This design comes from an exercise in tuning for small area and a short achievable clock period on the open sky130 flow, not from production work. At most, simulation tests tie the RTL to the original design; equivalence was not proved. The series may have gaps, and a smaller design here may also do less where the tests do not look. Only the layout flow was run in runs 1 to 8; the RTL was not checked for function there. No activity file was given, so power comes from the tool's default toggle rates.

## flow/design.v in outline (module list and top-level ports)
// module multiplier: 3490 lines
// module FA: 4 lines
// module FAX: 6 lines
// module HA: 4 lines
// module HAN: 4 lines
// module OR2: 3 lines
// module FA1: 4 lines
// module MAJ: 3 lines
// module BENC: 5 lines
// module BTWO: 3 lines
// module BSGN: 3 lines
// module PPSEL: 3 lines
// module PPSELN: 3 lines
// module INV: 3 lines
// module NAND2: 3 lines
// module NOR2: 3 lines
// module XOR2: 3 lines
// module XNOR2: 3 lines
// module AOI21: 3 lines
// module OAI21: 3 lines
// module CPA: 1510 lines
module multiplier (
    input clk,
    input rst,
    input start,
    input [31:0] A,
    input [31:0] B,
    input [7:0] Physical_address_in,
    input [31:0] PC_in,
    output [63:0] Product,
    output reg done,
    output reg [7:0] Physical_address_out,
    output reg [31:0] PC_out
);
  // ...
==> flow/flow/run.sh <==
#!/bin/bash
# Layout flow: the standard ORFS flow (standard.sh) with extra ORFS
# settings read from flow/knobs.txt (one VAR=value per line; @FLOW@ stands
# for this flow folder). Its output goes to standard.log.
set -euo pipefail
flowdir="$(pwd)/flow"
knobs=()
while IFS= read -r line; do
  [[ -z "$line" || "$line" == \#* ]] && continue
  knobs+=("${line//@FLOW@/$flowdir}")
done < flow/knobs.txt
bash standard.sh "${knobs[@]}" finish > standard.log 2>&1
==> flow/flow/downsize.tcl <==
# Start the layout from the smallest drive strength of every logic cell that
# synthesis sized up; the flow's timing repair then sizes up what needs it.
set n 0
foreach inst [[ord::get_db_block] getInsts] {
  set m [[$inst getMaster] getName]
  if {![regexp {^(sky130_fd_sc_hd__[a-z0-9]+)_([0-9]+)$} $m -> base size]} { continue }
  if {$size <= 1} { continue }
  if {[string match "*df*" $base] || [string match "*conb*" $base] || [string match "*clk*" $base]} { continue }
  set small [get_lib_cells -quiet ${base}_1]
  if {$small == ""} { continue }
  replace_cell [$inst getName] $small
  incr n
}
puts "downsize: $n cells set to drive strength 1"
==> flow/flow/knobs.txt <==
BUFFER_PORTS_ARGS=-buffer_cell sky130_fd_sc_hd__buf_4
PRE_FLOORPLAN_TCL=@FLOW@/downsize.tcl
==> flow/standard.sh <==
#!/bin/bash
# synth_recipe.tcl (not shown) runs the flow's synth.tcl, then flattens the netlist and writes it again
# the make line also repeats each setting of config.mk as NAME=value (left out here)
make -C /OpenROAD-flow-scripts/flow DESIGN_CONFIG=/design/flow/config.mk WORK_HOME=/design/flow/orfs CLKGATE_MAP_FILE= SYNTH_SCRIPT=/design/flow/synth_recipe.tcl "${@:-finish}"
==> flow/config.mk <==
export PLATFORM = sky130hd
export DESIGN_NAME = multiplier
export DESIGN_NICKNAME = multiplier
export VERILOG_FILES = /design/flow/design.v
export SDC_FILE = /design/flow/constraint.sdc
export NUM_CORES = 8
export LEC_CHECK = 0
export CAP_MARGIN = 20
export CORE_MARGIN = 2
export CORE_UTILIZATION = 40
export SETUP_SLACK_MARGIN = 1.0
export SLEW_MARGIN = 20
export SYNTH_HIERARCHICAL = 1
export SYNTH_MINIMUM_KEEP_SIZE = 0
==> flow/constraint.sdc <==
create_clock -name core_clock -period 5.0 [get_ports {clk}]
set_input_delay 1.0000 -clock core_clock [delete_from_list [all_inputs] [get_ports {clk}]]
set_output_delay 1.0000 -clock core_clock [all_outputs]
set_load 0.01 [all_outputs]
Run 1, I/O nets highlighted:
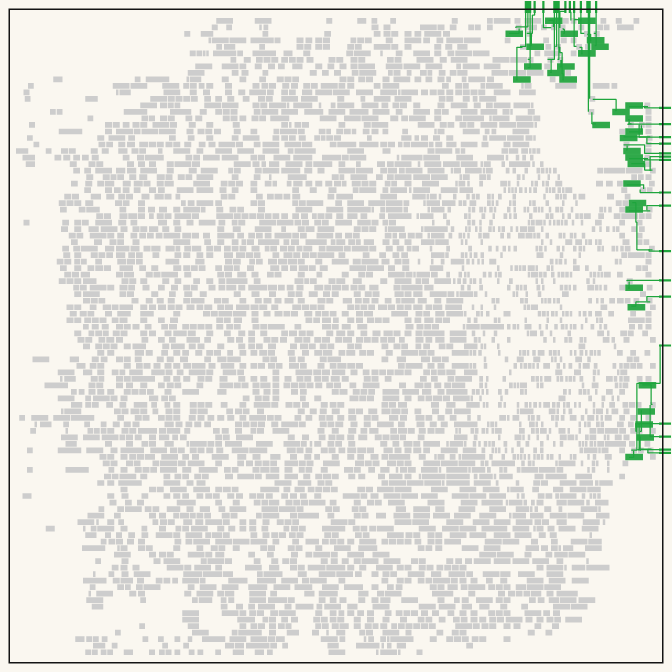
green -> `PC_in`  # bits 32, direction input, end cells 32, buffers 32, wire 749 µm
I/O pin count: 212
IO buf count: 211

Run 1, wire density map:
27 x 27 tiles, from dark blue (low) to red (high), scaled to the fullest tile. Values are wire area over tile area, all layers added.
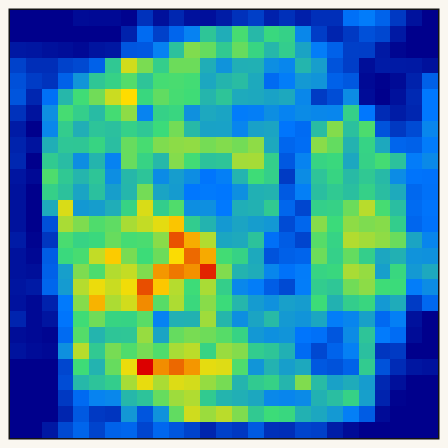
fullest tile = 0.75
nearly empty tiles = 9.3%
tiles over half the peak = 23%
mean over tiles = 0.25
routed vias: 26,184
Total Routing Usage GR: 0.287
drt wl/cell: 25.2 µm
Post-Route WL: 111,000 µm

Run 1, M4 wires:
Cells faint in the background.
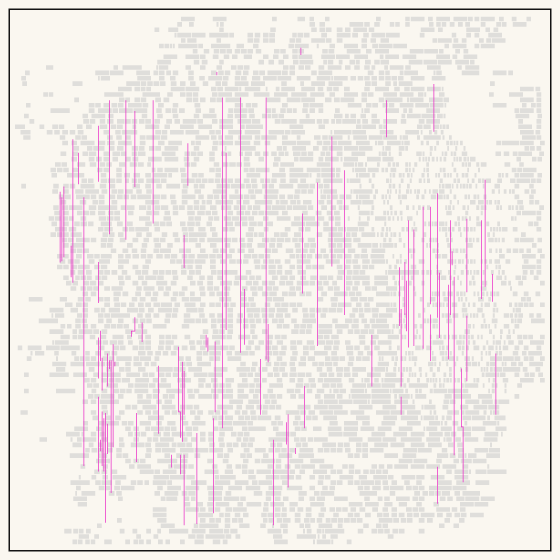
wire length on this layer = 3,400 µm
main direction = vertical
longest straight run = 167 µm
nets with wire on the layer = 73

Run 1, metal layers overlaid:
The bar under the picture is 100 µm long. Two of the layers only.
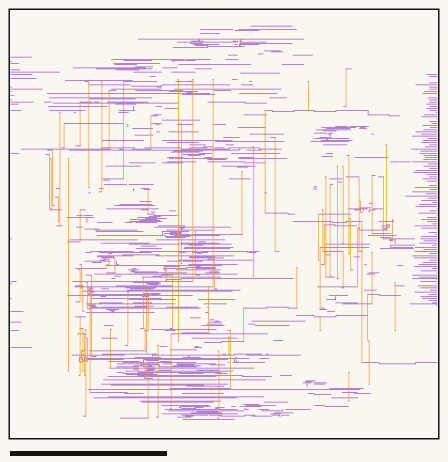
orange -> metal 4  # wire length 3,400 µm
purple -> metal 3  # wire length 10,900 µm

==> flow_metrics.env, run 1 <==
export IMPL_cp_arrival_ns=4.39
export IMPL_grt_pass1_vias=25890
export IMPL_dp_cells=4320
export IMPL_critPathMaxFanout=10
export IMPL_dp_hpwl_um=89100
export IMPL_post_route_min_period_ns=3.99
export IMPL_power_leakage_nw=15.1
export IMPL_hold_violations=0
export IMPL_setup_viol=0
export IMPL_path_cells="buf_4 -> xor2_4 -> a22o_1 -> ha_1 -> fa_2 -> fa_1 -> maj3_1 -> xor2_1 -> xor2_2 -> xor2_1 -> xor2_1"
export IMPL_dieArea_um2=74200
export IMPL_rsz0062_at_grt="yes"
export IMPL_first_iter_violations=2538
export IMPL_hold_buffers=0
export IMPL_clockRootBuffer="clkbuf_16"
export IMPL_finalSetupTns_ns=0
export IMPL_finalPower_mw=27.2
export IMPL_start_util=0.404
export IMPL_drt_vias_per_instance=5.93
export IMPL_htree_levels=4
export IMPL_worstSetupStartpointType="input pin"
export IMPL_globalplace_congestion=0.981
export IMPL_min_path_cells=1
export IMPL_slew_headroom=0.558
export IMPL_final_common_cell="xor2_1"
export IMPL_antenna_found_initial=2
export IMPL_drive_gt1_frac=0.199
export IMPL_numCtsBuffers=17
export IMPL_slowest_stage="xor2_4"
export IMPL_clockBufferDepth=2
export IMPL_final_cell_mix="xor2_1 (928), a22o_1 (528), buf_4 (298)"
export IMPL_grt_pass1_wl_um=161000
export IMPL_rows=98
export IMPL_largest_reg_flops=32
export IMPL_tightest_slew_ns=0.663
export IMPL_synthCells=3059
export IMPL_fin_cells=4412
export IMPL_cp_end_kind="flip-flop"
export IMPL_die_w_um=272
export IMPL_grt_max_degree=37
export IMPL_dr_pass1_iters=6
export IMPL_hold_path_class="in2reg"
export IMPL_ant_nets=0
export IMPL_setup_slack_ns=1.01
export IMPL_power_density_nw_per_um2=760
export IMPL_core_area_um2=71400
export IMPL_grt_ovfl_total=0
export IMPL_path_clk_slew_ns=0.08
export IMPL_nets=3863
export IMPL_ir_drop_mv=0.652
export IMPL_slew_viol_final=0
export IMPL_status="timing/DRC/antenna clean"
export IMPL_place_ws_ns=0.344
export IMPL_yosysWarnings=7
export IMPL_slowest_delay_ns=0.44
export IMPL_cts_num_sinks=168
export IMPL_worst_hold_slack_ns=0.617
export IMPL_fmax_mhz=251
export IMPL_remaining_drc_errors=0
export IMPL_finalCritPeriodShare=0.798
export IMPL_crit_path_frequent_cell="xor2_1"
export IMPL_cp_data_required_time_ns=5.40
export IMPL_max_cap_violations=0
export IMPL_cts_tree="built"
export IMPL_path_class="in2reg"
export IMPL_die_h_um=272
## run 1: repair_timing
item                                    4_1_cts  5_1_grt
endpoints found under the setup margin       73       90
gates resized for setup                      61      130
cloned                                        4       10
buffers inserted                             12       33
pin swaps                                     9       58
## run 1: power breakdown
part | switching, mW | internal, mW | leakage (nW)
sequential | 0.625 | 2.21 | 1.42
combinational | 12.9 | 10.0 | 13.4
clock | 0.693 | 0.728 | 0.302
## run 1: metrics by stage
| stage | utilization | instance area, µm² |
|---|---|---|
| global placement | 0.467 | 33300 |
| global route | 0.501 | 35800 |
| CTS | 0.484 | 34500 |
| detailed placement | 0.467 | 33300 |
| finish | 0.501 | 35800 |
| floorplan | - | 29600 |
## run 1: worst max-delay path: cells and delay by family
| kind | cells | cell delay (ns) |
|---|---|---|
| adder cells (fa/ha/maj) | 4 | 1.52 |
| XOR/XNOR | 5 | 1.38 |
| AO/OA/AOI/OAI | 1 | 0.23 |
| buffers and inverters | 1 | 0.22 |
## run 1: layer usage
metal | vias up | GRT usage | share of wire
li1 | 11717 | - | -
met1 | 12999 | 0.389 | 0.43
met2 | 1277 | 0.448 | 0.44
met3 | 191 | 0.0727 | 0.098
met4 | 0 | 0.0876 | 0.031
met5 | - | 0 | 0
## run 1: layout make-up
type / count / area [µm²]
Tap cell: 950 / 1190
Clock inverter: 15 / 201
Multi-Input combinational cell: 2871 / 27200
Fill cell: 6769 / 35600
Sequential cell: 168 / 3370
Clock buffer: 17 / 425
Inverter: 32 / 120
Timing Repair Buffer: 358 / 3300
Antenna cell: 1 / 2.50
Run 1, routing congestion:
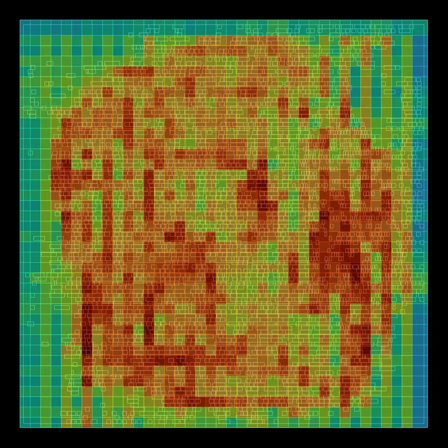

==> run 2: changes to the inputs <==
--- a/flow/design.v
+++ b/flow/design.v
@@ -2826,30 +2826,30 @@
   wire s525, c525;
   HA u_0 (.a(pp0_24), .b(pp1_22), .s(s0), .co(c0));
   HA u_1 (.a(pp0_25), .b(pp1_23), .s(s1), .co(c1));
-  FAX u_2 (.a(pp0_26), .b(pp1_24), .c(pp2_22), .s(s2), .co(c2));
+  FA u_2 (.a(pp0_26), .b(pp1_24), .c(pp2_22), .s(s2), .co(c2));
   HA u_3 (.a(pp3_20), .b(pp4_18), .s(s3), .co(c3));
   FA u_4 (.a(pp0_27), .b(pp1_25), .c(pp2_23), .s(s4), .co(c4));
   HA u_5 (.a(pp3_21), .b(pp4_19), .s(s5), .co(c5));
-  FAX u_6 (.a(pp0_28), .b(pp1_26), .c(pp2_24), .s(s6), .co(c6));
+  FA u_6 (.a(pp0_28), .b(pp1_26), .c(pp2_24), .s(s6), .co(c6));
   FA u_7 (.a(pp3_22), .b(pp4_20), .c(pp5_18), .s(s7), .co(c7));
   HA u_8 (.a(pp6_16), .b(pp7_14), .s(s8), .co(c8));
   FAX u_9 (.a(pp0_29), .b(pp1_27), .c(pp2_25), .s(s9), .co(c9));
-  FAX u_10 (.a(pp3_23), .b(pp4_21), .c(pp5_19), .s(s10), .co(c10));
+  FA u_10 (.a(pp3_23), .b(pp4_21), .c(pp5_19), .s(s10), .co(c10));
   HA u_11 (.a(pp6_17), .b(pp7_15), .s(s11), .co(c11));
-  FAX u_12 (.a(pp0_30), .b(pp1_28), .c(pp2_26), .s(s12), .co(c12));
-  FAX u_13 (.a(pp3_24), .b(pp4_22), .c(pp5_20), .s(s13), .co(c13));
+  FA u_12 (.a(pp0_30), .b(pp1_28), .c(pp2_26), .s(s12), .co(c12));
+  FA u_13 (.a(pp3_24), .b(pp4_22), .c(pp5_20), .s(s13), .co(c13));
   FA u_14 (.a(pp6_18), .b(pp7_16), .c(pp8_14), .s(s14), .co(c14));
   HA u_15 (.a(pp9_12), .b(pp10_10), .s(s15), .co(c15));
   FAX u_16 (.a(pp0_31), .b(pp1_29), .c(pp2_27), .s(s16), .co(c16));
   FA u_17 (.a(pp3_25), .b(pp4_23), .c(pp5_21), .s(s17), .co(c17));
-  FAX u_18 (.a(pp6_19), .b(pp7_17), .c(pp8_15), .s(s18), .co(c18));
+  FA u_18 (.a(pp6_19), .b(pp7_17), .c(pp8_15), .s(s18), .co(c18));
   HA u_19 (.a(pp9_13), .b(pp10_11), .s(s19), .co(c19));
   FAX u_20 (.a(pp0_32), .b(pp1_30), .c(pp2_28), .s(s20), .co(c20));
-  FAX u_21 (.a(pp3_26), .b(pp4_24), .c(pp5_22), .s(s21), .co(c21));
+  FA u_21 (.a(pp3_26), .b(pp4_24), .c(pp5_22), .s(s21), .co(c21));
   FAX u_22 (.a(pp6_20), .b(pp7_18), .c(pp8_16), .s(s22), .co(c22));
-  FAX u_23 (.a(pp9_14), .b(pp10_12), .c(pp11_10), .s(s23), .co(c23));
-  FAX u_24 (.a(ns0), .b(pp1_31), .c(pp2_29), .s(s24), .co(c24));
-  FAX u_25 (.a(pp3_27), .b(pp4_25), .c(pp5_23), .s(s25), .co(c25));
+  FA u_23 (.a(pp9_14), .b(pp10_12), .c(pp11_10), .s(s23), .co(c23));
+  FA u_24 (.a(ns0), .b(pp1_31), .c(pp2_29), .s(s24), .co(c24));
+  FA u_25 (.a(pp3_27), .b(pp4_25), .c(pp5_23), .s(s25), .co(c25));
   FAX u_26 (.a(pp6_21), .b(pp7_19), .c(pp8_17), .s(s26), .co(c26));
   FA u_27 (.a(pp9_15), .b(pp10_13), .c(pp11_11), .s(s27), .co(c27));
   HA u_28 (.a(pp12_9), .b(pp13_7), .s(s28), .co(c28));
@@ -2858,21 +2858,21 @@
   FAX u_31 (.a(pp7_20), .b(pp8_18), .c(pp9_16), .s(s31), .co(c31));
   FAX u_32 (.a(pp10_14), .b(pp11_12), .c(pp12_10), .s(s32), .co(c32));
   HA u_33 (.a(pp13_8), .b(pp14_6), .s(s33), .co(c33));
-  FAX u_34 (.a(ns1), .b(pp2_31), .c(pp3_29), .s(s34), .co(c34));
-  FAX u_35 (.a(pp4_27), .b(pp5_25), .c(pp6_23), .s(s35), .co(c35));
-  FAX u_36 (.a(pp7_21), .b(pp8_19), .c(pp9_17), .s(s36), .co(c36));
-  FAX u_37 (.a(pp10_15), .b(pp11_13), .c(pp12_11), .s(s37), .co(c37));
-  FAX u_38 (.a(pp2_32), .b(pp3_30), .c(pp4_28), .s(s38), .co(c38));
-  FAX u_39 (.a(pp5_26), .b(pp6_24), .c(pp7_22), .s(s39), .co(c39));
-  FAX u_40 (.a(pp8_20), .b(pp9_18), .c(pp10_16), .s(s40), .co(c40));
+  FA u_34 (.a(ns1), .b(pp2_31), .c(pp3_29), .s(s34), .co(c34));
+  FA u_35 (.a(pp4_27), .b(pp5_25), .c(pp6_23), .s(s35), .co(c35));
+  FA u_36 (.a(pp7_21), .b(pp8_19), .c(pp9_17), .s(s36), .co(c36));
+  FA u_37 (.a(pp10_15), .b(pp11_13), .c(pp12_11), .s(s37), .co(c37));
+  FA u_38 (.a(pp2_32), .b(pp3_30), .c(pp4_28), .s(s38), .co(c38));
+  FA u_39 (.a(pp5_26), .b(pp6_24), .c(pp7_22), .s(s39), .co(c39));
+  FA u_40 (.a(pp8_20), .b(pp9_18), .c(pp10_16), .s(s40), .co(c40));
   HA u_41 (.a(pp11_14), .b(pp12_12), .s(s41), .co(c41));
   FAX u_42 (.a(ns2), .b(pp3_31), .c(pp4_29), .s(s42), .co(c42));
-  FAX u_43 (.a(pp5_27), .b(pp6_25), .c(pp7_23), .s(s43), .co(c43));
+  FA u_43 (.a(pp5_27), .b(pp6_25), .c(pp7_23), .s(s43), .co(c43));
   FA u_44 (.a(pp8_21), .b(pp9_19), .c(pp10_17), .s(s44), .co(c44));
   FAX u_45 (.a(pp3_32), .b(pp4_30), .c(pp5_28), .s(s45), .co(c45));
   FAX u_46 (.a(pp6_26), .b(pp7_24), .c(pp8_22), .s(s46), .co(c46));
   HA u_47 (.a(pp9_20), .b(pp10_18), .s(s47), .co(c47));
-  FAX u_48 (.a(ns3), .b(pp4_31), .c(pp5_29), .s(s48), .co(c48));
+  FA u_48 (.a(ns3), .b(pp4_31), .c(pp5_29), .s(s48), .co(c48));
   FA u_49 (.a(pp6_27), .b(pp7_25), .c(pp8_23), .s(s49), .co(c49));
   FAX u_50 (.a(pp4_32), .b(pp5_30), .c(pp6_28), .s(s50), .co(c50));
   HA u_51 (.a(pp7_26), .b(pp8_24), .s(s51), .co(c51));
@@ -2914,27 +2914,27 @@
   FA u_87 (.a(pp5_17), .b(pp6_15), .c(s5), .s(s87), .co(c87));
   FA u_88 (.a(pp7_13), .b(pp8_11), .c(pp9_9), .s(s88), .co(c88));
   FA u_89 (.a(pp10_7), .b(pp11_5), .c(pp12_3), .s(s89), .co(c89));
-  FAX u_90 (.a(c5), .b(s6), .c(c4), .s(s90), .co(c90));
+  FAX u_90 (.a(c5), .b(c4), .c(s6), .s(s90), .co(c90));
   FAX u_91 (.a(pp8_12), .b(s8), .c(s7), .s(s91), .co(c91));
   FA u_92 (.a(pp9_10), .b(pp10_8), .c(pp11_6), .s(s92), .co(c92));
   FA u_93 (.a(pp12_4), .b(pp13_2), .c(pp14_0), .s(s93), .co(c93));
-  FAX u_94 (.a(c8), .b(c6), .c(c7), .s(s94), .co(c94));
+  FA u_94 (.a(c8), .b(c6), .c(c7), .s(s94), .co(c94));
   FAX u_95 (.a(s11), .b(s9), .c(s10), .s(s95), .co(c95));
   FA u_96 (.a(pp8_13), .b(pp9_11), .c(pp10_9), .s(s96), .co(c96));
   FA u_97 (.a(pp11_7), .b(pp12_5), .c(pp13_3), .s(s97), .co(c97));
-  FAX u_98 (.a(c11), .b(c9), .c(c10), .s(s98), .co(c98));
+  FA u_98 (.a(c11), .b(c9), .c(c10), .s(s98), .co(c98));
   FAX u_99 (.a(s12), .b(s13), .c(s14), .s(s99), .co(c99));
   FA u_100 (.a(pp11_8), .b(pp12_6), .c(s15), .s(s100), .co(c100));
   FA u_101 (.a(pp13_4), .b(pp14_2), .c(pp15_0), .s(s101), .co(c101));
-  FAX u_102 (.a(c12), .b(c13), .c(c14), .s(s102), .co(c102));
+  FA u_102 (.a(c12), .b(c13), .c(c14), .s(s102), .co(c102));
   FAX u_103 (.a(c15), .b(s16), .c(s17), .s(s103), .co(c103));
   FAX u_104 (.a(pp11_9), .b(s19), .c(s18), .s(s104), .co(c104));
   FA u_105 (.a(pp12_7), .b(pp13_5), .c(pp14_3), .s(s105), .co(c105));
-  FAX u_106 (.a(c16), .b(c18), .c(c17), .s(s106), .co(c106));
+  FA u_106 (.a(c16), .b(c17), .c(c18), .s(s106), .co(c106));
   FAX u_107 (.a(c19), .b(s20), .c(s21), .s(s107), .co(c107));
   FAX u_108 (.a(pp12_8), .b(s22), .c(s23), .s(s108), .co(c108));
   FA u_109 (.a(pp13_6), .b(pp14_4), .c(pp15_2), .s(s109), .co(c109));
-  FAX u_110 (.a(c20), .b(c22), .c(c21), .s(s110), .co(c110));
+  FA u_110 (.a(c20), .b(c22), .c(c21), .s(s110), .co(c110));
   FAX u_111 (.a(c23), .b(s24), .c(s25), .s(s111), .co(c111));
   FAX u_112 (.a(s28), .b(s26), .c(s27), .s(s112), .co(c112));
   FA u_113 (.a(pp16_1), .b(pp14_5), .c(pp15_3), .s(s113), .co(c113));
@@ -2946,7 +2946,7 @@
   FAX u_119 (.a(c33), .b(c32), .c(s34), .s(s119), .co(c119));
   FAX u_120 (.a(s35), .b(s36), .c(s37), .s(s120), .co(c120));
   FA u_121 (.a(pp13_9), .b(pp14_7), .c(pp15_5), .s(s121), .co(c121));
-  FAX u_122 (.a(c35), .b(c36), .c(c34), .s(s122), .co(c122));
+  FAX u_122 (.a(c34), .b(c35), .c(c36), .s(s122), .co(c122));
   FAX u_123 (.a(c37), .b(s38), .c(s39), .s(s123), .co(c123));
   FAX u_124 (.a(pp13_10), .b(s41), .c(s40), .s(s124), .co(c124));
   FA u_125 (.a(pp16_4), .b(pp14_8), .c(pp15_6), .s(s125), .co(c125));
@@ -2962,7 +2962,7 @@
   FAX u_135 (.a(pp9_21), .b(s48), .c(s49), .s(s135), .co(c135));
   FA u_136 (.a(pp10_19), .b(pp11_17), .c(pp12_15), .s(s136), .co(c136));
   FA u_137 (.a(pp13_13), .b(pp14_11), .c(pp15_9), .s(s137), .co(c137));
-  FAX u_138 (.a(c48), .b(s50), .c(c49), .s(s138), .co(c138));
+  FAX u_138 (.a(s50), .b(c48), .c(c49), .s(s138), .co(c138));
   FA u_139 (.a(pp9_22), .b(pp10_20), .c(s51), .s(s139), .co(c139));
   FA u_140 (.a(pp11_18), .b(pp12_16), .c(pp13_14), .s(s140), .co(c140));
   FA u_141 (.a(pp16_8), .b(pp14_12), .c(pp15_10), .s(s141), .co(c141));
@@ -2970,7 +2970,7 @@
   FA u_143 (.a(pp7_27), .b(pp8_25), .c(pp9_23), .s(s143), .co(c143));
   FA u_144 (.a(pp10_21), .b(pp11_19), .c(pp12_17), .s(s144), .co(c144));
   FA u_145 (.a(pp13_15), .b(pp14_13), .c(pp15_11), .s(s145), .co(c145));
-  FAX u_146 (.a(pp7_28), .b(s53), .c(c52), .s(s146), .co(c146));
+  FA u_146 (.a(pp7_28), .b(s53), .c(c52), .s(s146), .co(c146));
   FA u_147 (.a(pp8_26), .b(pp9_24), .c(pp10_22), .s(s147), .co(c147));
   FA u_148 (.a(pp11_20), .b(pp12_18), .c(pp13_16), .s(s148), .co(c148));
   FA u_149 (.a(pp16_10), .b(pp14_14), .c(pp15_12), .s(s149), .co(c149));
@@ -3031,39 +3031,39 @@
   FA u_204 (.a(c69), .b(s70), .c(s71), .s(s204), .co(c204));
   FA u_205 (.a(pp11_1), .b(s73), .c(s72), .s(s205), .co(c205));
   FA u_206 (.a(c70), .b(c71), .c(c72), .s(s206), .co(c206));
-  FAX u_207 (.a(c73), .b(s75), .c(s74), .s(s207), .co(c207));
+  FA u_207 (.a(c73), .b(s75), .c(s74), .s(s207), .co(c207));
   FA u_208 (.a(sgn12), .b(s76), .c(s77), .s(s208), .co(c208));
   FA u_209 (.a(c75), .b(c76), .c(c74), .s(s209), .co(c209));
-  FAX u_210 (.a(c77), .b(s79), .c(s78), .s(s210), .co(c210));
+  FA u_210 (.a(c77), .b(s79), .c(s78), .s(s210), .co(c210));
   FA u_211 (.a(pp12_1), .b(s80), .c(s81), .s(s211), .co(c211));
   FA u_212 (.a(c79), .b(c80), .c(c78), .s(s212), .co(c212));
   FAX u_213 (.a(c81), .b(s83), .c(s82), .s(s213), .co(c213));
   FA u_214 (.a(sgn13), .b(s84), .c(s85), .s(s214), .co(c214));
   FAX u_215 (.a(c83), .b(c84), .c(c82), .s(s215), .co(c215));
-  FAX u_216 (.a(c85), .b(s86), .c(s87), .s(s216), .co(c216));
+  FAX u_216 (.a(c85), .b(s87), .c(s86), .s(s216), .co(c216));
   FA u_217 (.a(pp13_1), .b(s88), .c(s89), .s(s217), .co(c217));
   FAX u_218 (.a(c88), .b(c87), .c(c86), .s(s218), .co(c218));
   FAX u_219 (.a(c89), .b(s91), .c(s90), .s(s219), .co(c219));
   FA u_220 (.a(sgn14), .b(s92), .c(s93), .s(s220), .co(c220));
   FAX u_221 (.a(c92), .b(c90), .c(c91), .s(s221), .co(c221));
-  FAX u_222 (.a(c93), .b(s94), .c(s95), .s(s222), .co(c222));
+  FAX u_222 (.a(c93), .b(s95), .c(s94), .s(s222), .co(c222));
   FA u_223 (.a(pp14_1), .b(s96), .c(s97), .s(s223), .co(c223));
-  FAX u_224 (.a(c96), .b(c95), .c(c94), .s(s224), .co(c224));
+  FAX u_224 (.a(c96), .b(c94), .c(c95), .s(s224), .co(c224));
   FAX u_225 (.a(c97), .b(s98), .c(s99), .s(s225), .co(c225));
-  FAX u_226 (.a(sgn15), .b(s101), .c(s100), .s(s226), .co(c226));
-  FAX u_227 (.a(c98), .b(c100), .c(c99), .s(s227), .co(c227));
-  FAX u_228 (.a(c101), .b(s102), .c(s103), .s(s228), .co(c228));
+  FA u_226 (.a(sgn15), .b(s101), .c(s100), .s(s226), .co(c226));
+  FAX u_227 (.a(c100), .b(c98), .c(c99), .s(s227), .co(c227));
+  FAX u_228 (.a(c101), .b(s103), .c(s102), .s(s228), .co(c228));
   FAX u_229 (.a(pp15_1), .b(s105), .c(s104), .s(s229), .co(c229));
-  FAX u_230 (.a(c104), .b(c102), .c(c103), .s(s230), .co(c230));
-  FAX u_231 (.a(c105), .b(s106), .c(s107), .s(s231), .co(c231));
+  FAX u_230 (.a(c102), .b(c104), .c(c103), .s(s230), .co(c230));
+  FAX u_231 (.a(c105), .b(s107), .c(s106), .s(s231), .co(c231));
   FAX u_232 (.a(pp16_0), .b(s109), .c(s108), .s(s232), .co(c232));
-  FAX u_233 (.a(c107), .b(c108), .c(c106), .s(s233), .co(c233));
+  FAX u_233 (.a(c106), .b(c107), .c(c108), .s(s233), .co(c233));
   FAX u_234 (.a(c109), .b(s110), .c(s111), .s(s234), .co(c234));
   FA1 u_235 (.a(s113), .b(s112), .s(s235), .co(c235));
   FAX u_236 (.a(c110), .b(c111), .c(c112), .s(s236), .co(c236));
-  FAX u_237 (.a(c113), .b(s114), .c(s115), .s(s237), .co(c237));
+  FAX u_237 (.a(c113), .b(s115), .c(s114), .s(s237), .co(c237));
   FA1 u_238 (.a(s117), .b(s116), .s(s238), .co(c238));
-  FAX u_239 (.a(c114), .b(c116), .c(c115), .s(s239), .co(c239));
+  FAX u_239 (.a(c116), .b(c114), .c(c115), .s(s239), .co(c239));
   FAX u_240 (.a(c117), .b(s118), .c(s119), .s(s240), .co(c240));
   FAX u_241 (.a(pp16_3), .b(s121), .c(s120), .s(s241), .co(c241));
   FAX u_242 (.a(c118), .b(c119), .c(c120), .s(s242), .co(c242));
@@ -3072,13 +3072,13 @@
   FAX u_245 (.a(c122), .b(c123), .c(c124), .s(s245), .co(c245));
   FAX u_246 (.a(c125), .b(s127), .c(s126), .s(s246), .co(c246));
   FAX u_247 (.a(pp16_5), .b(s129), .c(s128), .s(s247), .co(c247));
-  FAX u_248 (.a(c127), .b(c126), .c(c128), .s(s248), .co(c248));
-  FAX u_249 (.a(c129), .b(s130), .c(s131), .s(s249), .co(c249));
+  FAX u_248 (.a(c126), .b(c128), .c(c127), .s(s248), .co(c248));
+  FAX u_249 (.a(c129), .b(s131), .c(s130), .s(s249), .co(c249));
   FA1 u_250 (.a(s132), .b(s133), .s(s250), .co(c250));
   FAX u_251 (.a(c132), .b(c131), .c(c130), .s(s251), .co(c251));
   FAX u_252 (.a(c133), .b(s134), .c(s135), .s(s252), .co(c252));
   FA u_253 (.a(pp16_7), .b(s136), .c(s137), .s(s253), .co(c253));
-  FAX u_254 (.a(c136), .b(c134), .c(c135), .s(s254), .co(c254));
+  FA u_254 (.a(c136), .b(c134), .c(c135), .s(s254), .co(c254));
   FAX u_255 (.a(c137), .b(s139), .c(s138), .s(s255), .co(c255));
   FA1 u_256 (.a(s140), .b(s141), .s(s256), .co(c256));
   FAX u_257 (.a(c140), .b(c139), .c(c138), .s(s257), .co(c257));
@@ -3087,8 +3087,8 @@
   FAX u_260 (.a(c143), .b(c144), .c(c142), .s(s260), .co(c260));
   FAX u_261 (.a(c145), .b(s147), .c(s146), .s(s261), .co(c261));
   FA1 u_262 (.a(s148), .b(s149), .s(s262), .co(c262));
-  FAX u_263 (.a(c147), .b(c148), .c(c146), .s(s263), .co(c263));
-  FAX u_264 (.a(c149), .b(s151), .c(s150), .s(s264), .co(c264));
+  FA u_263 (.a(c147), .b(c148), .c(c146), .s(s263), .co(c263));
+  FA u_264 (.a(c149), .b(s151), .c(s150), .s(s264), .co(c264));
   FA u_265 (.a(pp16_11), .b(s152), .c(s153), .s(s265), .co(c265));
   FA u_266 (.a(c151), .b(c152), .c(c150), .s(s266), .co(c266));
   FA u_267 (.a(c153), .b(s154), .c(s155), .s(s267), .co(c267));
@@ -3159,45 +3159,45 @@
   FA u_331 (.a(c202), .b(c200), .c(c201), .s(s331), .co(c331));
   FA u_332 (.a(s203), .b(s205), .c(s204), .s(s332), .co(c332));
   FA u_333 (.a(c203), .b(c205), .c(c204), .s(s333), .co(c333));
-  FA u_334 (.a(s206), .b(s207), .c(s208), .s(s334), .co(c334));
+  FA u_334 (.a(s206), .b(s208), .c(s207), .s(s334), .co(c334));
   FAX u_335 (.a(c206), .b(c208), .c(c207), .s(s335), .co(c335));
-  FA u_336 (.a(s210), .b(s211), .c(s209), .s(s336), .co(c336));
+  FA u_336 (.a(s211), .b(s209), .c(s210), .s(s336), .co(c336));
   FAX u_337 (.a(c211), .b(c209), .c(c210), .s(s337), .co(c337));
-  FAX u_338 (.a(s213), .b(s214), .c(s212), .s(s338), .co(c338));
+  FA u_338 (.a(s213), .b(s214), .c(s212), .s(s338), .co(c338));
   FAX u_339 (.a(c214), .b(c213), .c(c212), .s(s339), .co(c339));
-  FAX u_340 (.a(s215), .b(s217), .c(s216), .s(s340), .co(c340));
-  FAX u_341 (.a(c217), .b(c215), .c(c216), .s(s341), .co(c341));
+  FA u_340 (.a(s217), .b(s215), .c(s216), .s(s340), .co(c340));
+  FAX u_341 (.a(c217), .b(c216), .c(c215), .s(s341), .co(c341));
   FAX u_342 (.a(s220), .b(s218), .c(s219), .s(s342), .co(c342));
   FAX u_343 (.a(c220), .b(c219), .c(c218), .s(s343), .co(c343));
   FAX u_344 (.a(s223), .b(s222), .c(s221), .s(s344), .co(c344));
-  FAX u_345 (.a(c223), .b(c222), .c(c221), .s(s345), .co(c345));
-  FAX u_346 (.a(s226), .b(s225), .c(s224), .s(s346), .co(c346));
-  FAX u_347 (.a(c224), .b(c226), .c(c225), .s(s347), .co(c347));
-  FAX u_348 (.a(s229), .b(s227), .c(s228), .s(s348), .co(c348));
-  FAX u_349 (.a(c229), .b(c228), .c(c227), .s(s349), .co(c349));
+  FAX u_345 (.a(c223), .b(c221), .c(c222), .s(s345), .co(c345));
+  FAX u_346 (.a(s226), .b(s224), .c(s225), .s(s346), .co(c346));
+  FAX u_347 (.a(c226), .b(c224), .c(c225), .s(s347), .co(c347));
+  FAX u_348 (.a(s229), .b(s228), .c(s227), .s(s348), .co(c348));
+  FAX u_349 (.a(c229), .b(c227), .c(c228), .s(s349), .co(c349));
   FAX u_350 (.a(s232), .b(s231), .c(s230), .s(s350), .co(c350));
-  FAX u_351 (.a(c232), .b(c231), .c(c230), .s(s351), .co(c351));
-  FAX u_352 (.a(s235), .b(s234), .c(s233), .s(s352), .co(c352));
-  FAX u_353 (.a(c233), .b(c235), .c(c234), .s(s353), .co(c353));
-  FAX u_354 (.a(s237), .b(s236), .c(s238), .s(s354), .co(c354));
+  FAX u_351 (.a(c232), .b(c230), .c(c231), .s(s351), .co(c351));
+  FAX u_352 (.a(s235), .b(s233), .c(s234), .s(s352), .co(c352));
+  FAX u_353 (.a(c235), .b(c233), .c(c234), .s(s353), .co(c353));
+  FAX u_354 (.a(s238), .b(s237), .c(s236), .s(s354), .co(c354));
   FAX u_355 (.a(c238), .b(c237), .c(c236), .s(s355), .co(c355));
   FAX u_356 (.a(s241), .b(s240), .c(s239), .s(s356), .co(c356));
   FAX u_357 (.a(c240), .b(c239), .c(c241), .s(s357), .co(c357));
   FAX u_358 (.a(s244), .b(s243), .c(s242), .s(s358), .co(c358));
   FAX u_359 (.a(c244), .b(c242), .c(c243), .s(s359), .co(c359));
-  FAX u_360 (.a(s247), .b(s245), .c(s246), .s(s360), .co(c360));
+  FAX u_360 (.a(s247), .b(s246), .c(s245), .s(s360), .co(c360));
   FAX u_361 (.a(c247), .b(c245), .c(c246), .s(s361), .co(c361));
   FAX u_362 (.a(s250), .b(s249), .c(s248), .s(s362), .co(c362));
   FAX u_363 (.a(c250), .b(c249), .c(c248), .s(s363), .co(c363));
   FAX u_364 (.a(s253), .b(s252), .c(s251), .s(s364), .co(c364));
   FAX u_365 (.a(c253), .b(c251), .c(c252), .s(s365), .co(c365));
-  FAX u_366 (.a(s256), .b(s254), .c(s255), .s(s366), .co(c366));
+  FAX u_366 (.a(s256), .b(s255), .c(s254), .s(s366), .co(c366));
   FAX u_367 (.a(c256), .b(c255), .c(c254), .s(s367), .co(c367));
   FAX u_368 (.a(s258), .b(s259), .c(s257), .s(s368), .co(c368));
   FAX u_369 (.a(c259), .b(c258), .c(c257), .s(s369), .co(c369));
-  FA u_370 (.a(s261), .b(s262), .c(s260), .s(s370), .co(c370));
-  FAX u_371 (.a(c262), .b(c261), .c(c260), .s(s371), .co(c371));
-  FAX u_372 (.a(s264), .b(s263), .c(s265), .s(s372), .co(c372));
+  FA u_370 (.a(s262), .b(s260), .c(s261), .s(s370), .co(c370));
+  FAX u_371 (.a(c262), .b(c260), .c(c261), .s(s371), .co(c371));
+  FAX u_372 (.a(s265), .b(s264), .c(s263), .s(s372), .co(c372));
   FAX u_373 (.a(c265), .b(c264), .c(c263), .s(s373), .co(c373));
   FA u_374 (.a(s268), .b(s267), .c(s266), .s(s374), .co(c374));
   FA u_375 (.a(c268), .b(c267), .c(c266), .s(s375), .co(c375));
@@ -3251,29 +3251,29 @@
   FA u_422 (.a(c325), .b(c326), .c(s327), .s(s422), .co(c422));
   FA u_423 (.a(c327), .b(s329), .c(c328), .s(s423), .co(c423));
   FA u_424 (.a(c329), .b(s331), .c(c330), .s(s424), .co(c424));
-  FAX u_425 (.a(c331), .b(c332), .c(s333), .s(s425), .co(c425));
+  FA u_425 (.a(c331), .b(c332), .c(s333), .s(s425), .co(c425));
   FAX u_426 (.a(c333), .b(s335), .c(c334), .s(s426), .co(c426));
   FAX u_427 (.a(c335), .b(s337), .c(c336), .s(s427), .co(c427));
-  FAX u_428 (.a(c337), .b(s339), .c(c338), .s(s428), .co(c428));
-  FAX u_429 (.a(c339), .b(c340), .c(s341), .s(s429), .co(c429));
-  FAX u_430 (.a(c341), .b(c342), .c(s343), .s(s430), .co(c430));
-  FAX u_431 (.a(c344), .b(c343), .c(s345), .s(s431), .co(c431));
-  FAX u_432 (.a(c346), .b(s347), .c(c345), .s(s432), .co(c432));
-  FAX u_433 (.a(c348), .b(c347), .c(s349), .s(s433), .co(c433));
-  FAX u_434 (.a(c350), .b(c349), .c(s351), .s(s434), .co(c434));
-  FAX u_435 (.a(c352), .b(c351), .c(s353), .s(s435), .co(c435));
-  FAX u_436 (.a(c353), .b(c354), .c(s355), .s(s436), .co(c436));
+  FAX u_428 (.a(s339), .b(c337), .c(c338), .s(s428), .co(c428));
+  FAX u_429 (.a(c339), .b(s341), .c(c340), .s(s429), .co(c429));
+  FAX u_430 (.a(c342), .b(c341), .c(s343), .s(s430), .co(c430));
+  FAX u_431 (.a(c343), .b(s345), .c(c344), .s(s431), .co(c431));
+  FAX u_432 (.a(s347), .b(c345), .c(c346), .s(s432), .co(c432));
+  FAX u_433 (.a(c348), .b(s349), .c(c347), .s(s433), .co(c433));
+  FAX u_434 (.a(c350), .b(s351), .c(c349), .s(s434), .co(c434));
+  FAX u_435 (.a(s353), .b(c351), .c(c352), .s(s435), .co(c435));
+  FAX u_436 (.a(s355), .b(c353), .c(c354), .s(s436), .co(c436));
   FAX u_437 (.a(c356), .b(s357), .c(c355), .s(s437), .co(c437));
   FAX u_438 (.a(c357), .b(c358), .c(s359), .s(s438), .co(c438));
-  FAX u_439 (.a(c359), .b(s361), .c(c360), .s(s439), .co(c439));
-  FAX u_440 (.a(c362), .b(c361), .c(s363), .s(s440), .co(c440));
+  FAX u_439 (.a(s361), .b(c359), .c(c360), .s(s439), .co(c439));
+  FAX u_440 (.a(s363), .b(c362), .c(c361), .s(s440), .co(c440));
   FAX u_441 (.a(c364), .b(s365), .c(c363), .s(s441), .co(c441));
-  FAX u_442 (.a(c365), .b(c366), .c(s367), .s(s442), .co(c442));
+  FAX u_442 (.a(s367), .b(c365), .c(c366), .s(s442), .co(c442));
   FAX u_443 (.a(c368), .b(s369), .c(c367), .s(s443), .co(c443));
-  FAX u_444 (.a(c369), .b(s371), .c(c370), .s(s444), .co(c444));
-  FAX u_445 (.a(c372), .b(s373), .c(c371), .s(s445), .co(c445));
-  FAX u_446 (.a(c373), .b(c374), .c(s375), .s(s446), .co(c446));
-  FAX u_447 (.a(c375), .b(c376), .c(s377), .s(s447), .co(c447));
+  FAX u_444 (.a(c369), .b(c370), .c(s371), .s(s444), .co(c444));
+  FAX u_445 (.a(s373), .b(c371), .c(c372), .s(s445), .co(c445));
+  FA u_446 (.a(c374), .b(s375), .c(c373), .s(s446), .co(c446));
+  FA u_447 (.a(c375), .b(c376), .c(s377), .s(s447), .co(c447));
   FA u_448 (.a(c377), .b(s379), .c(c378), .s(s448), .co(c448));
   FA u_449 (.a(c379), .b(s381), .c(c380), .s(s449), .co(c449));
   FA u_450 (.a(c381), .b(s383), .c(c382), .s(s450), .co(c450));
@@ -3314,7 +3314,7 @@
   FAX u_485 (.a(s332), .b(c423), .c(s424), .s(s485), .co(c485));
   FAX u_486 (.a(s334), .b(c424), .c(s425), .s(s486), .co(c486));
   FAX u_487 (.a(s336), .b(s426), .c(c425), .s(s487), .co(c487));
-  FAX u_488 (.a(s338), .b(c426), .c(s427), .s(s488), .co(c488));
+  FAX u_488 (.a(s338), .b(s427), .c(c426), .s(s488), .co(c488));
   FAX u_489 (.a(s340), .b(s428), .c(c427), .s(s489), .co(c489));
   FAX u_490 (.a(s342), .b(c428), .c(s429), .s(s490), .co(c490));
   FAX u_491 (.a(s344), .b(c429), .c(s430), .s(s491), .co(c491));
@@ -3324,11 +3324,11 @@
   FAX u_495 (.a(s352), .b(c433), .c(s434), .s(s495), .co(c495));
   FAX u_496 (.a(s354), .b(c434), .c(s435), .s(s496), .co(c496));
   FAX u_497 (.a(s356), .b(c435), .c(s436), .s(s497), .co(c497));
-  FAX u_498 (.a(s358), .b(c436), .c(s437), .s(s498), .co(c498));
+  FAX u_498 (.a(s358), .b(s437), .c(c436), .s(s498), .co(c498));
   FAX u_499 (.a(s360), .b(c437), .c(s438), .s(s499), .co(c499));
   FAX u_500 (.a(s362), .b(c438), .c(s439), .s(s500), .co(c500));
   FAX u_501 (.a(s364), .b(c439), .c(s440), .s(s501), .co(c501));
-  FAX u_502 (.a(s366), .b(c440), .c(s441), .s(s502), .co(c502));
+  FAX u_502 (.a(s366), .b(s441), .c(c440), .s(s502), .co(c502));
   FAX u_503 (.a(s368), .b(c441), .c(s442), .s(s503), .co(c503));
   FAX u_504 (.a(s370), .b(s443), .c(c442), .s(s504), .co(c504));
   FAX u_505 (.a(s372), .b(s444), .c(c443), .s(s505), .co(c505));
@@ -3339,7 +3339,7 @@
   FAX u_510 (.a(s382), .b(c448), .c(s449), .s(s510), .co(c510));
   FAX u_511 (.a(s384), .b(c449), .c(s450), .s(s511), .co(c511));
   FAX u_512 (.a(s386), .b(c450), .c(s451), .s(s512), .co(c512));
-  FAX u_513 (.a(s388), .b(c451), .c(s452), .s(s513), .co(c513));
+  FA u_513 (.a(s388), .b(c451), .c(s452), .s(s513), .co(c513));
   FA u_514 (.a(s390), .b(s453), .c(c452), .s(s514), .co(c514));
   FA u_515 (.a(s392), .b(s454), .c(c453), .s(s515), .co(c515));
   FA u_516 (.a(s394), .b(c454), .c(s455), .s(s516), .co(c516));
Run 2, routing congestion:
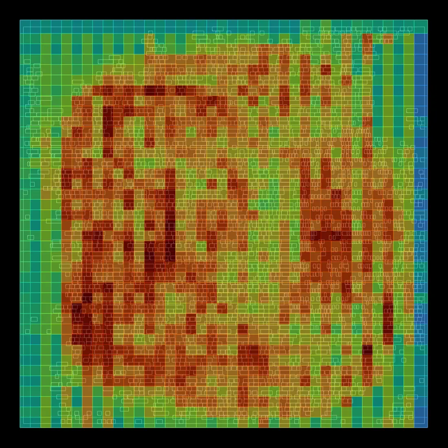
drt wl/cell: 26.0 µm
met3 Usage GRT: 0.0617
Final Util: 0.514
met1 usage in global routing: 0.399

Run 2, I/O nets highlighted:
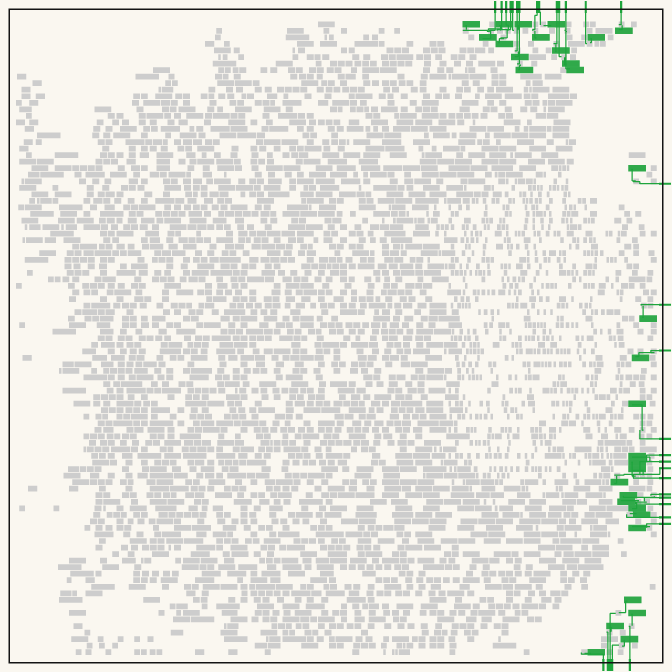
green -> `PC_in`  # bits 32, direction input, end cells 32, buffers 32, wire 599 µm

Run 2, M4 wires:
Cells faint in the background.
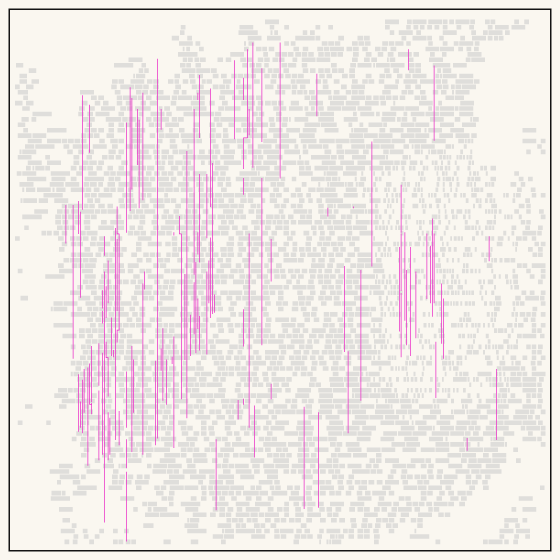
nets with wire on the layer = 82
share of all routed wire = 3.9%
wire length on this layer = 4,370 µm
longest straight run = 190 µm
main direction = vertical

==> run 2 against run 1 <==
- critical path type unchanged
- largest power group unchanged
- hold slack better by 0.021 ns
- sequential cell count unchanged
- largest cell class unchanged
- power up 2.1%
- sequential share of layout area down 0.11 points
==> flow_metrics.env, run 2 <==
export IMPL_max_cap_violations=0
export IMPL_dp_hpwl_um=87900
export IMPL_cp_arrival_ns=4.33
export IMPL_final_common_cell="xor2_1"
export IMPL_finalPower_mw=27.8
export IMPL_clockBufferDepth=2
export IMPL_remaining_drc_errors=0
export IMPL_critPathMaxFanout=6
export IMPL_yosysWarnings=7
export IMPL_start_util=0.406
export IMPL_hold_violations=0
export IMPL_grt_ovfl_total=0
export IMPL_clockRootBuffer="clkbuf_16"
export IMPL_post_route_min_period_ns=3.99
export IMPL_ir_drop_mv=0.603
export IMPL_largest_reg_flops=32
export IMPL_fmax_mhz=251
export IMPL_core_area_um2=70400
export IMPL_die_w_um=271
export IMPL_rsz0062_at_grt="yes"
export IMPL_ant_nets=0
export IMPL_power_leakage_nw=15.1
export IMPL_dieArea_um2=73500
export IMPL_tightest_slew_ns=0.709
export IMPL_worstSetupStartpointType="input pin"
export IMPL_globalplace_congestion=0.964
export IMPL_setup_viol=0
export IMPL_finalCritPeriodShare=0.798
export IMPL_final_cell_mix="xor2_1 (831), a22o_1 (525), buf_4 (296)"
export IMPL_numCtsBuffers=17
export IMPL_num_vias=26232
export IMPL_portBuffers=211
export IMPL_cts_num_sinks=168
export IMPL_power_density_nw_per_um2=768
export IMPL_min_path_cells=1
export IMPL_grt_max_degree=37
export IMPL_cp_data_required_time_ns=5.34
export IMPL_synthCells=2985
export IMPL_nets=3847
export IMPL_cp_end_kind="flip-flop"
export IMPL_die_h_um=271
export IMPL_hold_path_class="in2reg"
export IMPL_first_iter_violations=2782
export IMPL_status="timing/DRC/antenna clean"
export IMPL_slew_headroom=0.524
export IMPL_slew_viol_final=0
export IMPL_cts_tree="built"
export IMPL_drt_vias_per_instance=6.03
export IMPL_rows=97
export IMPL_dr_pass1_iters=6
export IMPL_grt_pass1_vias=25654
export IMPL_worst_hold_slack_ns=0.637
export IMPL_htree_levels=4
export IMPL_finalSetupTns_ns=0
export IMPL_grt_total_usage=0.289
export IMPL_ioPinCount=212
export IMPL_routed_wl_um=113000
export IMPL_path_clk_slew_ns=0.08
export IMPL_antenna_found_initial=4
export IMPL_path_class="in2reg"
export IMPL_grt_pass1_wl_um=161000
export IMPL_drive_gt1_frac=0.226
## run 2: cell type report
class                   instances  area, µm²
well taps                     940       1180
inverters                      32        120
flip-flops and latches        168       3370
diodes                          5       12.5
multi-input cells            2795      27100
fillers                      6590      34200
clock inverters                14        176
clock buffers                  18        439
repair buffers                381       3800
## run 2: stage by stage
step,instance area [µm²],utilization,instances,setup slack [ns]
after floorplan,29400,-,2990,0.874
after global placement,33100,0.470,4230,-0.0316
after detailed placement,33100,0.470,4230,-0.0527
after CTS,34600,0.491,4299,0.923
after global routing,36200,0.514,4348,0.945
final,36200,0.514,4353,1.01
## run 2: what timing repair did
action	in CTS	in global routing
hold buffers	0	0
gates resized for setup	69	169
gates cloned	8	12
pin swaps	28	90
setup buffers	29	37
setup endpoints to repair	74	84
## run 2: power breakdown
group          total (mW)  internal (mW)  leakage [nW]  switching [mW]
combinational        23.6           10.3          13.4            13.3
clock                1.38          0.732         0.302           0.643
sequential           2.74           2.21          1.42           0.536
total                27.8           13.3          15.1            14.5
## run 2: routing by layer
metal | share of wire | up-vias | track usage
met5 | 0.00042 | - | 0
met4 | 0.039 | 4 | 0.102
met3 | 0.10 | 262 | 0.0617
met2 | 0.44 | 1491 | 0.446
met1 | 0.42 | 12995 | 0.399
li1 | - | 11480 | -
## run 2: critical path, stage by stage
cell      delay, ns
buf_4          0.18
nand2b_4       0.21
o22ai_4        0.14
buf_4          0.17
a22o_1         0.21
fa_1           0.47
fa_1           0.56
maj3_2         0.35
maj3_2         0.34
maj3_2         0.34
maj3_1         0.34
Run 2, wire density map:
27 x 27 tiles, from dark blue (low) to red (high), scaled to the fullest tile. Values are wire area over tile area, all layers added.
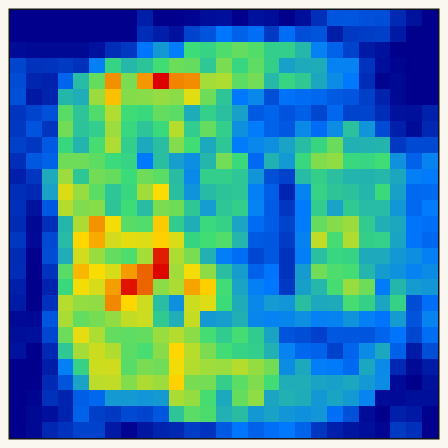

## Run 3: large edit since run 2, in outline
flow/design.v: 5066 -> 4550 lines; modules unchanged: 19
  multiplier: edited, 3490 -> 3490 lines
  CPA: edited, 1510 -> 994 lines
Run 3, wire density map:
27 x 27 tiles, from dark blue (low) to red (high), scaled to the fullest tile. Values are wire area over tile area, all layers added.
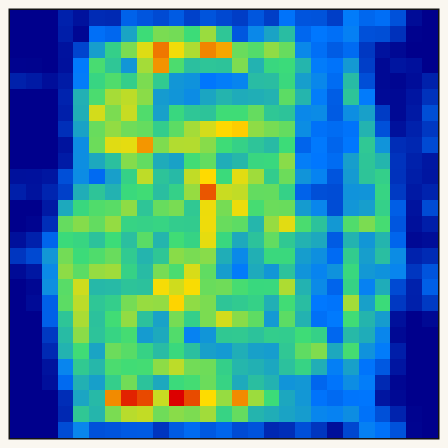
tiles over half the peak = 25%
mean over tiles = 0.26
emptiest ninth of the die = top right
nearly empty tiles = 12%
Total Routing Usage GR: 0.302
drt wl/cell: 26.5 µm

Run 3, routing congestion:
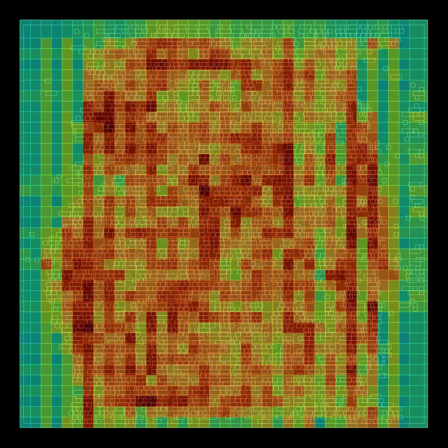
met1 usage in global routing: 0.385
Most Crowded Layer GR: met2
Final Util: 0.512
met3 Usage GRT: 0.0818
met2 Usage GRT: 0.471

==> run 3 against run 2 <==
- still clean
- largest cell class unchanged
- highest routed layer unchanged
- largest power group unchanged
- maximum frequency shrank 1.3%
- synthesized cell count down 6.2%
- final cell count is 4.3% lower
- sequential share of layout area increased by 0.29 points
- sequential cell count unchanged
- clock-buffer cell count unchanged
- clock power barely moved
- first-iteration DRC count fell by 14%
- combinational power decreased by 3%
- non-clock buffer count increased by 13
- design area shrank 2.9%
==> flow_metrics.env, run 3 <==
export IMPL_cp_data_required_time_ns=5.39
export IMPL_cp_end_kind="flip-flop"
export IMPL_fmax_mhz=248
export IMPL_die_h_um=267
export IMPL_hold_violations=0
export IMPL_largest_reg_flops=32
export IMPL_synthCells=2801
export IMPL_dr_pass1_iters=6
export IMPL_cts_tree="built"
export IMPL_fin_cells=4164
export IMPL_rsz0062_at_grt="yes"
export IMPL_hold_path_class="in2reg"
export IMPL_clkPwrFrac=0.052
export IMPL_yosysWarnings=7
export IMPL_start_util=0.404
export IMPL_dp_hpwl_um=84900
export IMPL_cts_num_sinks=168
export IMPL_p_comb_frac=0.848
export IMPL_switching_share=0.520
export IMPL_ir_drop_mv=0.499
export IMPL_nets=3634
export IMPL_net_switching_power_mw=14.0
export IMPL_final_common_cell="xor2_1"
export IMPL_max_cap_violations=0
export IMPL_min_path_cells=1
export IMPL_routed_wl_um=110000
export IMPL_grt_pass1_vias=24993
export IMPL_tightest_slew_ns=0.805
export IMPL_status="timing/DRC/antenna clean"
export IMPL_slew_viol_final=0
export IMPL_clockBufferDepth=2
export IMPL_rows=96
export IMPL_setup_viol=0
export IMPL_finalPower_mw=26.9
export IMPL_path_class="in2reg"
export IMPL_post_route_min_period_ns=4.04
export IMPL_intPower_mw=12.9
export IMPL_grt_pass1_wl_um=160000
export IMPL_core_area_um2=68600
export IMPL_final_cell_mix="xor2_1 (902), a22o_1 (527), buf_4 (314)"
export IMPL_slew_headroom=0.463
export IMPL_grt_max_degree=65
export IMPL_die_w_um=267
export IMPL_path_clk_slew_ns=0.08
export IMPL_globalplace_congestion=0.940
export IMPL_grt_ovfl_total=0
export IMPL_worstSetupStartpointType="input pin"
export IMPL_drt_vias_per_instance=5.95
export IMPL_finalSetupTns_ns=0
export IMPL_remaining_drc_errors=0
export IMPL_first_iter_violations=2381
export IMPL_numCtsBuffers=17
export IMPL_power_leakage_nw=14.9
export IMPL_drive_gt1_frac=0.238
export IMPL_dieArea_um2=71400
export IMPL_critPathMaxFanout=17
export IMPL_antenna_found_initial=2
export IMPL_portBuffers=211
export IMPL_ioPinCount=212
export IMPL_ant_nets=0
export IMPL_dp_cells=4055
export IMPL_clockRootBuffer="clkbuf_16"
export IMPL_num_vias=24791
export IMPL_cp_arrival_ns=4.43
export IMPL_htree_levels=4
export IMPL_power_density_nw_per_um2=767
export IMPL_power_frac_seq=0.100
export IMPL_finalCritPeriodShare=0.808
Run 3, I/O nets highlighted:
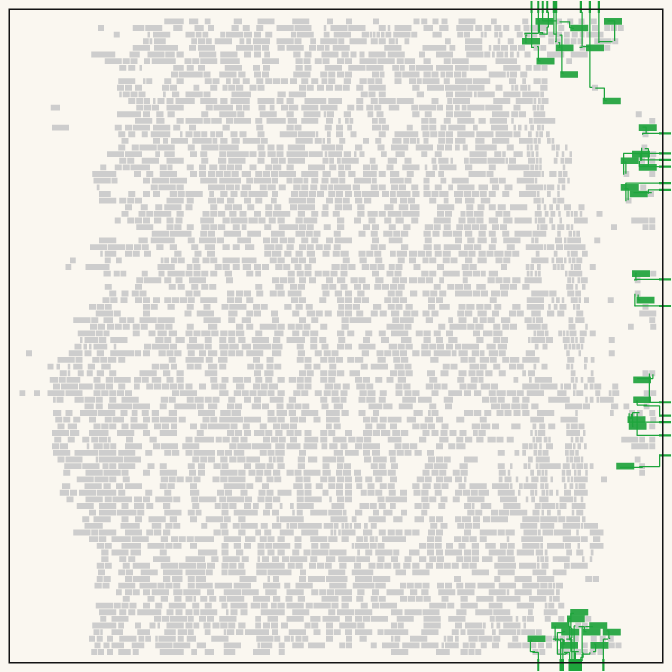
green -> `PC_in`  # bits 32, direction input, end cells 32, buffers 32, wire 657 µm

run 3: cell count changes in the layout (fill, tap and decap cells not counted), moves of 21 or more:
| cell | previous run | this run |
|---|---|---|
| a21oi_1 | 141 | 40 |
| fa_2 | 56 | 27 |
| maj3_1 | 34 | 92 |
| maj3_2 | 131 | 110 |
| nand2_1 | 184 | 130 |
| nor2_1 | 147 | 48 |
| o21ai_1 | 165 | 94 |
| xnor2_1 | 55 | 86 |
| xor2_1 | 831 | 902 |
run 3: power groups by stage:
stage	Sequential (mW)	Combinational, mW	Clock (mW)
floorplan	2.51	14.3	0
global placement	2.60	20.8	0
global route	2.75	24.6	1.48
detailed placement	2.62	21.2	0
finish	2.70	22.8	1.39
CTS	2.65	21.8	1.43
run 3: metrics by stage:
| stage | cell area [µm²] | hold WS (ns) | worst slack, ns |
|---|---|---|---|
| after floorplan | 28500 | 1.03 | 0.955 |
| after global placement | 32300 | 1.10 | 0.234 |
| after detailed placement | 32300 | 1.11 | 0.182 |
| after CTS | 33600 | 0.555 | 0.902 |
| after global routing | 35100 | 0.567 | 0.914 |
| final | 35100 | 0.592 | 0.961 |
run 3: area by class of cell:
class,count,area (µm²)
Antenna cell,1,2.50
Timing Repair Buffer,394,3750
Tap cell,931,1160
Clock inverter,14,146
Fill cell,6278,33500
Sequential cell,168,3370
Multi-Input combinational cell,2606,26100
Clock buffer,18,439
Inverter,32,120
run 3: critical path, stage by stage:
cell	delay (ns)
buf_4	0.41
xor2_1	0.19
a22o_1	0.27
maj3_1	0.40
maj3_2	0.36
maj3_1	0.41
maj3_2	0.36
xor2_1	0.24
xor2_1	0.31
xor2_1	0.20
xor2_1	0.25
run 3: timing repair:
item	4_1_cts	5_1_grt
pin swaps	21	68
resized for setup	97	169
gates cloned	4	7
hold buffers	0	0
buffers inserted	13	52
endpoints found under the setup margin	96	92
run 3: routing by layer:
layer | wire length, µm | part of all wire | vias up
met4 | 6060 | 0.055 | 4
met5 | 72 | 0.00065 | -
met3 | 10300 | 0.093 | 265
met2 | 49400 | 0.45 | 1244
met1 | 44600 | 0.40 | 12421
li1 | - | - | 10857
Run 3, metal layers overlaid:
The bar under the picture is 100 µm long. Two of the layers only.
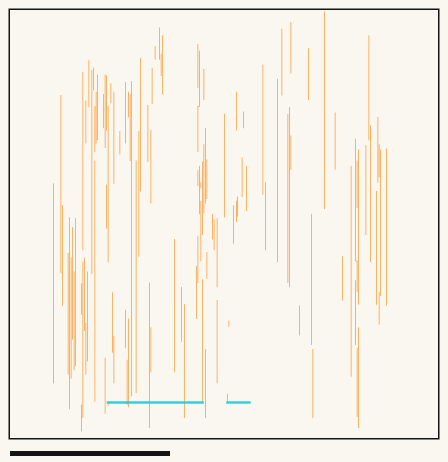

==> run 4: changes to the inputs <==
==> flow/flow/knobs.txt (replaced) <==
BUFFER_PORTS_ARGS=-buffer_cell sky130_fd_sc_hd__buf_1
PRE_FLOORPLAN_TCL=@FLOW@/downsize.tcl
Run 4, metal layers overlaid:
The bar under the picture is 100 µm long. Two of the layers only.
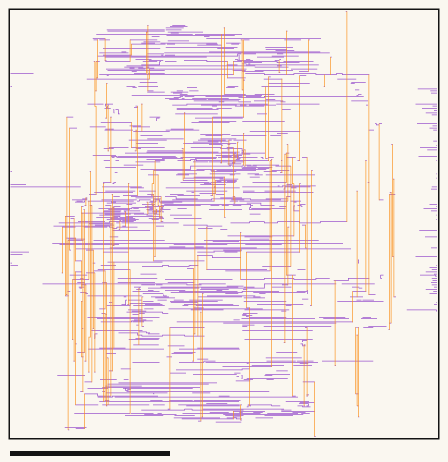
purple -> metal 3  # wire length 12,100 µm
orange -> metal 4  # wire length 6,110 µm

Run 4, wire density map:
27 x 27 tiles, from dark blue (low) to red (high), scaled to the fullest tile. Values are wire area over tile area, all layers added.
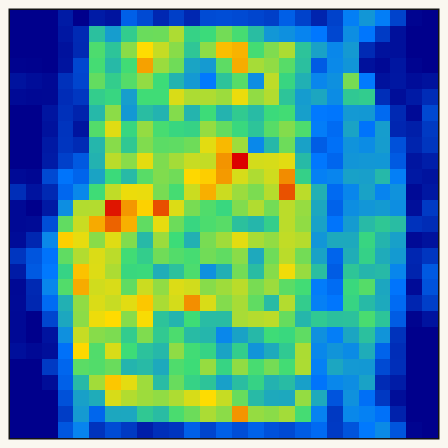
mean over tiles = 0.28
densest ninth of the die = middle
fullest tile = 0.76
emptiest ninth of the die = top right
tiles over half the peak = 34%

==> run 4 against run 3 <==
- first-iteration DRC count is 26% higher
- sequential power is 1% higher
- power is 0.12% lower
- synthesized cell count stayed put
- core utilization is 0.78 points higher
- global-route usage is 1.3 points higher
- maximum frequency is 1.4% higher
- wire length is 6.2% higher
- sequential cell count stayed put
- die area stayed put
==> flow_metrics.env, run 4 <==
export IMPL_status="timing/DRC/antenna clean"
export IMPL_cp_arrival_ns=4.36
export IMPL_max_cap_violations=0
export IMPL_hold_path_class="in2reg"
export IMPL_power_frac_seq=0.102
export IMPL_critPathMaxFanout=16
export IMPL_core_area_um2=68600
export IMPL_ant_nets=0
export IMPL_slowest_stage="maj3_1"
export IMPL_fin_util=0.520
export IMPL_first_iter_violations=2996
export IMPL_cp_end_kind="flip-flop"
export IMPL_path_class="in2reg"
export IMPL_switching_share=0.533
export IMPL_clkPwrFrac=0.052
export IMPL_setup_slack_ns=1.02
export IMPL_dr_pass1_iters=6
export IMPL_clockRootBuffer="clkbuf_16"
export IMPL_intPower_mw=12.6
export IMPL_rows=96
export IMPL_slew_headroom=0.407
export IMPL_grt_pass1_vias=25262
export IMPL_slew_viol_final=0
export IMPL_dp_hpwl_um=87500
export IMPL_critPathBufInv=5
export IMPL_cts_tree="built"
export IMPL_drive_gt1_frac=0.214
export IMPL_power_density_nw_per_um2=754
export IMPL_tightest_slew_ns=0.889
export IMPL_die_h_um=267
export IMPL_path_cells="buf_6 -> buf_12 -> buf_4 -> o22ai_4 -> buf_12 -> clkbuf_16 -> a22o_1 -> maj3_1 -> maj3_1 -> maj3_2 -> xor2_2 -> xor2_1 -> xor2_1 -> xor2_1 -> maj3_1"
export IMPL_min_path_cells=1
export IMPL_htree_levels=4
export IMPL_dieArea_um2=71400
export IMPL_nets=3727
export IMPL_final_common_cell="xor2_1"
export IMPL_path_depth=15
export IMPL_p_comb_frac=0.846
export IMPL_grt_pass1_wl_um=165000
export IMPL_worstSetupStartpointType="input pin"
export IMPL_power_leakage_nw=14.9
export IMPL_final_cell_mix="xor2_1 (894), a22o_1 (525), fa_1 (228)"
export IMPL_finalCritPeriodShare=0.797
export IMPL_portBuffers=211
export IMPL_grt_ovfl_total=0
export IMPL_ioPinCount=212
export IMPL_net_switching_power_mw=14.3
export IMPL_setup_viol=0
export IMPL_numCtsBuffers=17
export IMPL_yosysWarnings=7
export IMPL_cp_data_required_time_ns=5.38
export IMPL_slowest_delay_ns=0.39
export IMPL_drt_vias_per_instance=6.06
export IMPL_die_w_um=267
export IMPL_largest_reg_flops=32
export IMPL_hold_violations=0
export IMPL_start_util=0.404
export IMPL_grt_max_degree=46
export IMPL_num_vias=25775
export IMPL_place_ws_ns=-0.0264
export IMPL_ir_drop_mv=0.584
export IMPL_antenna_found_initial=0
export IMPL_rsz0062_at_grt="yes"
export IMPL_clockBufferDepth=2
export IMPL_hold_buffers=0
export IMPL_post_route_min_period_ns=3.98
export IMPL_path_clk_slew_ns=0.08
export IMPL_routed_wl_um=117000
export IMPL_antennaDiodeCount=0
export IMPL_remaining_drc_errors=0
export IMPL_critPathTopFamily="adder cells"
export IMPL_cts_num_sinks=168
export IMPL_synthCells=2801
export IMPL_fmax_mhz=251
export IMPL_globalplace_congestion=0.939
Run 4, routing congestion:
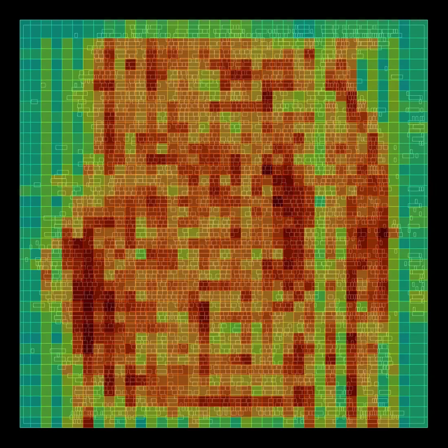
met1 usage in global routing: 0.412
drt wl/cell: 27.6 µm
met3 Usage GRT: 0.0745
Total Routing Usage GR: 0.314
met2 Usage GRT: 0.487

==> run 4: changes by cell type in the layout (fill, tap and decap cells not counted), sizes merged <==
cell / previous run / this run
diode: 1 / 0
xor2: 957 / 958
o22ai: 16 / 18
clkbuf: 25 / 46
buf: 386 / 451
clkinv: 4 / 6
clkinvlp: 1 / 0
bufbuf: 1 / 4
==> run 4: layout make-up <==
type	instances	area [µm²]
multi-input cells	2609	26200
flip-flops and latches	168	3370
well taps	931	1160
clock buffers	17	425
inverters	32	120
clock inverters	15	170
fillers	6213	32900
repair buffers	484	4160
==> run 4: power by group through the flow <==
stage / Clock, mW / Combinational [mW] / Sequential, mW
2_1_floorplan: 0 / 14.3 / 2.51
4_1_cts: 1.43 / 21.3 / 2.63
3_3_place_gp: 0 / 20.3 / 2.63
5_1_grt: 1.49 / 24.3 / 2.79
3_5_place_dp: 0 / 20.7 / 2.64
6_report: 1.39 / 22.8 / 2.74
==> run 4: through the flow <==
stage / TNS (ns) / hold WS (ns) / power [mW] / cells / cell area [µm²]
6_report: 0 / 0.580 / 26.9 / 4256 / 35600
2_1_floorplan: 0 / 1.03 / 16.8 / 2806 / 28500
4_1_cts: 0 / 0.547 / 25.4 / 4189 / 34000
3_5_place_dp: -0.0342 / 1.09 / 23.3 / 4116 / 32400
3_3_place_gp: 0 / 1.09 / 22.9 / 4116 / 32400
5_1_grt: 0 / 0.559 / 28.6 / 4256 / 35600
==> run 4: what timing repair did <==
action | in CTS | in global routing
hold endpoints to repair | 0 | 0
gates cloned | 10 | 12
setup buffers | 31 | 55
resized for setup | 109 | 192
endpoints found under the setup margin | 120 | 97
pin swaps | 29 | 88
==> run 4: metal layers <==
metal  global-route usage  vias to the layer above  routed length [µm]
li1                     -                    11026                   -
met2                0.487                     1550               52100
met5                    0                        -                   0
met4                0.147                        0                6110
met3               0.0745                      290               12100
met1                0.412                    12909               47000
Run 4, M4 wires:
Cells faint in the background.
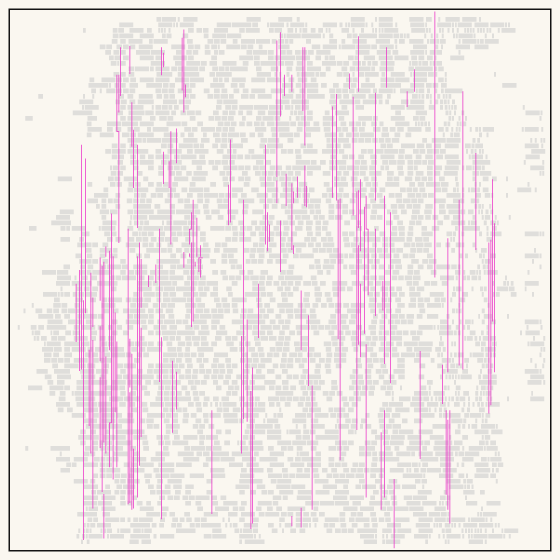

==> run 5: changes to the inputs <==
--- a/flow/config.mk
+++ b/flow/config.mk
@@ -12,3 +12,4 @@
 export SLEW_MARGIN = 20
 export SYNTH_HIERARCHICAL = 1
 export SYNTH_MINIMUM_KEEP_SIZE = 0
+export TNS_END_PERCENT = 5
Run 5, M4 wires:
Cells faint in the background.
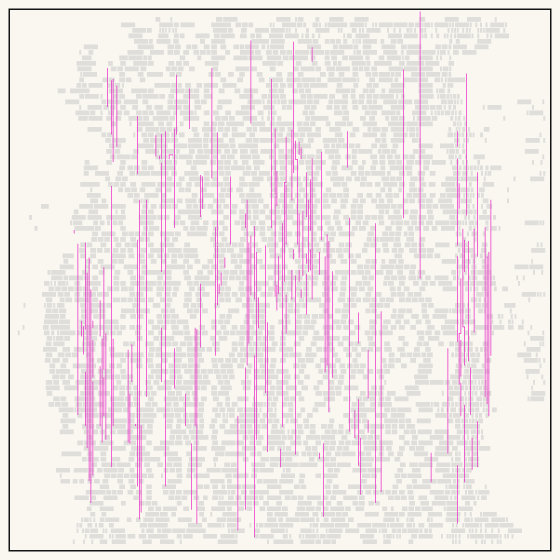
wire length on this layer = 6,210 µm
nets with wire on the layer = 114
share of all routed wire = 5.2%
longest straight run = 175 µm
main direction = vertical

Run 5, I/O nets highlighted:
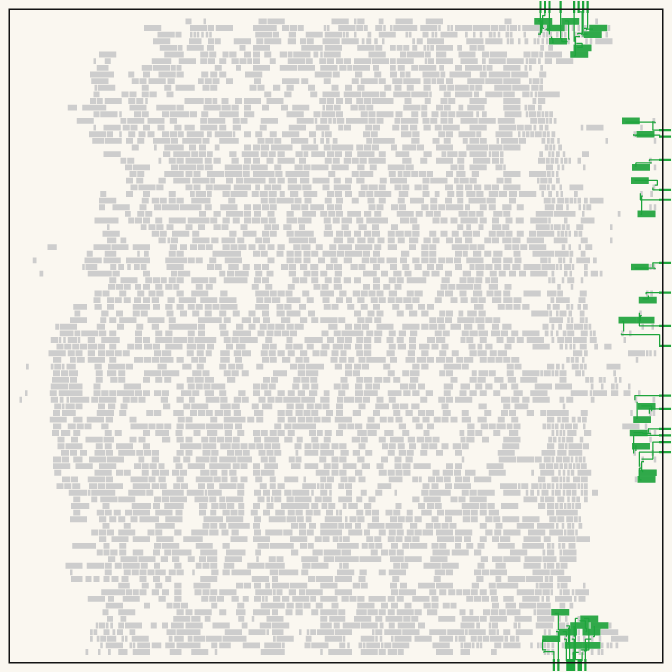
green -> `PC_in`  # bits 32, direction input, end cells 32, buffers 32, wire 546 µm

Run 5, wire density map:
27 x 27 tiles, from dark blue (low) to red (high), scaled to the fullest tile. Values are wire area over tile area, all layers added.
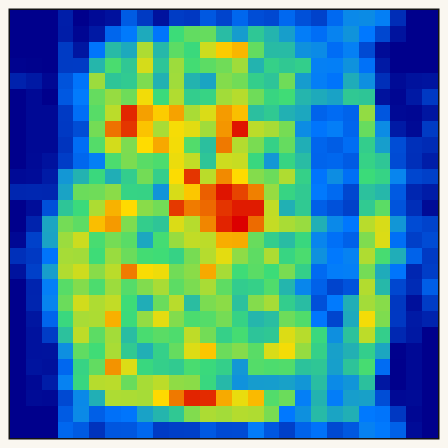
densest ninth of the die = middle
mean over tiles = 0.28
tiles over half the peak = 36%

==> run 5 against run 4 <==
- still clean
- non-clock buffer count fell by 28
- clock-buffer cell count rose by 1
- clock power barely moved
- first-iteration DRC count fell by 11%
- combinational power fell by 4%
==> flow_metrics.env, run 5 <==
export IMPL_globalplace_congestion=0.964
export IMPL_path_cells="xnor2_2 -> buf_4 -> nor2_4 -> a21oi_1 -> o21ai_2 -> a21oi_2 -> o21ai_1 -> a21oi_2 -> o21ai_1 -> xnor2_1 -> clkbuf_2"
export IMPL_power_leakage_nw=14.7
export IMPL_num_vias=25594
export IMPL_core_area_um2=68600
export IMPL_htree_levels=4
export IMPL_critPathTopFamily="compound AO/OA/AOI/OAI gates"
export IMPL_worstSetupStartpointType="flip-flop"
export IMPL_drive_gt1_frac=0.198
export IMPL_die_h_um=267
export IMPL_drt_vias_per_instance=6.05
export IMPL_clockRootBuffer="clkbuf_16"
export IMPL_ir_drop_mv=0.486
export IMPL_power_density_nw_per_um2=735
export IMPL_cts_tree="built"
export IMPL_yosysWarnings=7
export IMPL_cp_end_kind="primary output"
export IMPL_dieArea_um2=71400
export IMPL_grt_busiest_layer="met2"
export IMPL_grt_max_degree=43
export IMPL_numCtsBuffers=17
export IMPL_antenna_found_initial=2
export IMPL_final_common_cell="xor2_1"
export IMPL_grt_ovfl_total=0
export IMPL_slew_headroom=0.224
export IMPL_grt_pass1_vias=25421
export IMPL_first_iter_violations=2653
export IMPL_grtUsageMet1=0.403
export IMPL_fmax_mhz=247
export IMPL_slowest_stage="dfxtp_1"
export IMPL_critPathMaxFanout=3
export IMPL_globalRouteMet3Util=0.0728
export IMPL_hold_violations=0
export IMPL_path_clk_slew_ns=0.09
export IMPL_min_path_cells=1
export IMPL_routed_wl_um=118000
export IMPL_dp_cells=4098
export IMPL_cts_num_sinks=168
export IMPL_tightest_slew_ns=1.16
export IMPL_antennaDiodeCount=0
export IMPL_portBuffers=211
export IMPL_rows=96
export IMPL_path_class="reg2out"
export IMPL_ant_nets=0
export IMPL_post_route_min_period_ns=4.05
export IMPL_use_met2=0.493
export IMPL_rsz0062_at_grt="yes"
export IMPL_nFillCells=6211
export IMPL_cp_arrival_ns=3.05
export IMPL_nets=3702
export IMPL_critPathBufInv=2
export IMPL_ioPinCount=212
export IMPL_die_w_um=267
export IMPL_start_util=0.404
export IMPL_finalSetupTns_ns=0
export IMPL_path_depth=11
export IMPL_finalCritPeriodShare=0.811
export IMPL_max_cap_violations=0
export IMPL_largest_reg_flops=32
export IMPL_status="timing/DRC/antenna clean"
export IMPL_grt_total_usage=0.313
export IMPL_fin_cells=4231
export IMPL_dr_pass1_iters=6
export IMPL_dp_hpwl_um=85200
export IMPL_clockBufferDepth=2
export IMPL_slowest_delay_ns=0.35
export IMPL_grt_pass1_wl_um=164000
export IMPL_cp_data_required_time_ns=4.00
export IMPL_remaining_drc_errors=0
export IMPL_synthCells=2801
export IMPL_routedWlPerCell_um=28.0
export IMPL_slew_viol_final=0
export IMPL_final_cell_mix="xor2_1 (896), a22o_1 (525), fa_1 (235)"
export IMPL_setup_viol=0
export IMPL_hold_path_class="in2reg"
-- run 5: stage by stage --
step           total power [mW]   util  hold WS, ns  cell area [µm²]  worst slack [ns]
6_report                   26.0  0.516        0.573            35400             0.945
5_1_grt                    27.9  0.516        0.557            35400             0.842
4_1_cts                    24.9  0.491        0.550            33700             0.909
3_5_place_dp               22.7  0.468         1.09            32100            0.0196
3_3_place_gp               22.4  0.468         1.09            32100            0.0970
2_1_floorplan              16.7      -         1.03            28500             0.955
-- run 5: area by class of cell --
type / instances / area, µm² / area share
inverter: 32 / 120 / 0.00339
multi-input combinational: 2612 / 26300 / 0.742
sequential: 168 / 3370 / 0.0953
timing repair buffer: 456 / 3870 / 0.109
clock inverter: 14 / 146 / 0.00414
tap: 931 / 1160 / 0.0329
clock buffer: 18 / 439 / 0.0124
-- run 5: power by group --
group | total [mW] | switching, mW | leakage [nW] | internal, mW
combinational | 21.9 | 12.8 | 13.0 | 9.14
sequential | 2.70 | 0.493 | 1.42 | 2.21
clock | 1.42 | 0.739 | 0.287 | 0.680
total | 26.0 | 14.0 | 14.7 | 12.0
-- run 5: repair_timing --
action,in CTS,in global routing
setup buffers,34,39
gates resized for setup,108,197
gates cloned,9,19
endpoints found under the setup margin,122,107
pin swaps,22,76
hold buffers,0,0
-- run 5: metal layers --
layer  routed length (µm)  vias to the layer above
met2                53400                     1564
li1                     -                    10962
met3                12300                      324
met4                 6210                        2
met1                46500                    12742
met5                   13                        -
Run 5, metal layers overlaid:
The bar under the picture is 100 µm long. Two of the layers only.
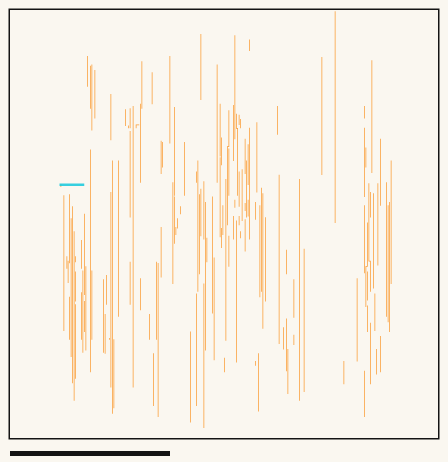

==> run 6: changes to the inputs <==
--- a/flow/config.mk
+++ b/flow/config.mk
@@ -12,4 +12,4 @@
 export SLEW_MARGIN = 20
 export SYNTH_HIERARCHICAL = 1
 export SYNTH_MINIMUM_KEEP_SIZE = 0
-export TNS_END_PERCENT = 5
+export TNS_END_PERCENT = 30
Run 6, metal layers overlaid:
The bar under the picture is 100 µm long. Two of the layers only.
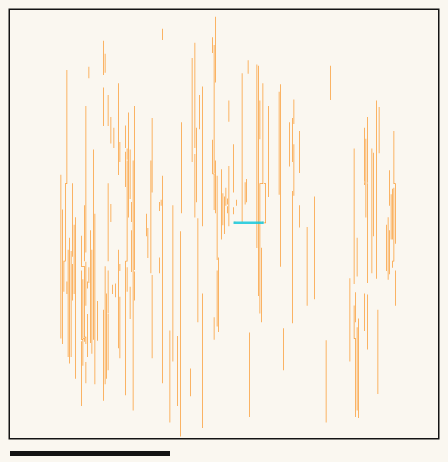
cyan -> metal 5  # wire length 17.2 µm
orange -> metal 4  # wire length 7,150 µm
routed vias: 25,663
Post-Route WL: 119,000 µm

Run 6, M4 wires:
Cells faint in the background.
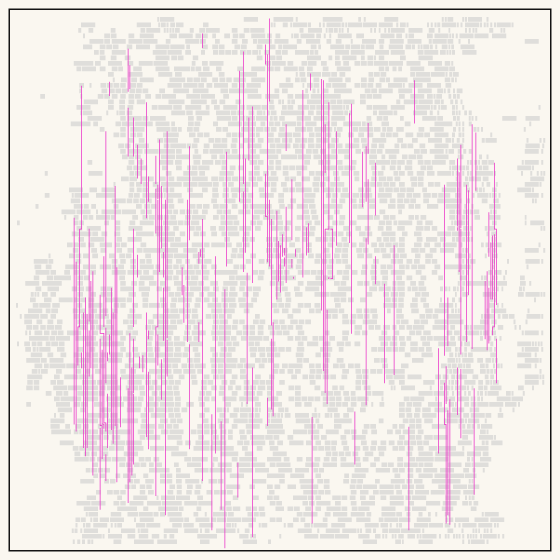
main direction = vertical
nets with wire on the layer = 124
wire length on this layer = 7,150 µm
longest straight run = 156 µm
share of all routed wire = 6.0%

==> run 6 against run 5 <==
- still clean on timing, DRC and antenna
- sequential cell count is the same
- non-clock buffer count is 28 higher
- core utilization rose by 0.62 points
- die area unchanged
- clock power hardly changed
- critical path depth unchanged
- setup slack better by 0.045 ns
- design area increased by 1.2%
==> flow_metrics.env, run 6 <==
export IMPL_antennaDiodeCount=0
export IMPL_dr_pass1_iters=7
export IMPL_hold_path_class="in2reg"
export IMPL_cp_end_kind="primary output"
export IMPL_grt_total_usage=0.317
export IMPL_grt_max_degree=49
export IMPL_nets=3727
export IMPL_die_h_um=267
export IMPL_globalplace_congestion=0.944
export IMPL_remaining_drc_errors=0
export IMPL_ant_nets=0
export IMPL_setup_viol=0
export IMPL_rsz0062_at_grt="yes"
export IMPL_dp_cells=4105
export IMPL_final_cell_mix="xor2_1 (890), a22o_1 (525), fa_1 (231)"
export IMPL_yosysWarnings=7
export IMPL_critPathMaxFanout=2
export IMPL_fin_cells=4256
export IMPL_synthCells=2801
export IMPL_ir_drop_mv=0.676
export IMPL_clockRootBuffer="clkbuf_16"
export IMPL_finalCritPeriodShare=0.802
export IMPL_slowest_delay_ns=0.40
export IMPL_core_area_um2=68600
export IMPL_min_path_cells=1
export IMPL_power_density_nw_per_um2=745
export IMPL_fmax_mhz=249
export IMPL_dp_hpwl_um=87400
export IMPL_dieArea_um2=71400
export IMPL_hold_violations=0
export IMPL_critPathTopFamily="compound AO/OA/AOI/OAI gates"
export IMPL_drt_vias_per_instance=6.03
export IMPL_clockBufferDepth=2
export IMPL_portBuffers=211
export IMPL_cts_tree="built"
export IMPL_grt_pass1_vias=25428
export IMPL_power_leakage_nw=15.0
export IMPL_cts_num_sinks=168
export IMPL_path_clk_slew_ns=0.08
export IMPL_grt_ovfl_total=0
export IMPL_status="timing/DRC/antenna clean"
export IMPL_rows=96
export IMPL_drive_gt1_frac=0.215
export IMPL_ioPinCount=212
export IMPL_first_iter_violations=2786
export IMPL_post_route_min_period_ns=4.01
export IMPL_tightest_slew_ns=0.896
export IMPL_finalSetupTns_ns=0
export IMPL_die_w_um=267
export IMPL_nFillCells=6194
export IMPL_cp_arrival_ns=3.01
export IMPL_final_common_cell="xor2_1"
export IMPL_path_cells="nand2_1 -> o21ai_4 -> a21oi_1 -> o21ai_1 -> a21oi_1 -> o21ai_1 -> a21oi_1 -> buf_4 -> o21ai_1 -> xnor2_1 -> buf_1"
export IMPL_worstSetupStartpointType="flip-flop"
export IMPL_antenna_found_initial=3
export IMPL_max_cap_violations=0
export IMPL_htree_levels=4
export IMPL_slew_viol_final=0
export IMPL_largest_reg_flops=32
export IMPL_finalPower_mw=26.7
export IMPL_path_depth=11
export IMPL_slew_headroom=0.402
export IMPL_critPathBufInv=2
export IMPL_cp_data_required_time_ns=4.00
export IMPL_slowest_stage="dfxtp_1"
export IMPL_grt_pass1_wl_um=166000
export IMPL_routedWlPerCell_um=27.9
export IMPL_numCtsBuffers=17
export IMPL_start_util=0.404
Run 6, I/O nets highlighted:
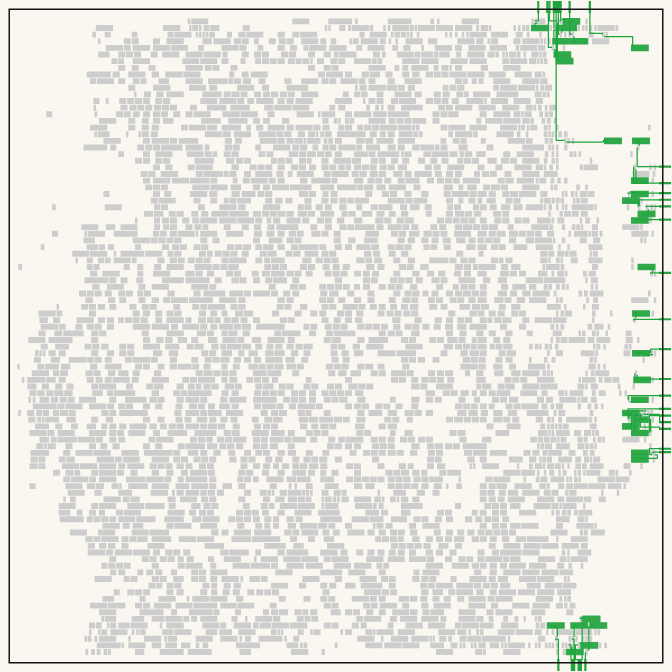
green -> `PC_in`  # bits 32, direction input, end cells 32, buffers 32, wire 584 µm

==> run 6: layout make-up <==
| class | instances | area [µm²] | share of cell area |
|---|---|---|---|
| Sequential cell | 168 | 3370 | 0.0941 |
| Clock buffer | 17 | 425 | 0.0119 |
| Tap cell | 931 | 1160 | 0.0325 |
| Multi-Input combinational cell | 2609 | 26400 | 0.737 |
| Clock inverter | 15 | 155 | 0.00433 |
| Inverter | 32 | 120 | 0.00335 |
| Timing Repair Buffer | 484 | 4180 | 0.117 |
==> run 6: routing by layer <==
metal | GRT usage | wire (µm)
met3 | 0.0834 | 11600
met5 | 0 | 17
met2 | 0.491 | 52200
met4 | 0.154 | 7150
met1 | 0.408 | 47500
==> run 6: through the flow <==
stage | setup slack, ns | hold slack [ns] | instance area, µm² | utilization
floorplan | 0.955 | 1.03 | 28500 | -
global placement | 0.109 | 1.09 | 32300 | 0.470
detailed placement | 0.0447 | 1.09 | 32300 | 0.470
CTS | 0.918 | 0.540 | 33900 | 0.494
global route | 0.918 | 0.567 | 35800 | 0.522
finish | 0.991 | 0.585 | 35800 | 0.522
==> run 6: where the power goes <==
group | internal [mW] | switching (mW) | leakage [nW]
logic | 9.53 | 13.0 | 13.3
registers | 2.21 | 0.508 | 1.42
clock network | 0.663 | 0.726 | 0.279
total | 12.4 | 14.3 | 15.0
==> run 6: timing repair <==
item,4_1_cts,5_1_grt
endpoints found under the setup margin,115,108
resized for setup,117,214
cloned,11,13
hold buffers,0,0
pin swaps,15,99
buffers inserted,25,70
Run 6, routing congestion:
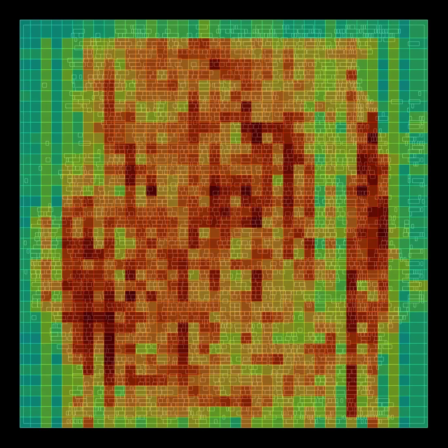

==> run 7: changes to the inputs <==
==> flow/flow/knobs.txt (replaced) <==
BUFFER_PORTS_ARGS=-buffer_cell sky130_fd_sc_hd__buf_2
PRE_FLOORPLAN_TCL=@FLOW@/downsize.tcl
--- a/flow/config.mk
+++ b/flow/config.mk
@@ -12,4 +12,3 @@
 export SLEW_MARGIN = 20
 export SYNTH_HIERARCHICAL = 1
 export SYNTH_MINIMUM_KEEP_SIZE = 0
-export TNS_END_PERCENT = 30
Run 7, routing congestion:
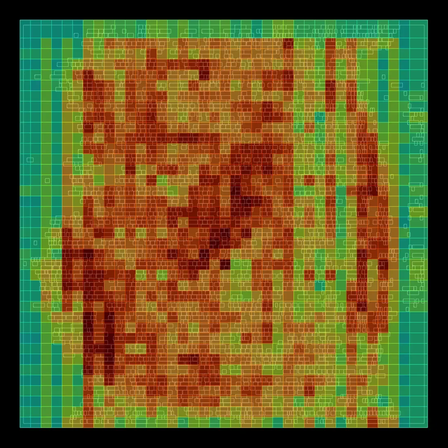
Total Routing Usage GR: 0.321
Final Util: 0.526
met1 usage in global routing: 0.419
met3 Usage GRT: 0.0749
drt wl/cell: 28.0 µm

Run 7, metal layers overlaid:
The bar under the picture is 100 µm long. Two of the layers only.
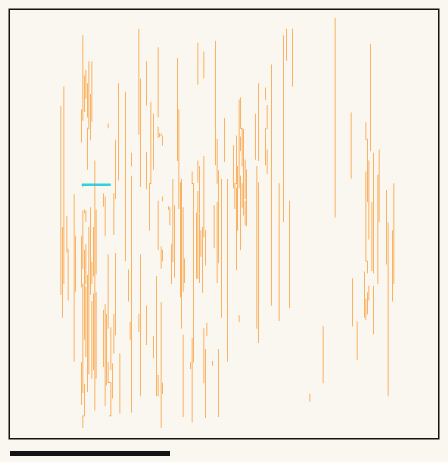
orange -> metal 4  # wire length 7,270 µm
cyan -> metal 5  # wire length 16.6 µm
routed vias: 25,926
Post-Route WL: 119,000 µm

Run 7, wire density map:
27 x 27 tiles, from dark blue (low) to red (high), scaled to the fullest tile. Values are wire area over tile area, all layers added.
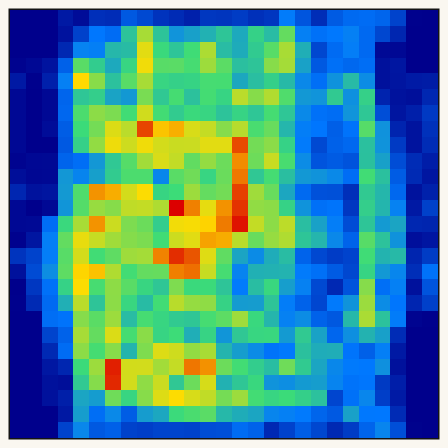
emptiest ninth of the die = top right
tiles over half the peak = 30%
densest ninth of the die = middle

==> run 7 against run 6 <==
- first-iteration DRC count increased by 9.1%
- sequential cell count unchanged
- largest power group unchanged
- setup slack got worse by 0.026 ns
- non-clock buffer count increased by 7
- power decreased by 0.11%
==> flow_metrics.env, run 7 <==
export IMPL_first_iter_violations=3039
export IMPL_clockBufferDepth=2
export IMPL_rows=96
export IMPL_htree_levels=4
export IMPL_post_route_min_period_ns=4.04
export IMPL_synthCells=2801
export IMPL_path_depth=7
export IMPL_die_h_um=267
export IMPL_numCtsBuffers=17
export IMPL_grt_max_degree=70
export IMPL_dieArea_um2=71400
export IMPL_portBuffers=211
export IMPL_hold_buffers=0
export IMPL_antenna_found_initial=2
export IMPL_critPathBufInv=1
export IMPL_finalCritPeriodShare=0.807
export IMPL_dr_pass1_iters=6
export IMPL_drt_vias_per_instance=6.08
export IMPL_path_clk_slew_ns=0.08
export IMPL_final_cell_mix="xor2_1 (888), a22o_1 (518), fa_1 (230)"
export IMPL_critPathTopFamily="adder cells"
export IMPL_crit_path_frequent_cell="fa_1"
export IMPL_core_area_um2=68600
export IMPL_path_class="in2reg"
export IMPL_rsz0062_at_grt="yes"
export IMPL_ioPinCount=212
export IMPL_slowest_stage="xor2_2"
export IMPL_dp_hpwl_um=88800
export IMPL_cp_end_kind="flip-flop"
export IMPL_slew_headroom=0.281
export IMPL_yosysWarnings=7
export IMPL_grt_pass1_vias=25252
export IMPL_final_common_cell="xor2_1"
export IMPL_die_w_um=267
export IMPL_max_cap_violations=0
export IMPL_finalSetupTns_ns=0
export IMPL_power_density_nw_per_um2=740
export IMPL_fin_cells=4266
export IMPL_worstSetupStartpointType="input pin"
export IMPL_nets=3736
export IMPL_globalplace_congestion=0.946
export IMPL_dp_cells=4087
export IMPL_remaining_drc_errors=0
export IMPL_grt_ovfl_total=0
export IMPL_path_cells="buf_4 -> xor2_2 -> a22o_1 -> fa_1 -> fa_1 -> fa_1 -> fa_1"
export IMPL_grt_pass1_wl_um=167000
export IMPL_start_util=0.404
export IMPL_min_path_cells=1
export IMPL_tightest_slew_ns=1.08
export IMPL_fmax_mhz=248
export IMPL_ant_nets=0
export IMPL_slowest_delay_ns=0.83
export IMPL_cts_tree="built"
export IMPL_cp_data_required_time_ns=5.35
export IMPL_cp_arrival_ns=4.38
export IMPL_status="timing/DRC/antenna clean"
export IMPL_largest_reg_flops=32
export IMPL_setup_viol=0
export IMPL_cts_num_sinks=168
export IMPL_hold_path_class="in2reg"
export IMPL_critPathMaxFanout=13
export IMPL_drive_gt1_frac=0.273
export IMPL_slew_viol_final=0
export IMPL_power_leakage_nw=15.5
export IMPL_clockRootBuffer="clkbuf_16"
export IMPL_ir_drop_mv=0.668
export IMPL_hold_violations=0
## run 7: power breakdown
group,switching (mW),internal (mW),total (mW)
sequential,0.510,2.21,2.72
clock,0.716,0.666,1.38
combinational,12.9,9.70,22.6
total,14.1,12.6,26.7
## run 7: stage by stage
step / worst slack [ns] / area [µm²] / power, mW / hold slack [ns]
global placement: 0.0400 / 32000 / 22.8 / 1.10
detailed placement: 0.0241 / 32000 / 23.1 / 1.10
floorplan: 0.955 / 28500 / 16.8 / 1.03
CTS: 0.938 / 34000 / 25.3 / 0.562
global route: 0.909 / 36000 / 28.5 / 0.571
finish: 0.964 / 36000 / 26.7 / 0.597
## run 7: timing repair
item | in CTS | in global routing
setup buffers | 44 | 75
resized for setup | 116 | 202
cloned | 13 | 14
pin swaps | 29 | 93
setup endpoints to repair | 120 | 94
## run 7: area by class of cell
cell class | count | area, µm²
antenna | 1 | 2.50
clock buffer | 17 | 425
clock inverter | 15 | 156
fill | 6181 | 32500
inverter | 32 | 120
multi-input combinational | 2611 | 26400
sequential | 168 | 3370
tap | 931 | 1160
timing repair buffer | 491 | 4380
## run 7: metal layers
layer / up-vias / global-route usage / routed length [µm]
li1: 11030 / - / -
met1: 12863 / 0.419 / 47300
met2: 1653 / 0.488 / 52100
met3: 378 / 0.0749 / 12800
met4: 2 / 0.176 / 7270
met5: - / 0 / 16
Run 7, I/O nets highlighted:
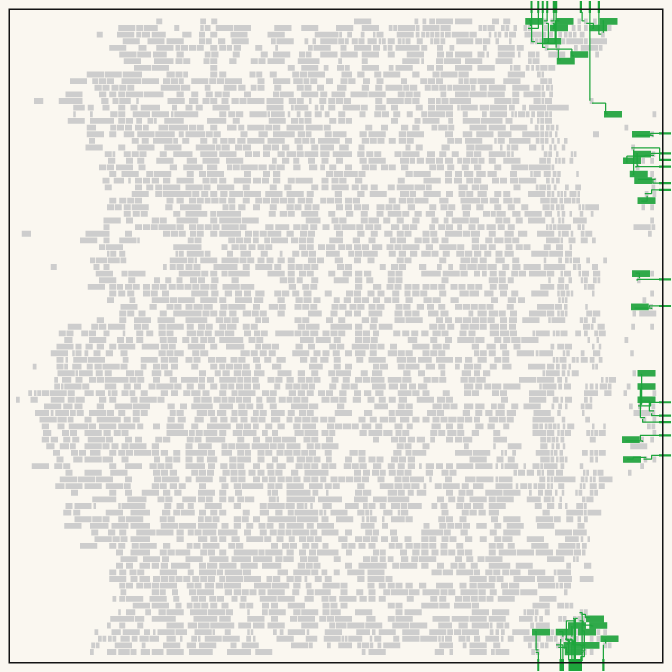

==> run 8: changes to the inputs <==
==> flow/flow/knobs.txt (replaced) <==
BUFFER_PORTS_ARGS=-buffer_cell sky130_fd_sc_hd__buf_1
PRE_FLOORPLAN_TCL=@FLOW@/downsize.tcl
--- a/flow/config.mk
+++ b/flow/config.mk
@@ -7,7 +7,8 @@
 export LEC_CHECK = 0
 export CAP_MARGIN = 20
 export CORE_MARGIN = 2
-export CORE_UTILIZATION = 40
+export CORE_UTILIZATION = 55
+export PLACE_DENSITY = 0.7
 export SETUP_SLACK_MARGIN = 1.0
 export SLEW_MARGIN = 20
 export SYNTH_HIERARCHICAL = 1
Run 8, I/O nets highlighted:
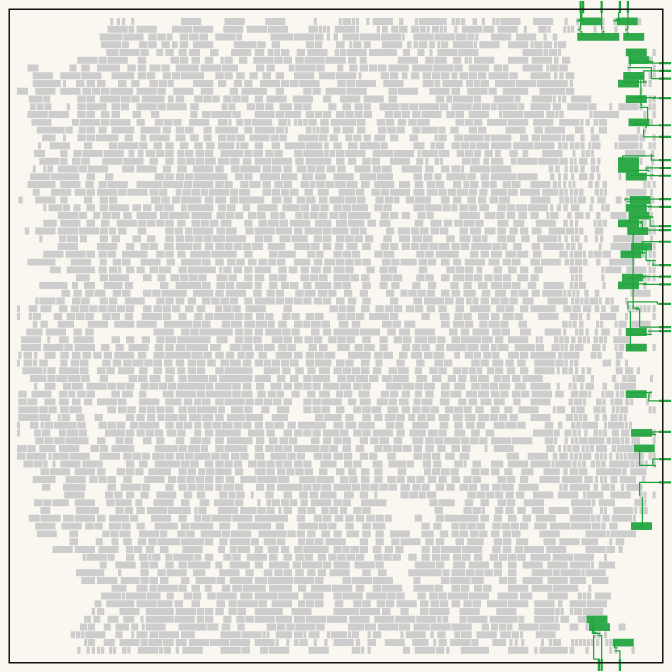
green -> `PC_in`  # bits 32, direction input, end cells 32, buffers 32, wire 499 µm

Run 8, M4 wires:
Cells faint in the background.
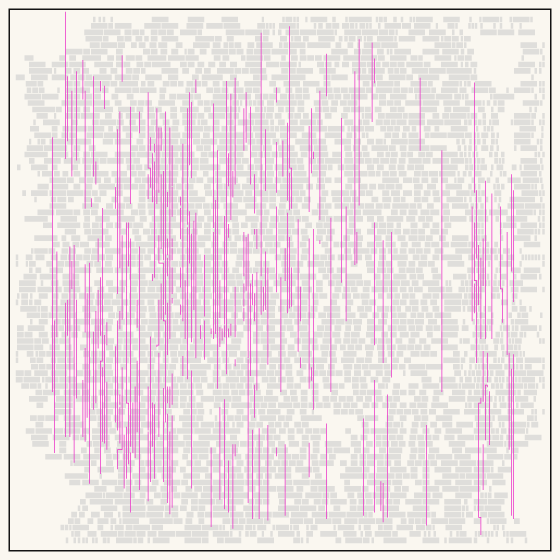
share of all routed wire = 7.1%
nets with wire on the layer = 191
longest straight run = 124 µm
wire length on this layer = 8,030 µm
main direction = vertical
Post-Route WL: 113,000 µm
routed vias: 26,561

Run 8, routing congestion:
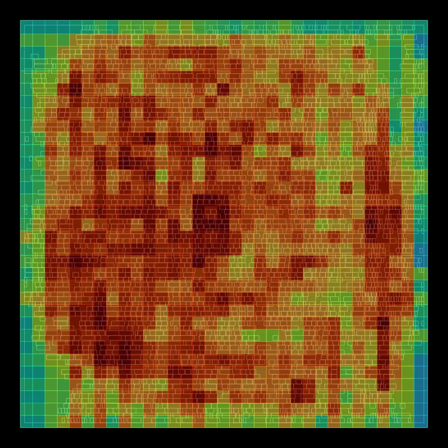
met2 Usage GRT: 0.599
drt wl/cell: 28.3 µm
Total Routing Usage GR: 0.405
met3 Usage GRT: 0.161

==> run 8 against run 7 <==
- sequential power fell by 1%
- first-iteration DRC count is 26% higher
- design area down 1.3%
- via count is 2.4% higher
- critical path depth up 6
- die area down 27%
- critical endpoint is now r29_1
==> flow_metrics.env, run 8 <==
export IMPL_finalPower_mw=26.5
export IMPL_drt_vias_per_instance=6.67
export IMPL_power_density_nw_per_um2=744
export IMPL_remaining_drc_errors=0
export IMPL_critPathTopFamily="XOR/XNOR gates"
export IMPL_grt_ovfl_total=0
export IMPL_htree_levels=4
export IMPL_slew_headroom=0.465
export IMPL_nets=3712
export IMPL_place_ws_ns=0.0856
export IMPL_cp_arrival_ns=4.50
export IMPL_cts_num_sinks=168
export IMPL_fin_cells=3985
export IMPL_die_w_um=228
export IMPL_tightest_slew_ns=0.801
export IMPL_ir_drop_mv=0.748
export IMPL_setup_viol=0
export IMPL_globalplace_congestion=1.02
export IMPL_worst_hold_slack_ns=0.592
export IMPL_finalSetupTns_ns=0
export IMPL_rows=82
export IMPL_power_leakage_nw=15.0
export IMPL_path_clk_slew_ns=0.08
export IMPL_status="timing/DRC/antenna clean"
export IMPL_worstSetupStartpointType="input pin"
export IMPL_cts_tree="built"
export IMPL_largest_reg_flops=32
export IMPL_crit_path_frequent_cell="xor2_1"
export IMPL_dp_hpwl_um=79200
export IMPL_slowest_stage="fa_1"
export IMPL_rsz0062_at_grt="yes"
export IMPL_dieArea_um2=52200
export IMPL_drive_gt1_frac=0.215
export IMPL_path_class="in2reg"
export IMPL_finalInstanceArea_um2=35600
export IMPL_hold_violations=0
export IMPL_slew_viol_final=0
export IMPL_critPathBufInv=3
export IMPL_start_util=0.554
export IMPL_path_cells="buf_4 -> buf_8 -> buf_12 -> xor2_1 -> a22o_1 -> fa_1 -> xor2_2 -> xor2_1 -> xor2_1 -> maj3_2 -> xor2_1 -> xor2_1 -> xor2_1"
export IMPL_path_depth=13
export IMPL_post_dp_cell_area_um2=31800
export IMPL_finalCritPeriodShare=0.825
export IMPL_final_cell_mix="xor2_1 (887), a22o_1 (516), fa_1 (229)"
export IMPL_grt_pass1_wl_um=159000
export IMPL_dp_cells=3836
export IMPL_ioPinCount=212
export IMPL_max_cap_violations=0
export IMPL_hold_path_class="in2reg"
export IMPL_min_path_cells=1
export IMPL_dr_pass1_iters=6
export IMPL_setup_slack_ns=0.876
export IMPL_yosysWarnings=7
export IMPL_cp_end_kind="flip-flop"
export IMPL_fmax_mhz=242
export IMPL_core_area_um2=50000
export IMPL_ant_nets=0
export IMPL_antenna_found_initial=3
export IMPL_final_common_cell="xor2_1"
export IMPL_synthCells=2801
export IMPL_portBuffers=211
export IMPL_grt_max_degree=49
export IMPL_die_h_um=228
export IMPL_critPathMaxFanout=10
export IMPL_post_route_min_period_ns=4.12
export IMPL_clockBufferDepth=2
export IMPL_clockRootBuffer="clkbuf_16"
export IMPL_first_iter_violations=3839
export IMPL_slowest_delay_ns=0.49
export IMPL_fin_util=0.712
export IMPL_numCtsBuffers=17
export IMPL_cp_data_required_time_ns=5.38
export IMPL_grt_pass1_vias=25840
## run 8: layout make-up
class	count	area (µm²)
diodes	3	7.51
clock buffers	17	425
clock inverters	15	200
fillers	3722	14400
inverters	32	120
multi-input cells	2609	26400
flip-flops and latches	168	3360
well taps	672	841
repair buffers	469	4220
## run 8: report_power, final
group          total, mW  switching (mW)  leakage [nW]  internal (mW)
Combinational       22.3            12.8          13.3           9.54
Sequential          2.68           0.478          1.42           2.20
Clock               1.45           0.692         0.295          0.762
## run 8: routing by layer
metal,part of all wire,wire length [µm],track usage,vias up
li1,-,-,-,10993
met1,0.36,40900,0.505,12815
met2,0.41,46800,0.599,2208
met3,0.15,17000,0.161,539
met4,0.071,8030,0.224,6
met5,0.0014,158,0,-
## run 8: repair_timing
| action | in CTS | in global routing |
|---|---|---|
| setup buffers | 23 | 61 |
| hold buffers | 0 | 0 |
| pin swaps | 29 | 139 |
| resized for setup | 121 | 223 |
| cloned | 15 | 15 |
| endpoints found under the setup margin | 110 | 96 |
Run 8, wire density map:
23 x 23 tiles, from dark blue (low) to red (high), scaled to the fullest tile. Values are wire area over tile area, all layers added.
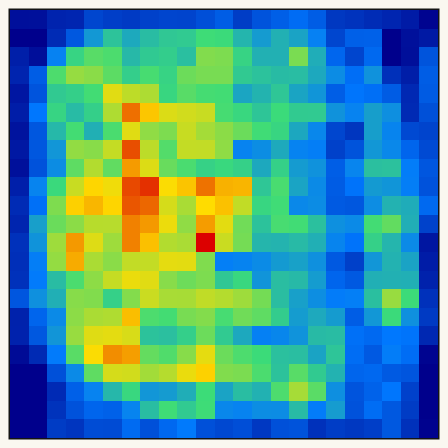

--- run 9: outline of the changes from run 8 ---
flow/design.v: 4550 -> 4550 lines; modules unchanged: 19
  multiplier: edited, 3490 -> 3490 lines
  CPA: edited, 994 -> 994 lines
--- a/flow/config.mk
+++ b/flow/config.mk
@@ -6,10 +6,9 @@
 export NUM_CORES = 8
 export LEC_CHECK = 0
-export CAP_MARGIN = 20
+export CAP_MARGIN = 5
 export CORE_MARGIN = 2
-export CORE_UTILIZATION = 55
-export PLACE_DENSITY = 0.7
+export CORE_UTILIZATION = 40
 export SETUP_SLACK_MARGIN = 1.0
-export SLEW_MARGIN = 20
+export SLEW_MARGIN = 5
 export SYNTH_HIERARCHICAL = 1
 export SYNTH_MINIMUM_KEEP_SIZE = 0
Run 9, wire density map:
26 x 26 tiles, from dark blue (low) to red (high), scaled to the fullest tile. Values are wire area over tile area, all layers added.
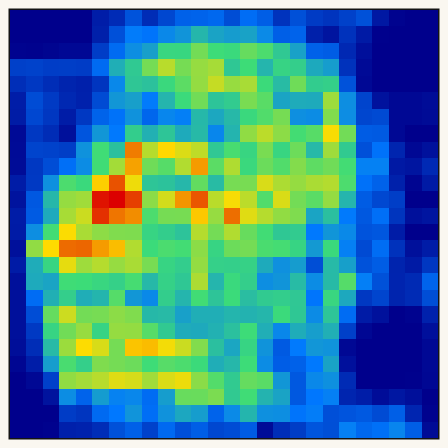
mean over tiles = 0.27
tiles over half the peak = 27%
densest ninth of the die = middle
emptiest ninth of the die = bottom right
routed vias: 24,953
Total Routing Usage GR: 0.302

Run 9, M4 wires:
Cells faint in the background.
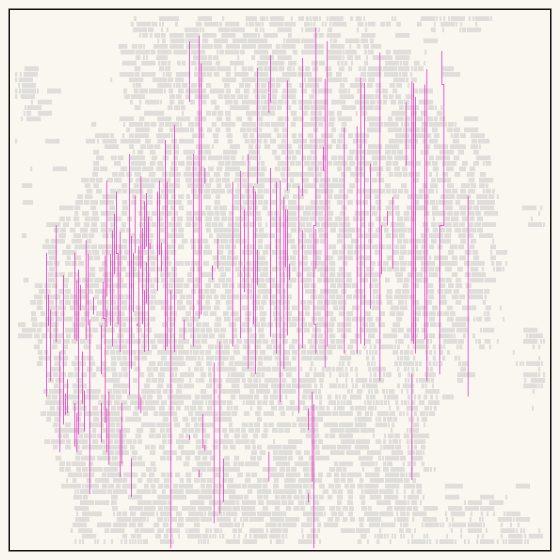
wire length on this layer = 6,770 µm
main direction = vertical

Run 9, metal layers overlaid:
The bar under the picture is 100 µm long. Two of the layers only.
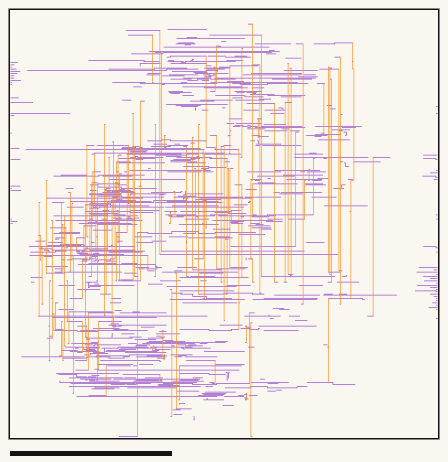
orange -> metal 4  # wire length 6,770 µm
purple -> metal 3  # wire length 10,300 µm

==> run 9 against run 8 <==
- critical path type unchanged
- sequential share of layout area grew 0.23 points
- synthesized cell count grew 1.1%
- highest routed layer is now met4
- sequential cell count is the same
- largest cell class unchanged
==> flow_metrics.env, run 9 <==
export IMPL_slew_headroom=0.418
export IMPL_grt_pass1_wl_um=156000
export IMPL_largest_reg_flops=32
export IMPL_final_cell_mix="xor2_1 (928), a22oi_1 (463), fa_1 (250)"
export IMPL_die_w_um=264
export IMPL_dr_pass1_iters=7
export IMPL_grt_ovfl_total=0
export IMPL_cts_num_sinks=168
export IMPL_antenna_found_initial=3
export IMPL_critPathMaxFanout=7
export IMPL_drive_gt1_frac=0.204
export IMPL_die_h_um=264
export IMPL_first_iter_violations=2958
export IMPL_numCtsBuffers=17
export IMPL_fmax_mhz=250
export IMPL_fin_cells=4184
export IMPL_multi_input_area_um2=25700
export IMPL_power_leakage_nw=12.4
export IMPL_yosysWarnings=7
export IMPL_status="timing/DRC/antenna clean"
export IMPL_clockBufferDepth=2
export IMPL_hold_path_class="in2reg"
export IMPL_worstSetupStartpointType="input pin"
export IMPL_nets=3680
export IMPL_path_clk_slew_ns=0.09
export IMPL_setup_viol=0
export IMPL_remaining_drc_errors=0
export IMPL_min_path_cells=1
export IMPL_final_common_cell="xor2_1"
export IMPL_max_cap_violations=0
export IMPL_routedWlPerCell_um=26.2
export IMPL_dieArea_um2=69700
export IMPL_hold_buffers=0
export IMPL_grt_max_degree=38
export IMPL_dp_cells=4077
export IMPL_regArea_um2=3370
export IMPL_tightest_slew_ns=0.873
export IMPL_rsz0062_at_grt="yes"
export IMPL_cp_data_required_time_ns=5.40
export IMPL_core_area_um2=67000
export IMPL_synthCells=2833
export IMPL_finalSetupTns_ns=0
export IMPL_htree_levels=4
export IMPL_post_route_min_period_ns=4.00
export IMPL_start_util=0.403
export IMPL_ir_drop_mv=0.454
export IMPL_ioPinCount=212
export IMPL_nFillCells=6188
export IMPL_cp_end_kind="flip-flop"
export IMPL_hold_violations=0
export IMPL_power_density_nw_per_um2=725
export IMPL_path_class="in2reg"
export IMPL_cp_arrival_ns=4.39
export IMPL_clockRootBuffer="clkbuf_16"
export IMPL_ant_nets=0
export IMPL_slew_viol_final=0
export IMPL_rows=95
export IMPL_portBuffers=211
export IMPL_grt_pass1_vias=24434
export IMPL_setup_slack_ns=1.00
export IMPL_cts_tree="built"
export IMPL_place_ws_ns=0.136
export IMPL_finalCritPeriodShare=0.799
export IMPL_routed_wl_um=110000
export IMPL_globalplace_congestion=0.948
export IMPL_drt_vias_per_instance=5.96
export IMPL_dp_hpwl_um=82500
export IMPL_finalPower_mw=25.2
Testbench counts for the RTL of run 9, summed over its fixed seeds: latency 24,000, ops 24,000.
run 9: cell type report:
class                      instances  share of cell area
timing repair buffer             443               0.111
multi-input combinational       2633               0.738
clock inverter                    15             0.00615
clock buffer                      17              0.0122
antenna                            3            0.000216
sequential                       168              0.0969
inverter                          32             0.00345
tap                              873              0.0314
run 9: worst max-delay path: stages:
cell,delay (ns)
buf_1,0.09
buf_6,0.15
nand2b_4,0.15
o22ai_4,0.31
clkbuf_16,0.26
buf_4,0.12
a22oi_2,0.07
maj3_1,0.40
maj3_1,0.40
maj3_1,0.43
maj3_2,0.35
maj3_2,0.33
maj3_1,0.34
run 9: metrics by stage:
stage	cell area (µm²)	util	hold WS [ns]
final	34800	0.519	0.558
after global placement	31500	0.471	1.09
after detailed placement	31500	0.471	1.09
after floorplan	27900	-	1.03
after global routing	34800	0.519	0.548
after CTS	33100	0.494	0.534
run 9: routing by layer:
layer / vias up / track usage / share of wire
li1: 10954 / - / -
met1: 12273 / 0.386 / 0.40
met2: 1449 / 0.475 / 0.45
met3: 277 / 0.0586 / 0.094
met4: 0 / 0.173 / 0.062
met5: - / 0 / 0
run 9: report_power, final:
part / switching, mW / internal [mW] / total [mW]
clock network: 0.789 / 0.694 / 1.48
registers: 0.497 / 2.21 / 2.71
logic: 12.4 / 8.67 / 21.0
run 9: timing repair:
item / in CTS / in global routing
buffers inserted: 14 / 41
resized for setup: 122 / 257
endpoints found under the setup margin: 104 / 91
cloned: 8 / 9
pin swaps: 15 / 91
Run 9, I/O nets highlighted:
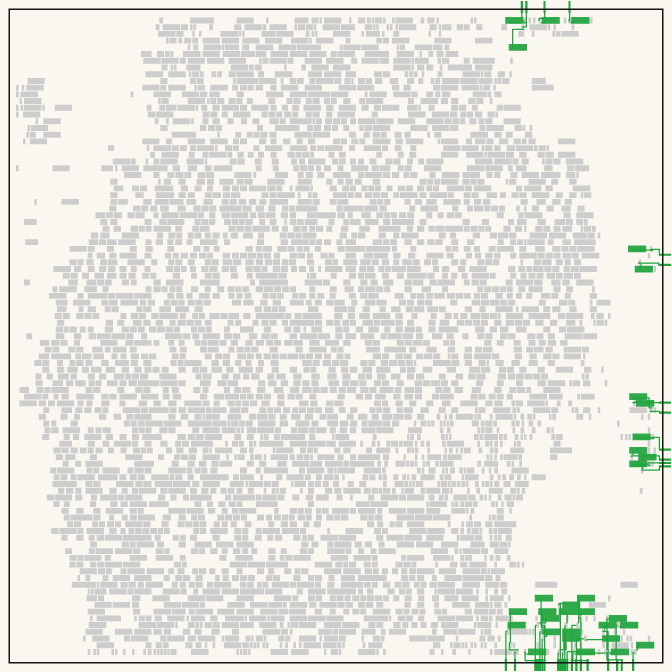

==> run 10: changes to the inputs <==
--- a/flow/config.mk
+++ b/flow/config.mk
@@ -5,10 +5,11 @@
 export SDC_FILE = /design/flow/constraint.sdc
 export NUM_CORES = 8
 export LEC_CHECK = 0
-export CAP_MARGIN = 5
+export CAP_MARGIN = 20
 export CORE_MARGIN = 2
 export CORE_UTILIZATION = 40
+export PLACE_DENSITY = 0.5
 export SETUP_SLACK_MARGIN = 1.0
-export SLEW_MARGIN = 5
+export SLEW_MARGIN = 20
 export SYNTH_HIERARCHICAL = 1
 export SYNTH_MINIMUM_KEEP_SIZE = 0
Run 10, I/O nets highlighted:
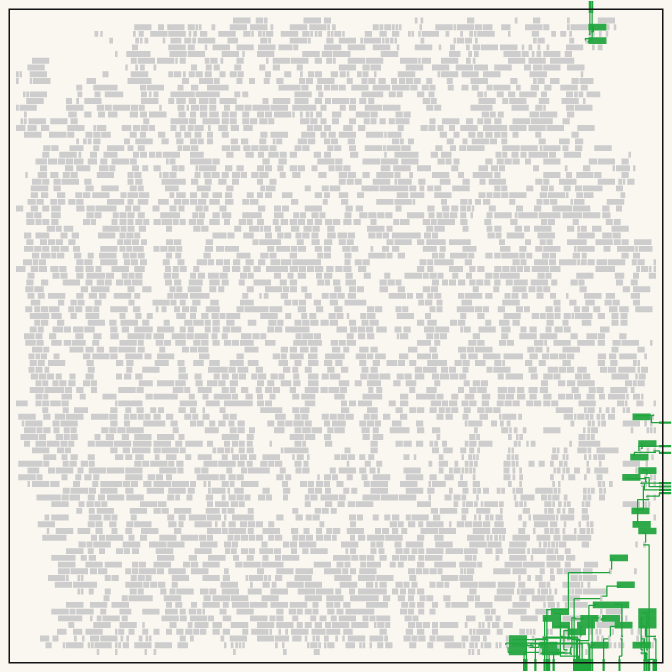
green -> `PC_in`  # bits 32, direction input, end cells 32, buffers 32, wire 810 µm

Run 10, wire density map:
26 x 26 tiles, from dark blue (low) to red (high), scaled to the fullest tile. Values are wire area over tile area, all layers added.
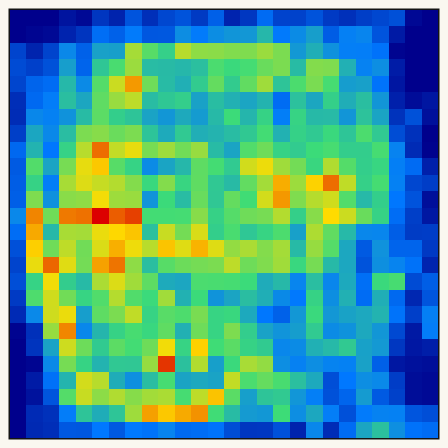
tiles over half the peak = 34%
mean over tiles = 0.29
nearly empty tiles = 4.4%
fullest tile = 0.73

==> run 10 against run 9 <==
- critical endpoint is now r43_0
- highest routed layer is now met5
- largest power group unchanged
- sequential cell count unchanged
- non-clock buffer count increased by 45
- critical path depth stayed put
- setup slack about the same
- hold slack better by 0.023 ns
- core utilization grew 1.0 points
- power is 1.9% higher
- final cell count grew 1.0%
- sequential share of layout area fell by 0.17 points
- clock power about the same
- combinational power up 2%
- global-route usage up 3.4 points
==> flow_metrics.env, run 10 <==
export IMPL_fin_cells=4226
export IMPL_die_h_um=264
export IMPL_dr_pass1_iters=6
export IMPL_ant_nets=0
export IMPL_portBuffers=211
export IMPL_numCtsBuffers=17
export IMPL_synthCells=2833
export IMPL_tightest_slew_ns=0.672
export IMPL_status="timing/DRC/antenna clean"
export IMPL_htree_levels=4
export IMPL_ioPinCount=212
export IMPL_nFillCells=6270
export IMPL_finalPower_mw=25.7
export IMPL_p_comb_frac=0.836
export IMPL_cp_data_required_time_ns=5.39
export IMPL_power_density_nw_per_um2=725
export IMPL_path_depth=13
export IMPL_routedWlPerCell_um=28.5
export IMPL_slew_viol_final=0
export IMPL_dp_cells=4111
export IMPL_worst_hold_slack_ns=0.581
export IMPL_cp_arrival_ns=4.39
export IMPL_nets=3725
export IMPL_antenna_found_initial=2
export IMPL_grt_pass1_wl_um=172000
export IMPL_rows=95
export IMPL_grt_pass1_vias=25430
export IMPL_min_path_cells=1
export IMPL_final_cell_mix="xor2_1 (915), a22oi_1 (444), fa_1 (241)"
export IMPL_critPathMaxFanout=33
export IMPL_ir_drop_mv=0.480
export IMPL_num_vias=25501
export IMPL_setup_slack_ns=1.00
export IMPL_core_area_um2=67000
export IMPL_dp_hpwl_um=91100
export IMPL_hold_path_class="in2reg"
export IMPL_drt_vias_per_instance=6.03
export IMPL_intPower_mw=11.8
export IMPL_finalCritPeriodShare=0.799
export IMPL_worstSetupStartpointType="input pin"
export IMPL_setup_viol=0
export IMPL_start_util=0.403
export IMPL_dieArea_um2=69700
export IMPL_path_cells="clkbuf_4 -> xor2_4 -> buf_12 -> a22oi_1 -> xor2_1 -> xor2_1 -> xor2_1 -> xor2_2 -> maj3_1 -> xor2_1 -> xor2_1 -> maj3_2 -> maj3_1"
export IMPL_path_clk_slew_ns=0.09
export IMPL_hold_violations=0
export IMPL_cts_tree="built"
export IMPL_grt_total_usage=0.336
export IMPL_clockRootBuffer="clkbuf_16"
export IMPL_first_iter_violations=2836
export IMPL_critPathBufInv=2
export IMPL_globalplace_congestion=0.916
export IMPL_antennaDiodeCount=0
export IMPL_remaining_drc_errors=0
export IMPL_post_route_min_period_ns=4.00
export IMPL_clkPwrFrac=0.057
export IMPL_max_cap_violations=0
export IMPL_grt_max_degree=70
export IMPL_drive_gt1_frac=0.226
export IMPL_die_w_um=264
export IMPL_slowest_stage="maj3_1"
export IMPL_largest_reg_flops=32
export IMPL_slew_headroom=0.551
export IMPL_routed_wl_um=120000
export IMPL_power_leakage_nw=12.7
export IMPL_crit_path_frequent_cell="xor2_1"
export IMPL_switching_share=0.541
export IMPL_path_class="in2reg"
export IMPL_final_common_cell="xor2_1"
export IMPL_finalSetupTns_ns=0
export IMPL_power_frac_seq=0.106
export IMPL_cp_end_kind="flip-flop"
export IMPL_clockBufferDepth=2
export IMPL_cts_num_sinks=168
export IMPL_net_switching_power_mw=13.9
export IMPL_slowest_delay_ns=0.41
export IMPL_yosysWarnings=7
export IMPL_fmax_mhz=250
export IMPL_place_ws_ns=0.00299
export IMPL_rsz0062_at_grt="yes"
export IMPL_critPathTopFamily="XOR/XNOR gates"
export IMPL_grt_ovfl_total=0
Run 10, metal layers overlaid:
The bar under the picture is 100 µm long. Two of the layers only.
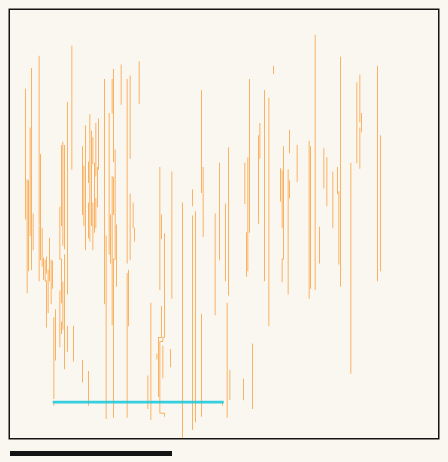
orange -> metal 4  # wire length 6,630 µm
cyan -> metal 5  # wire length 104 µm

run 10: power groups by stage:
stage	logic [mW]	registers [mW]	clock network, mW
finish	21.5	2.74	1.48
global placement	19.4	2.60	0
global route	23.2	2.80	1.56
CTS	20.4	2.64	1.53
floorplan	13.7	2.51	0
detailed placement	19.7	2.62	0
run 10: repair_timing:
action	CTS	global route
hold buffers	0	0
cloned	8	7
pin swaps	14	112
setup buffers	24	44
setup endpoints to repair	106	96
resized for setup	165	264
run 10: final cells by class:
cell class	count	area [µm²]	area share
tap	873	1090	0.0308
timing repair buffer	488	4300	0.121
clock buffer	17	425	0.0120
sequential	168	3380	0.0952
multi-input combinational	2633	26000	0.731
inverter	32	120	0.00338
clock inverter	15	214	0.00603
run 10: through the flow:
step                      cell area, µm²  utilization
after floorplan                    27900            -
after global placement             32000        0.477
after detailed placement           32000        0.477
after CTS                          33800        0.504
after global routing               35500        0.529
final                              35500        0.529
run 10: routing by layer:
layer / wire length, µm / vias up / global-route usage
met4: 6630 / 2 / 0.159
met5: 103 / - / 0
met1: 50200 / 12940 / 0.446
li1: - / 11000 / -
met3: 9300 / 268 / 0.0564
met2: 54200 / 1291 / 0.532

==> port drivers added, routing unchanged <==
How much do the figures lean on ideal ports? The routed layouts below were timed once more, with nothing changed but the port constraints.
Step 1, drivers: a clkbuf_16 drives clk and a buf_2 each remaining input, both assumed.
Step 2 adds t to the input delays and takes it off the output delays; t is the mean of the earliest and latest rising clock arrival at the registers after step 1. Input paths then give back, and output paths get back, about the clock's delay inside the block.
Slacks: no drivers / after step 1 / after step 2; pairs: no drivers / after step 1.
run | t (ns) | setup slack, ns | hold WS [ns]
run 1 | 0.532 | 1.009 / 0.988 / 0.481 | 0.617 / 0.584 / 1.116
run 2 | 0.504 | 1.012 / 0.941 / 0.436 | 0.637 / 0.614 / 1.118
run 3 | 0.559 | 0.961 / 0.954 / 0.428 | 0.592 / 0.561 / 1.120
run 4 | 0.570 | 1.016 / 0.955 / 0.461 | 0.580 / 0.541 / 1.111
run 5 | 0.573 | 0.945 / 0.883 / 0.423 | 0.573 / 0.535 / 1.107
run 6 | 0.555 | 0.991 / 0.931 / 0.443 | 0.585 / 0.548 / 1.103
run 7 | 0.555 | 0.964 / 0.989 / 0.434 | 0.597 / 0.560 / 1.115
run 8 | 0.560 | 0.876 / 0.904 / 0.344 | 0.592 / 0.554 / 1.114
run 9 | 0.575 | 1.004 / 0.973 / 0.418 | 0.558 / 0.518 / 1.094
run 10 | 0.559 | 1.005 / 0.979 / 0.460 | 0.581 / 0.543 / 1.102
After both steps every run listed still meets setup and hold. For run 9, which loses most, drivers alone change the setup slack by -0.031 ns; drivers and shift together by -0.586 ns.
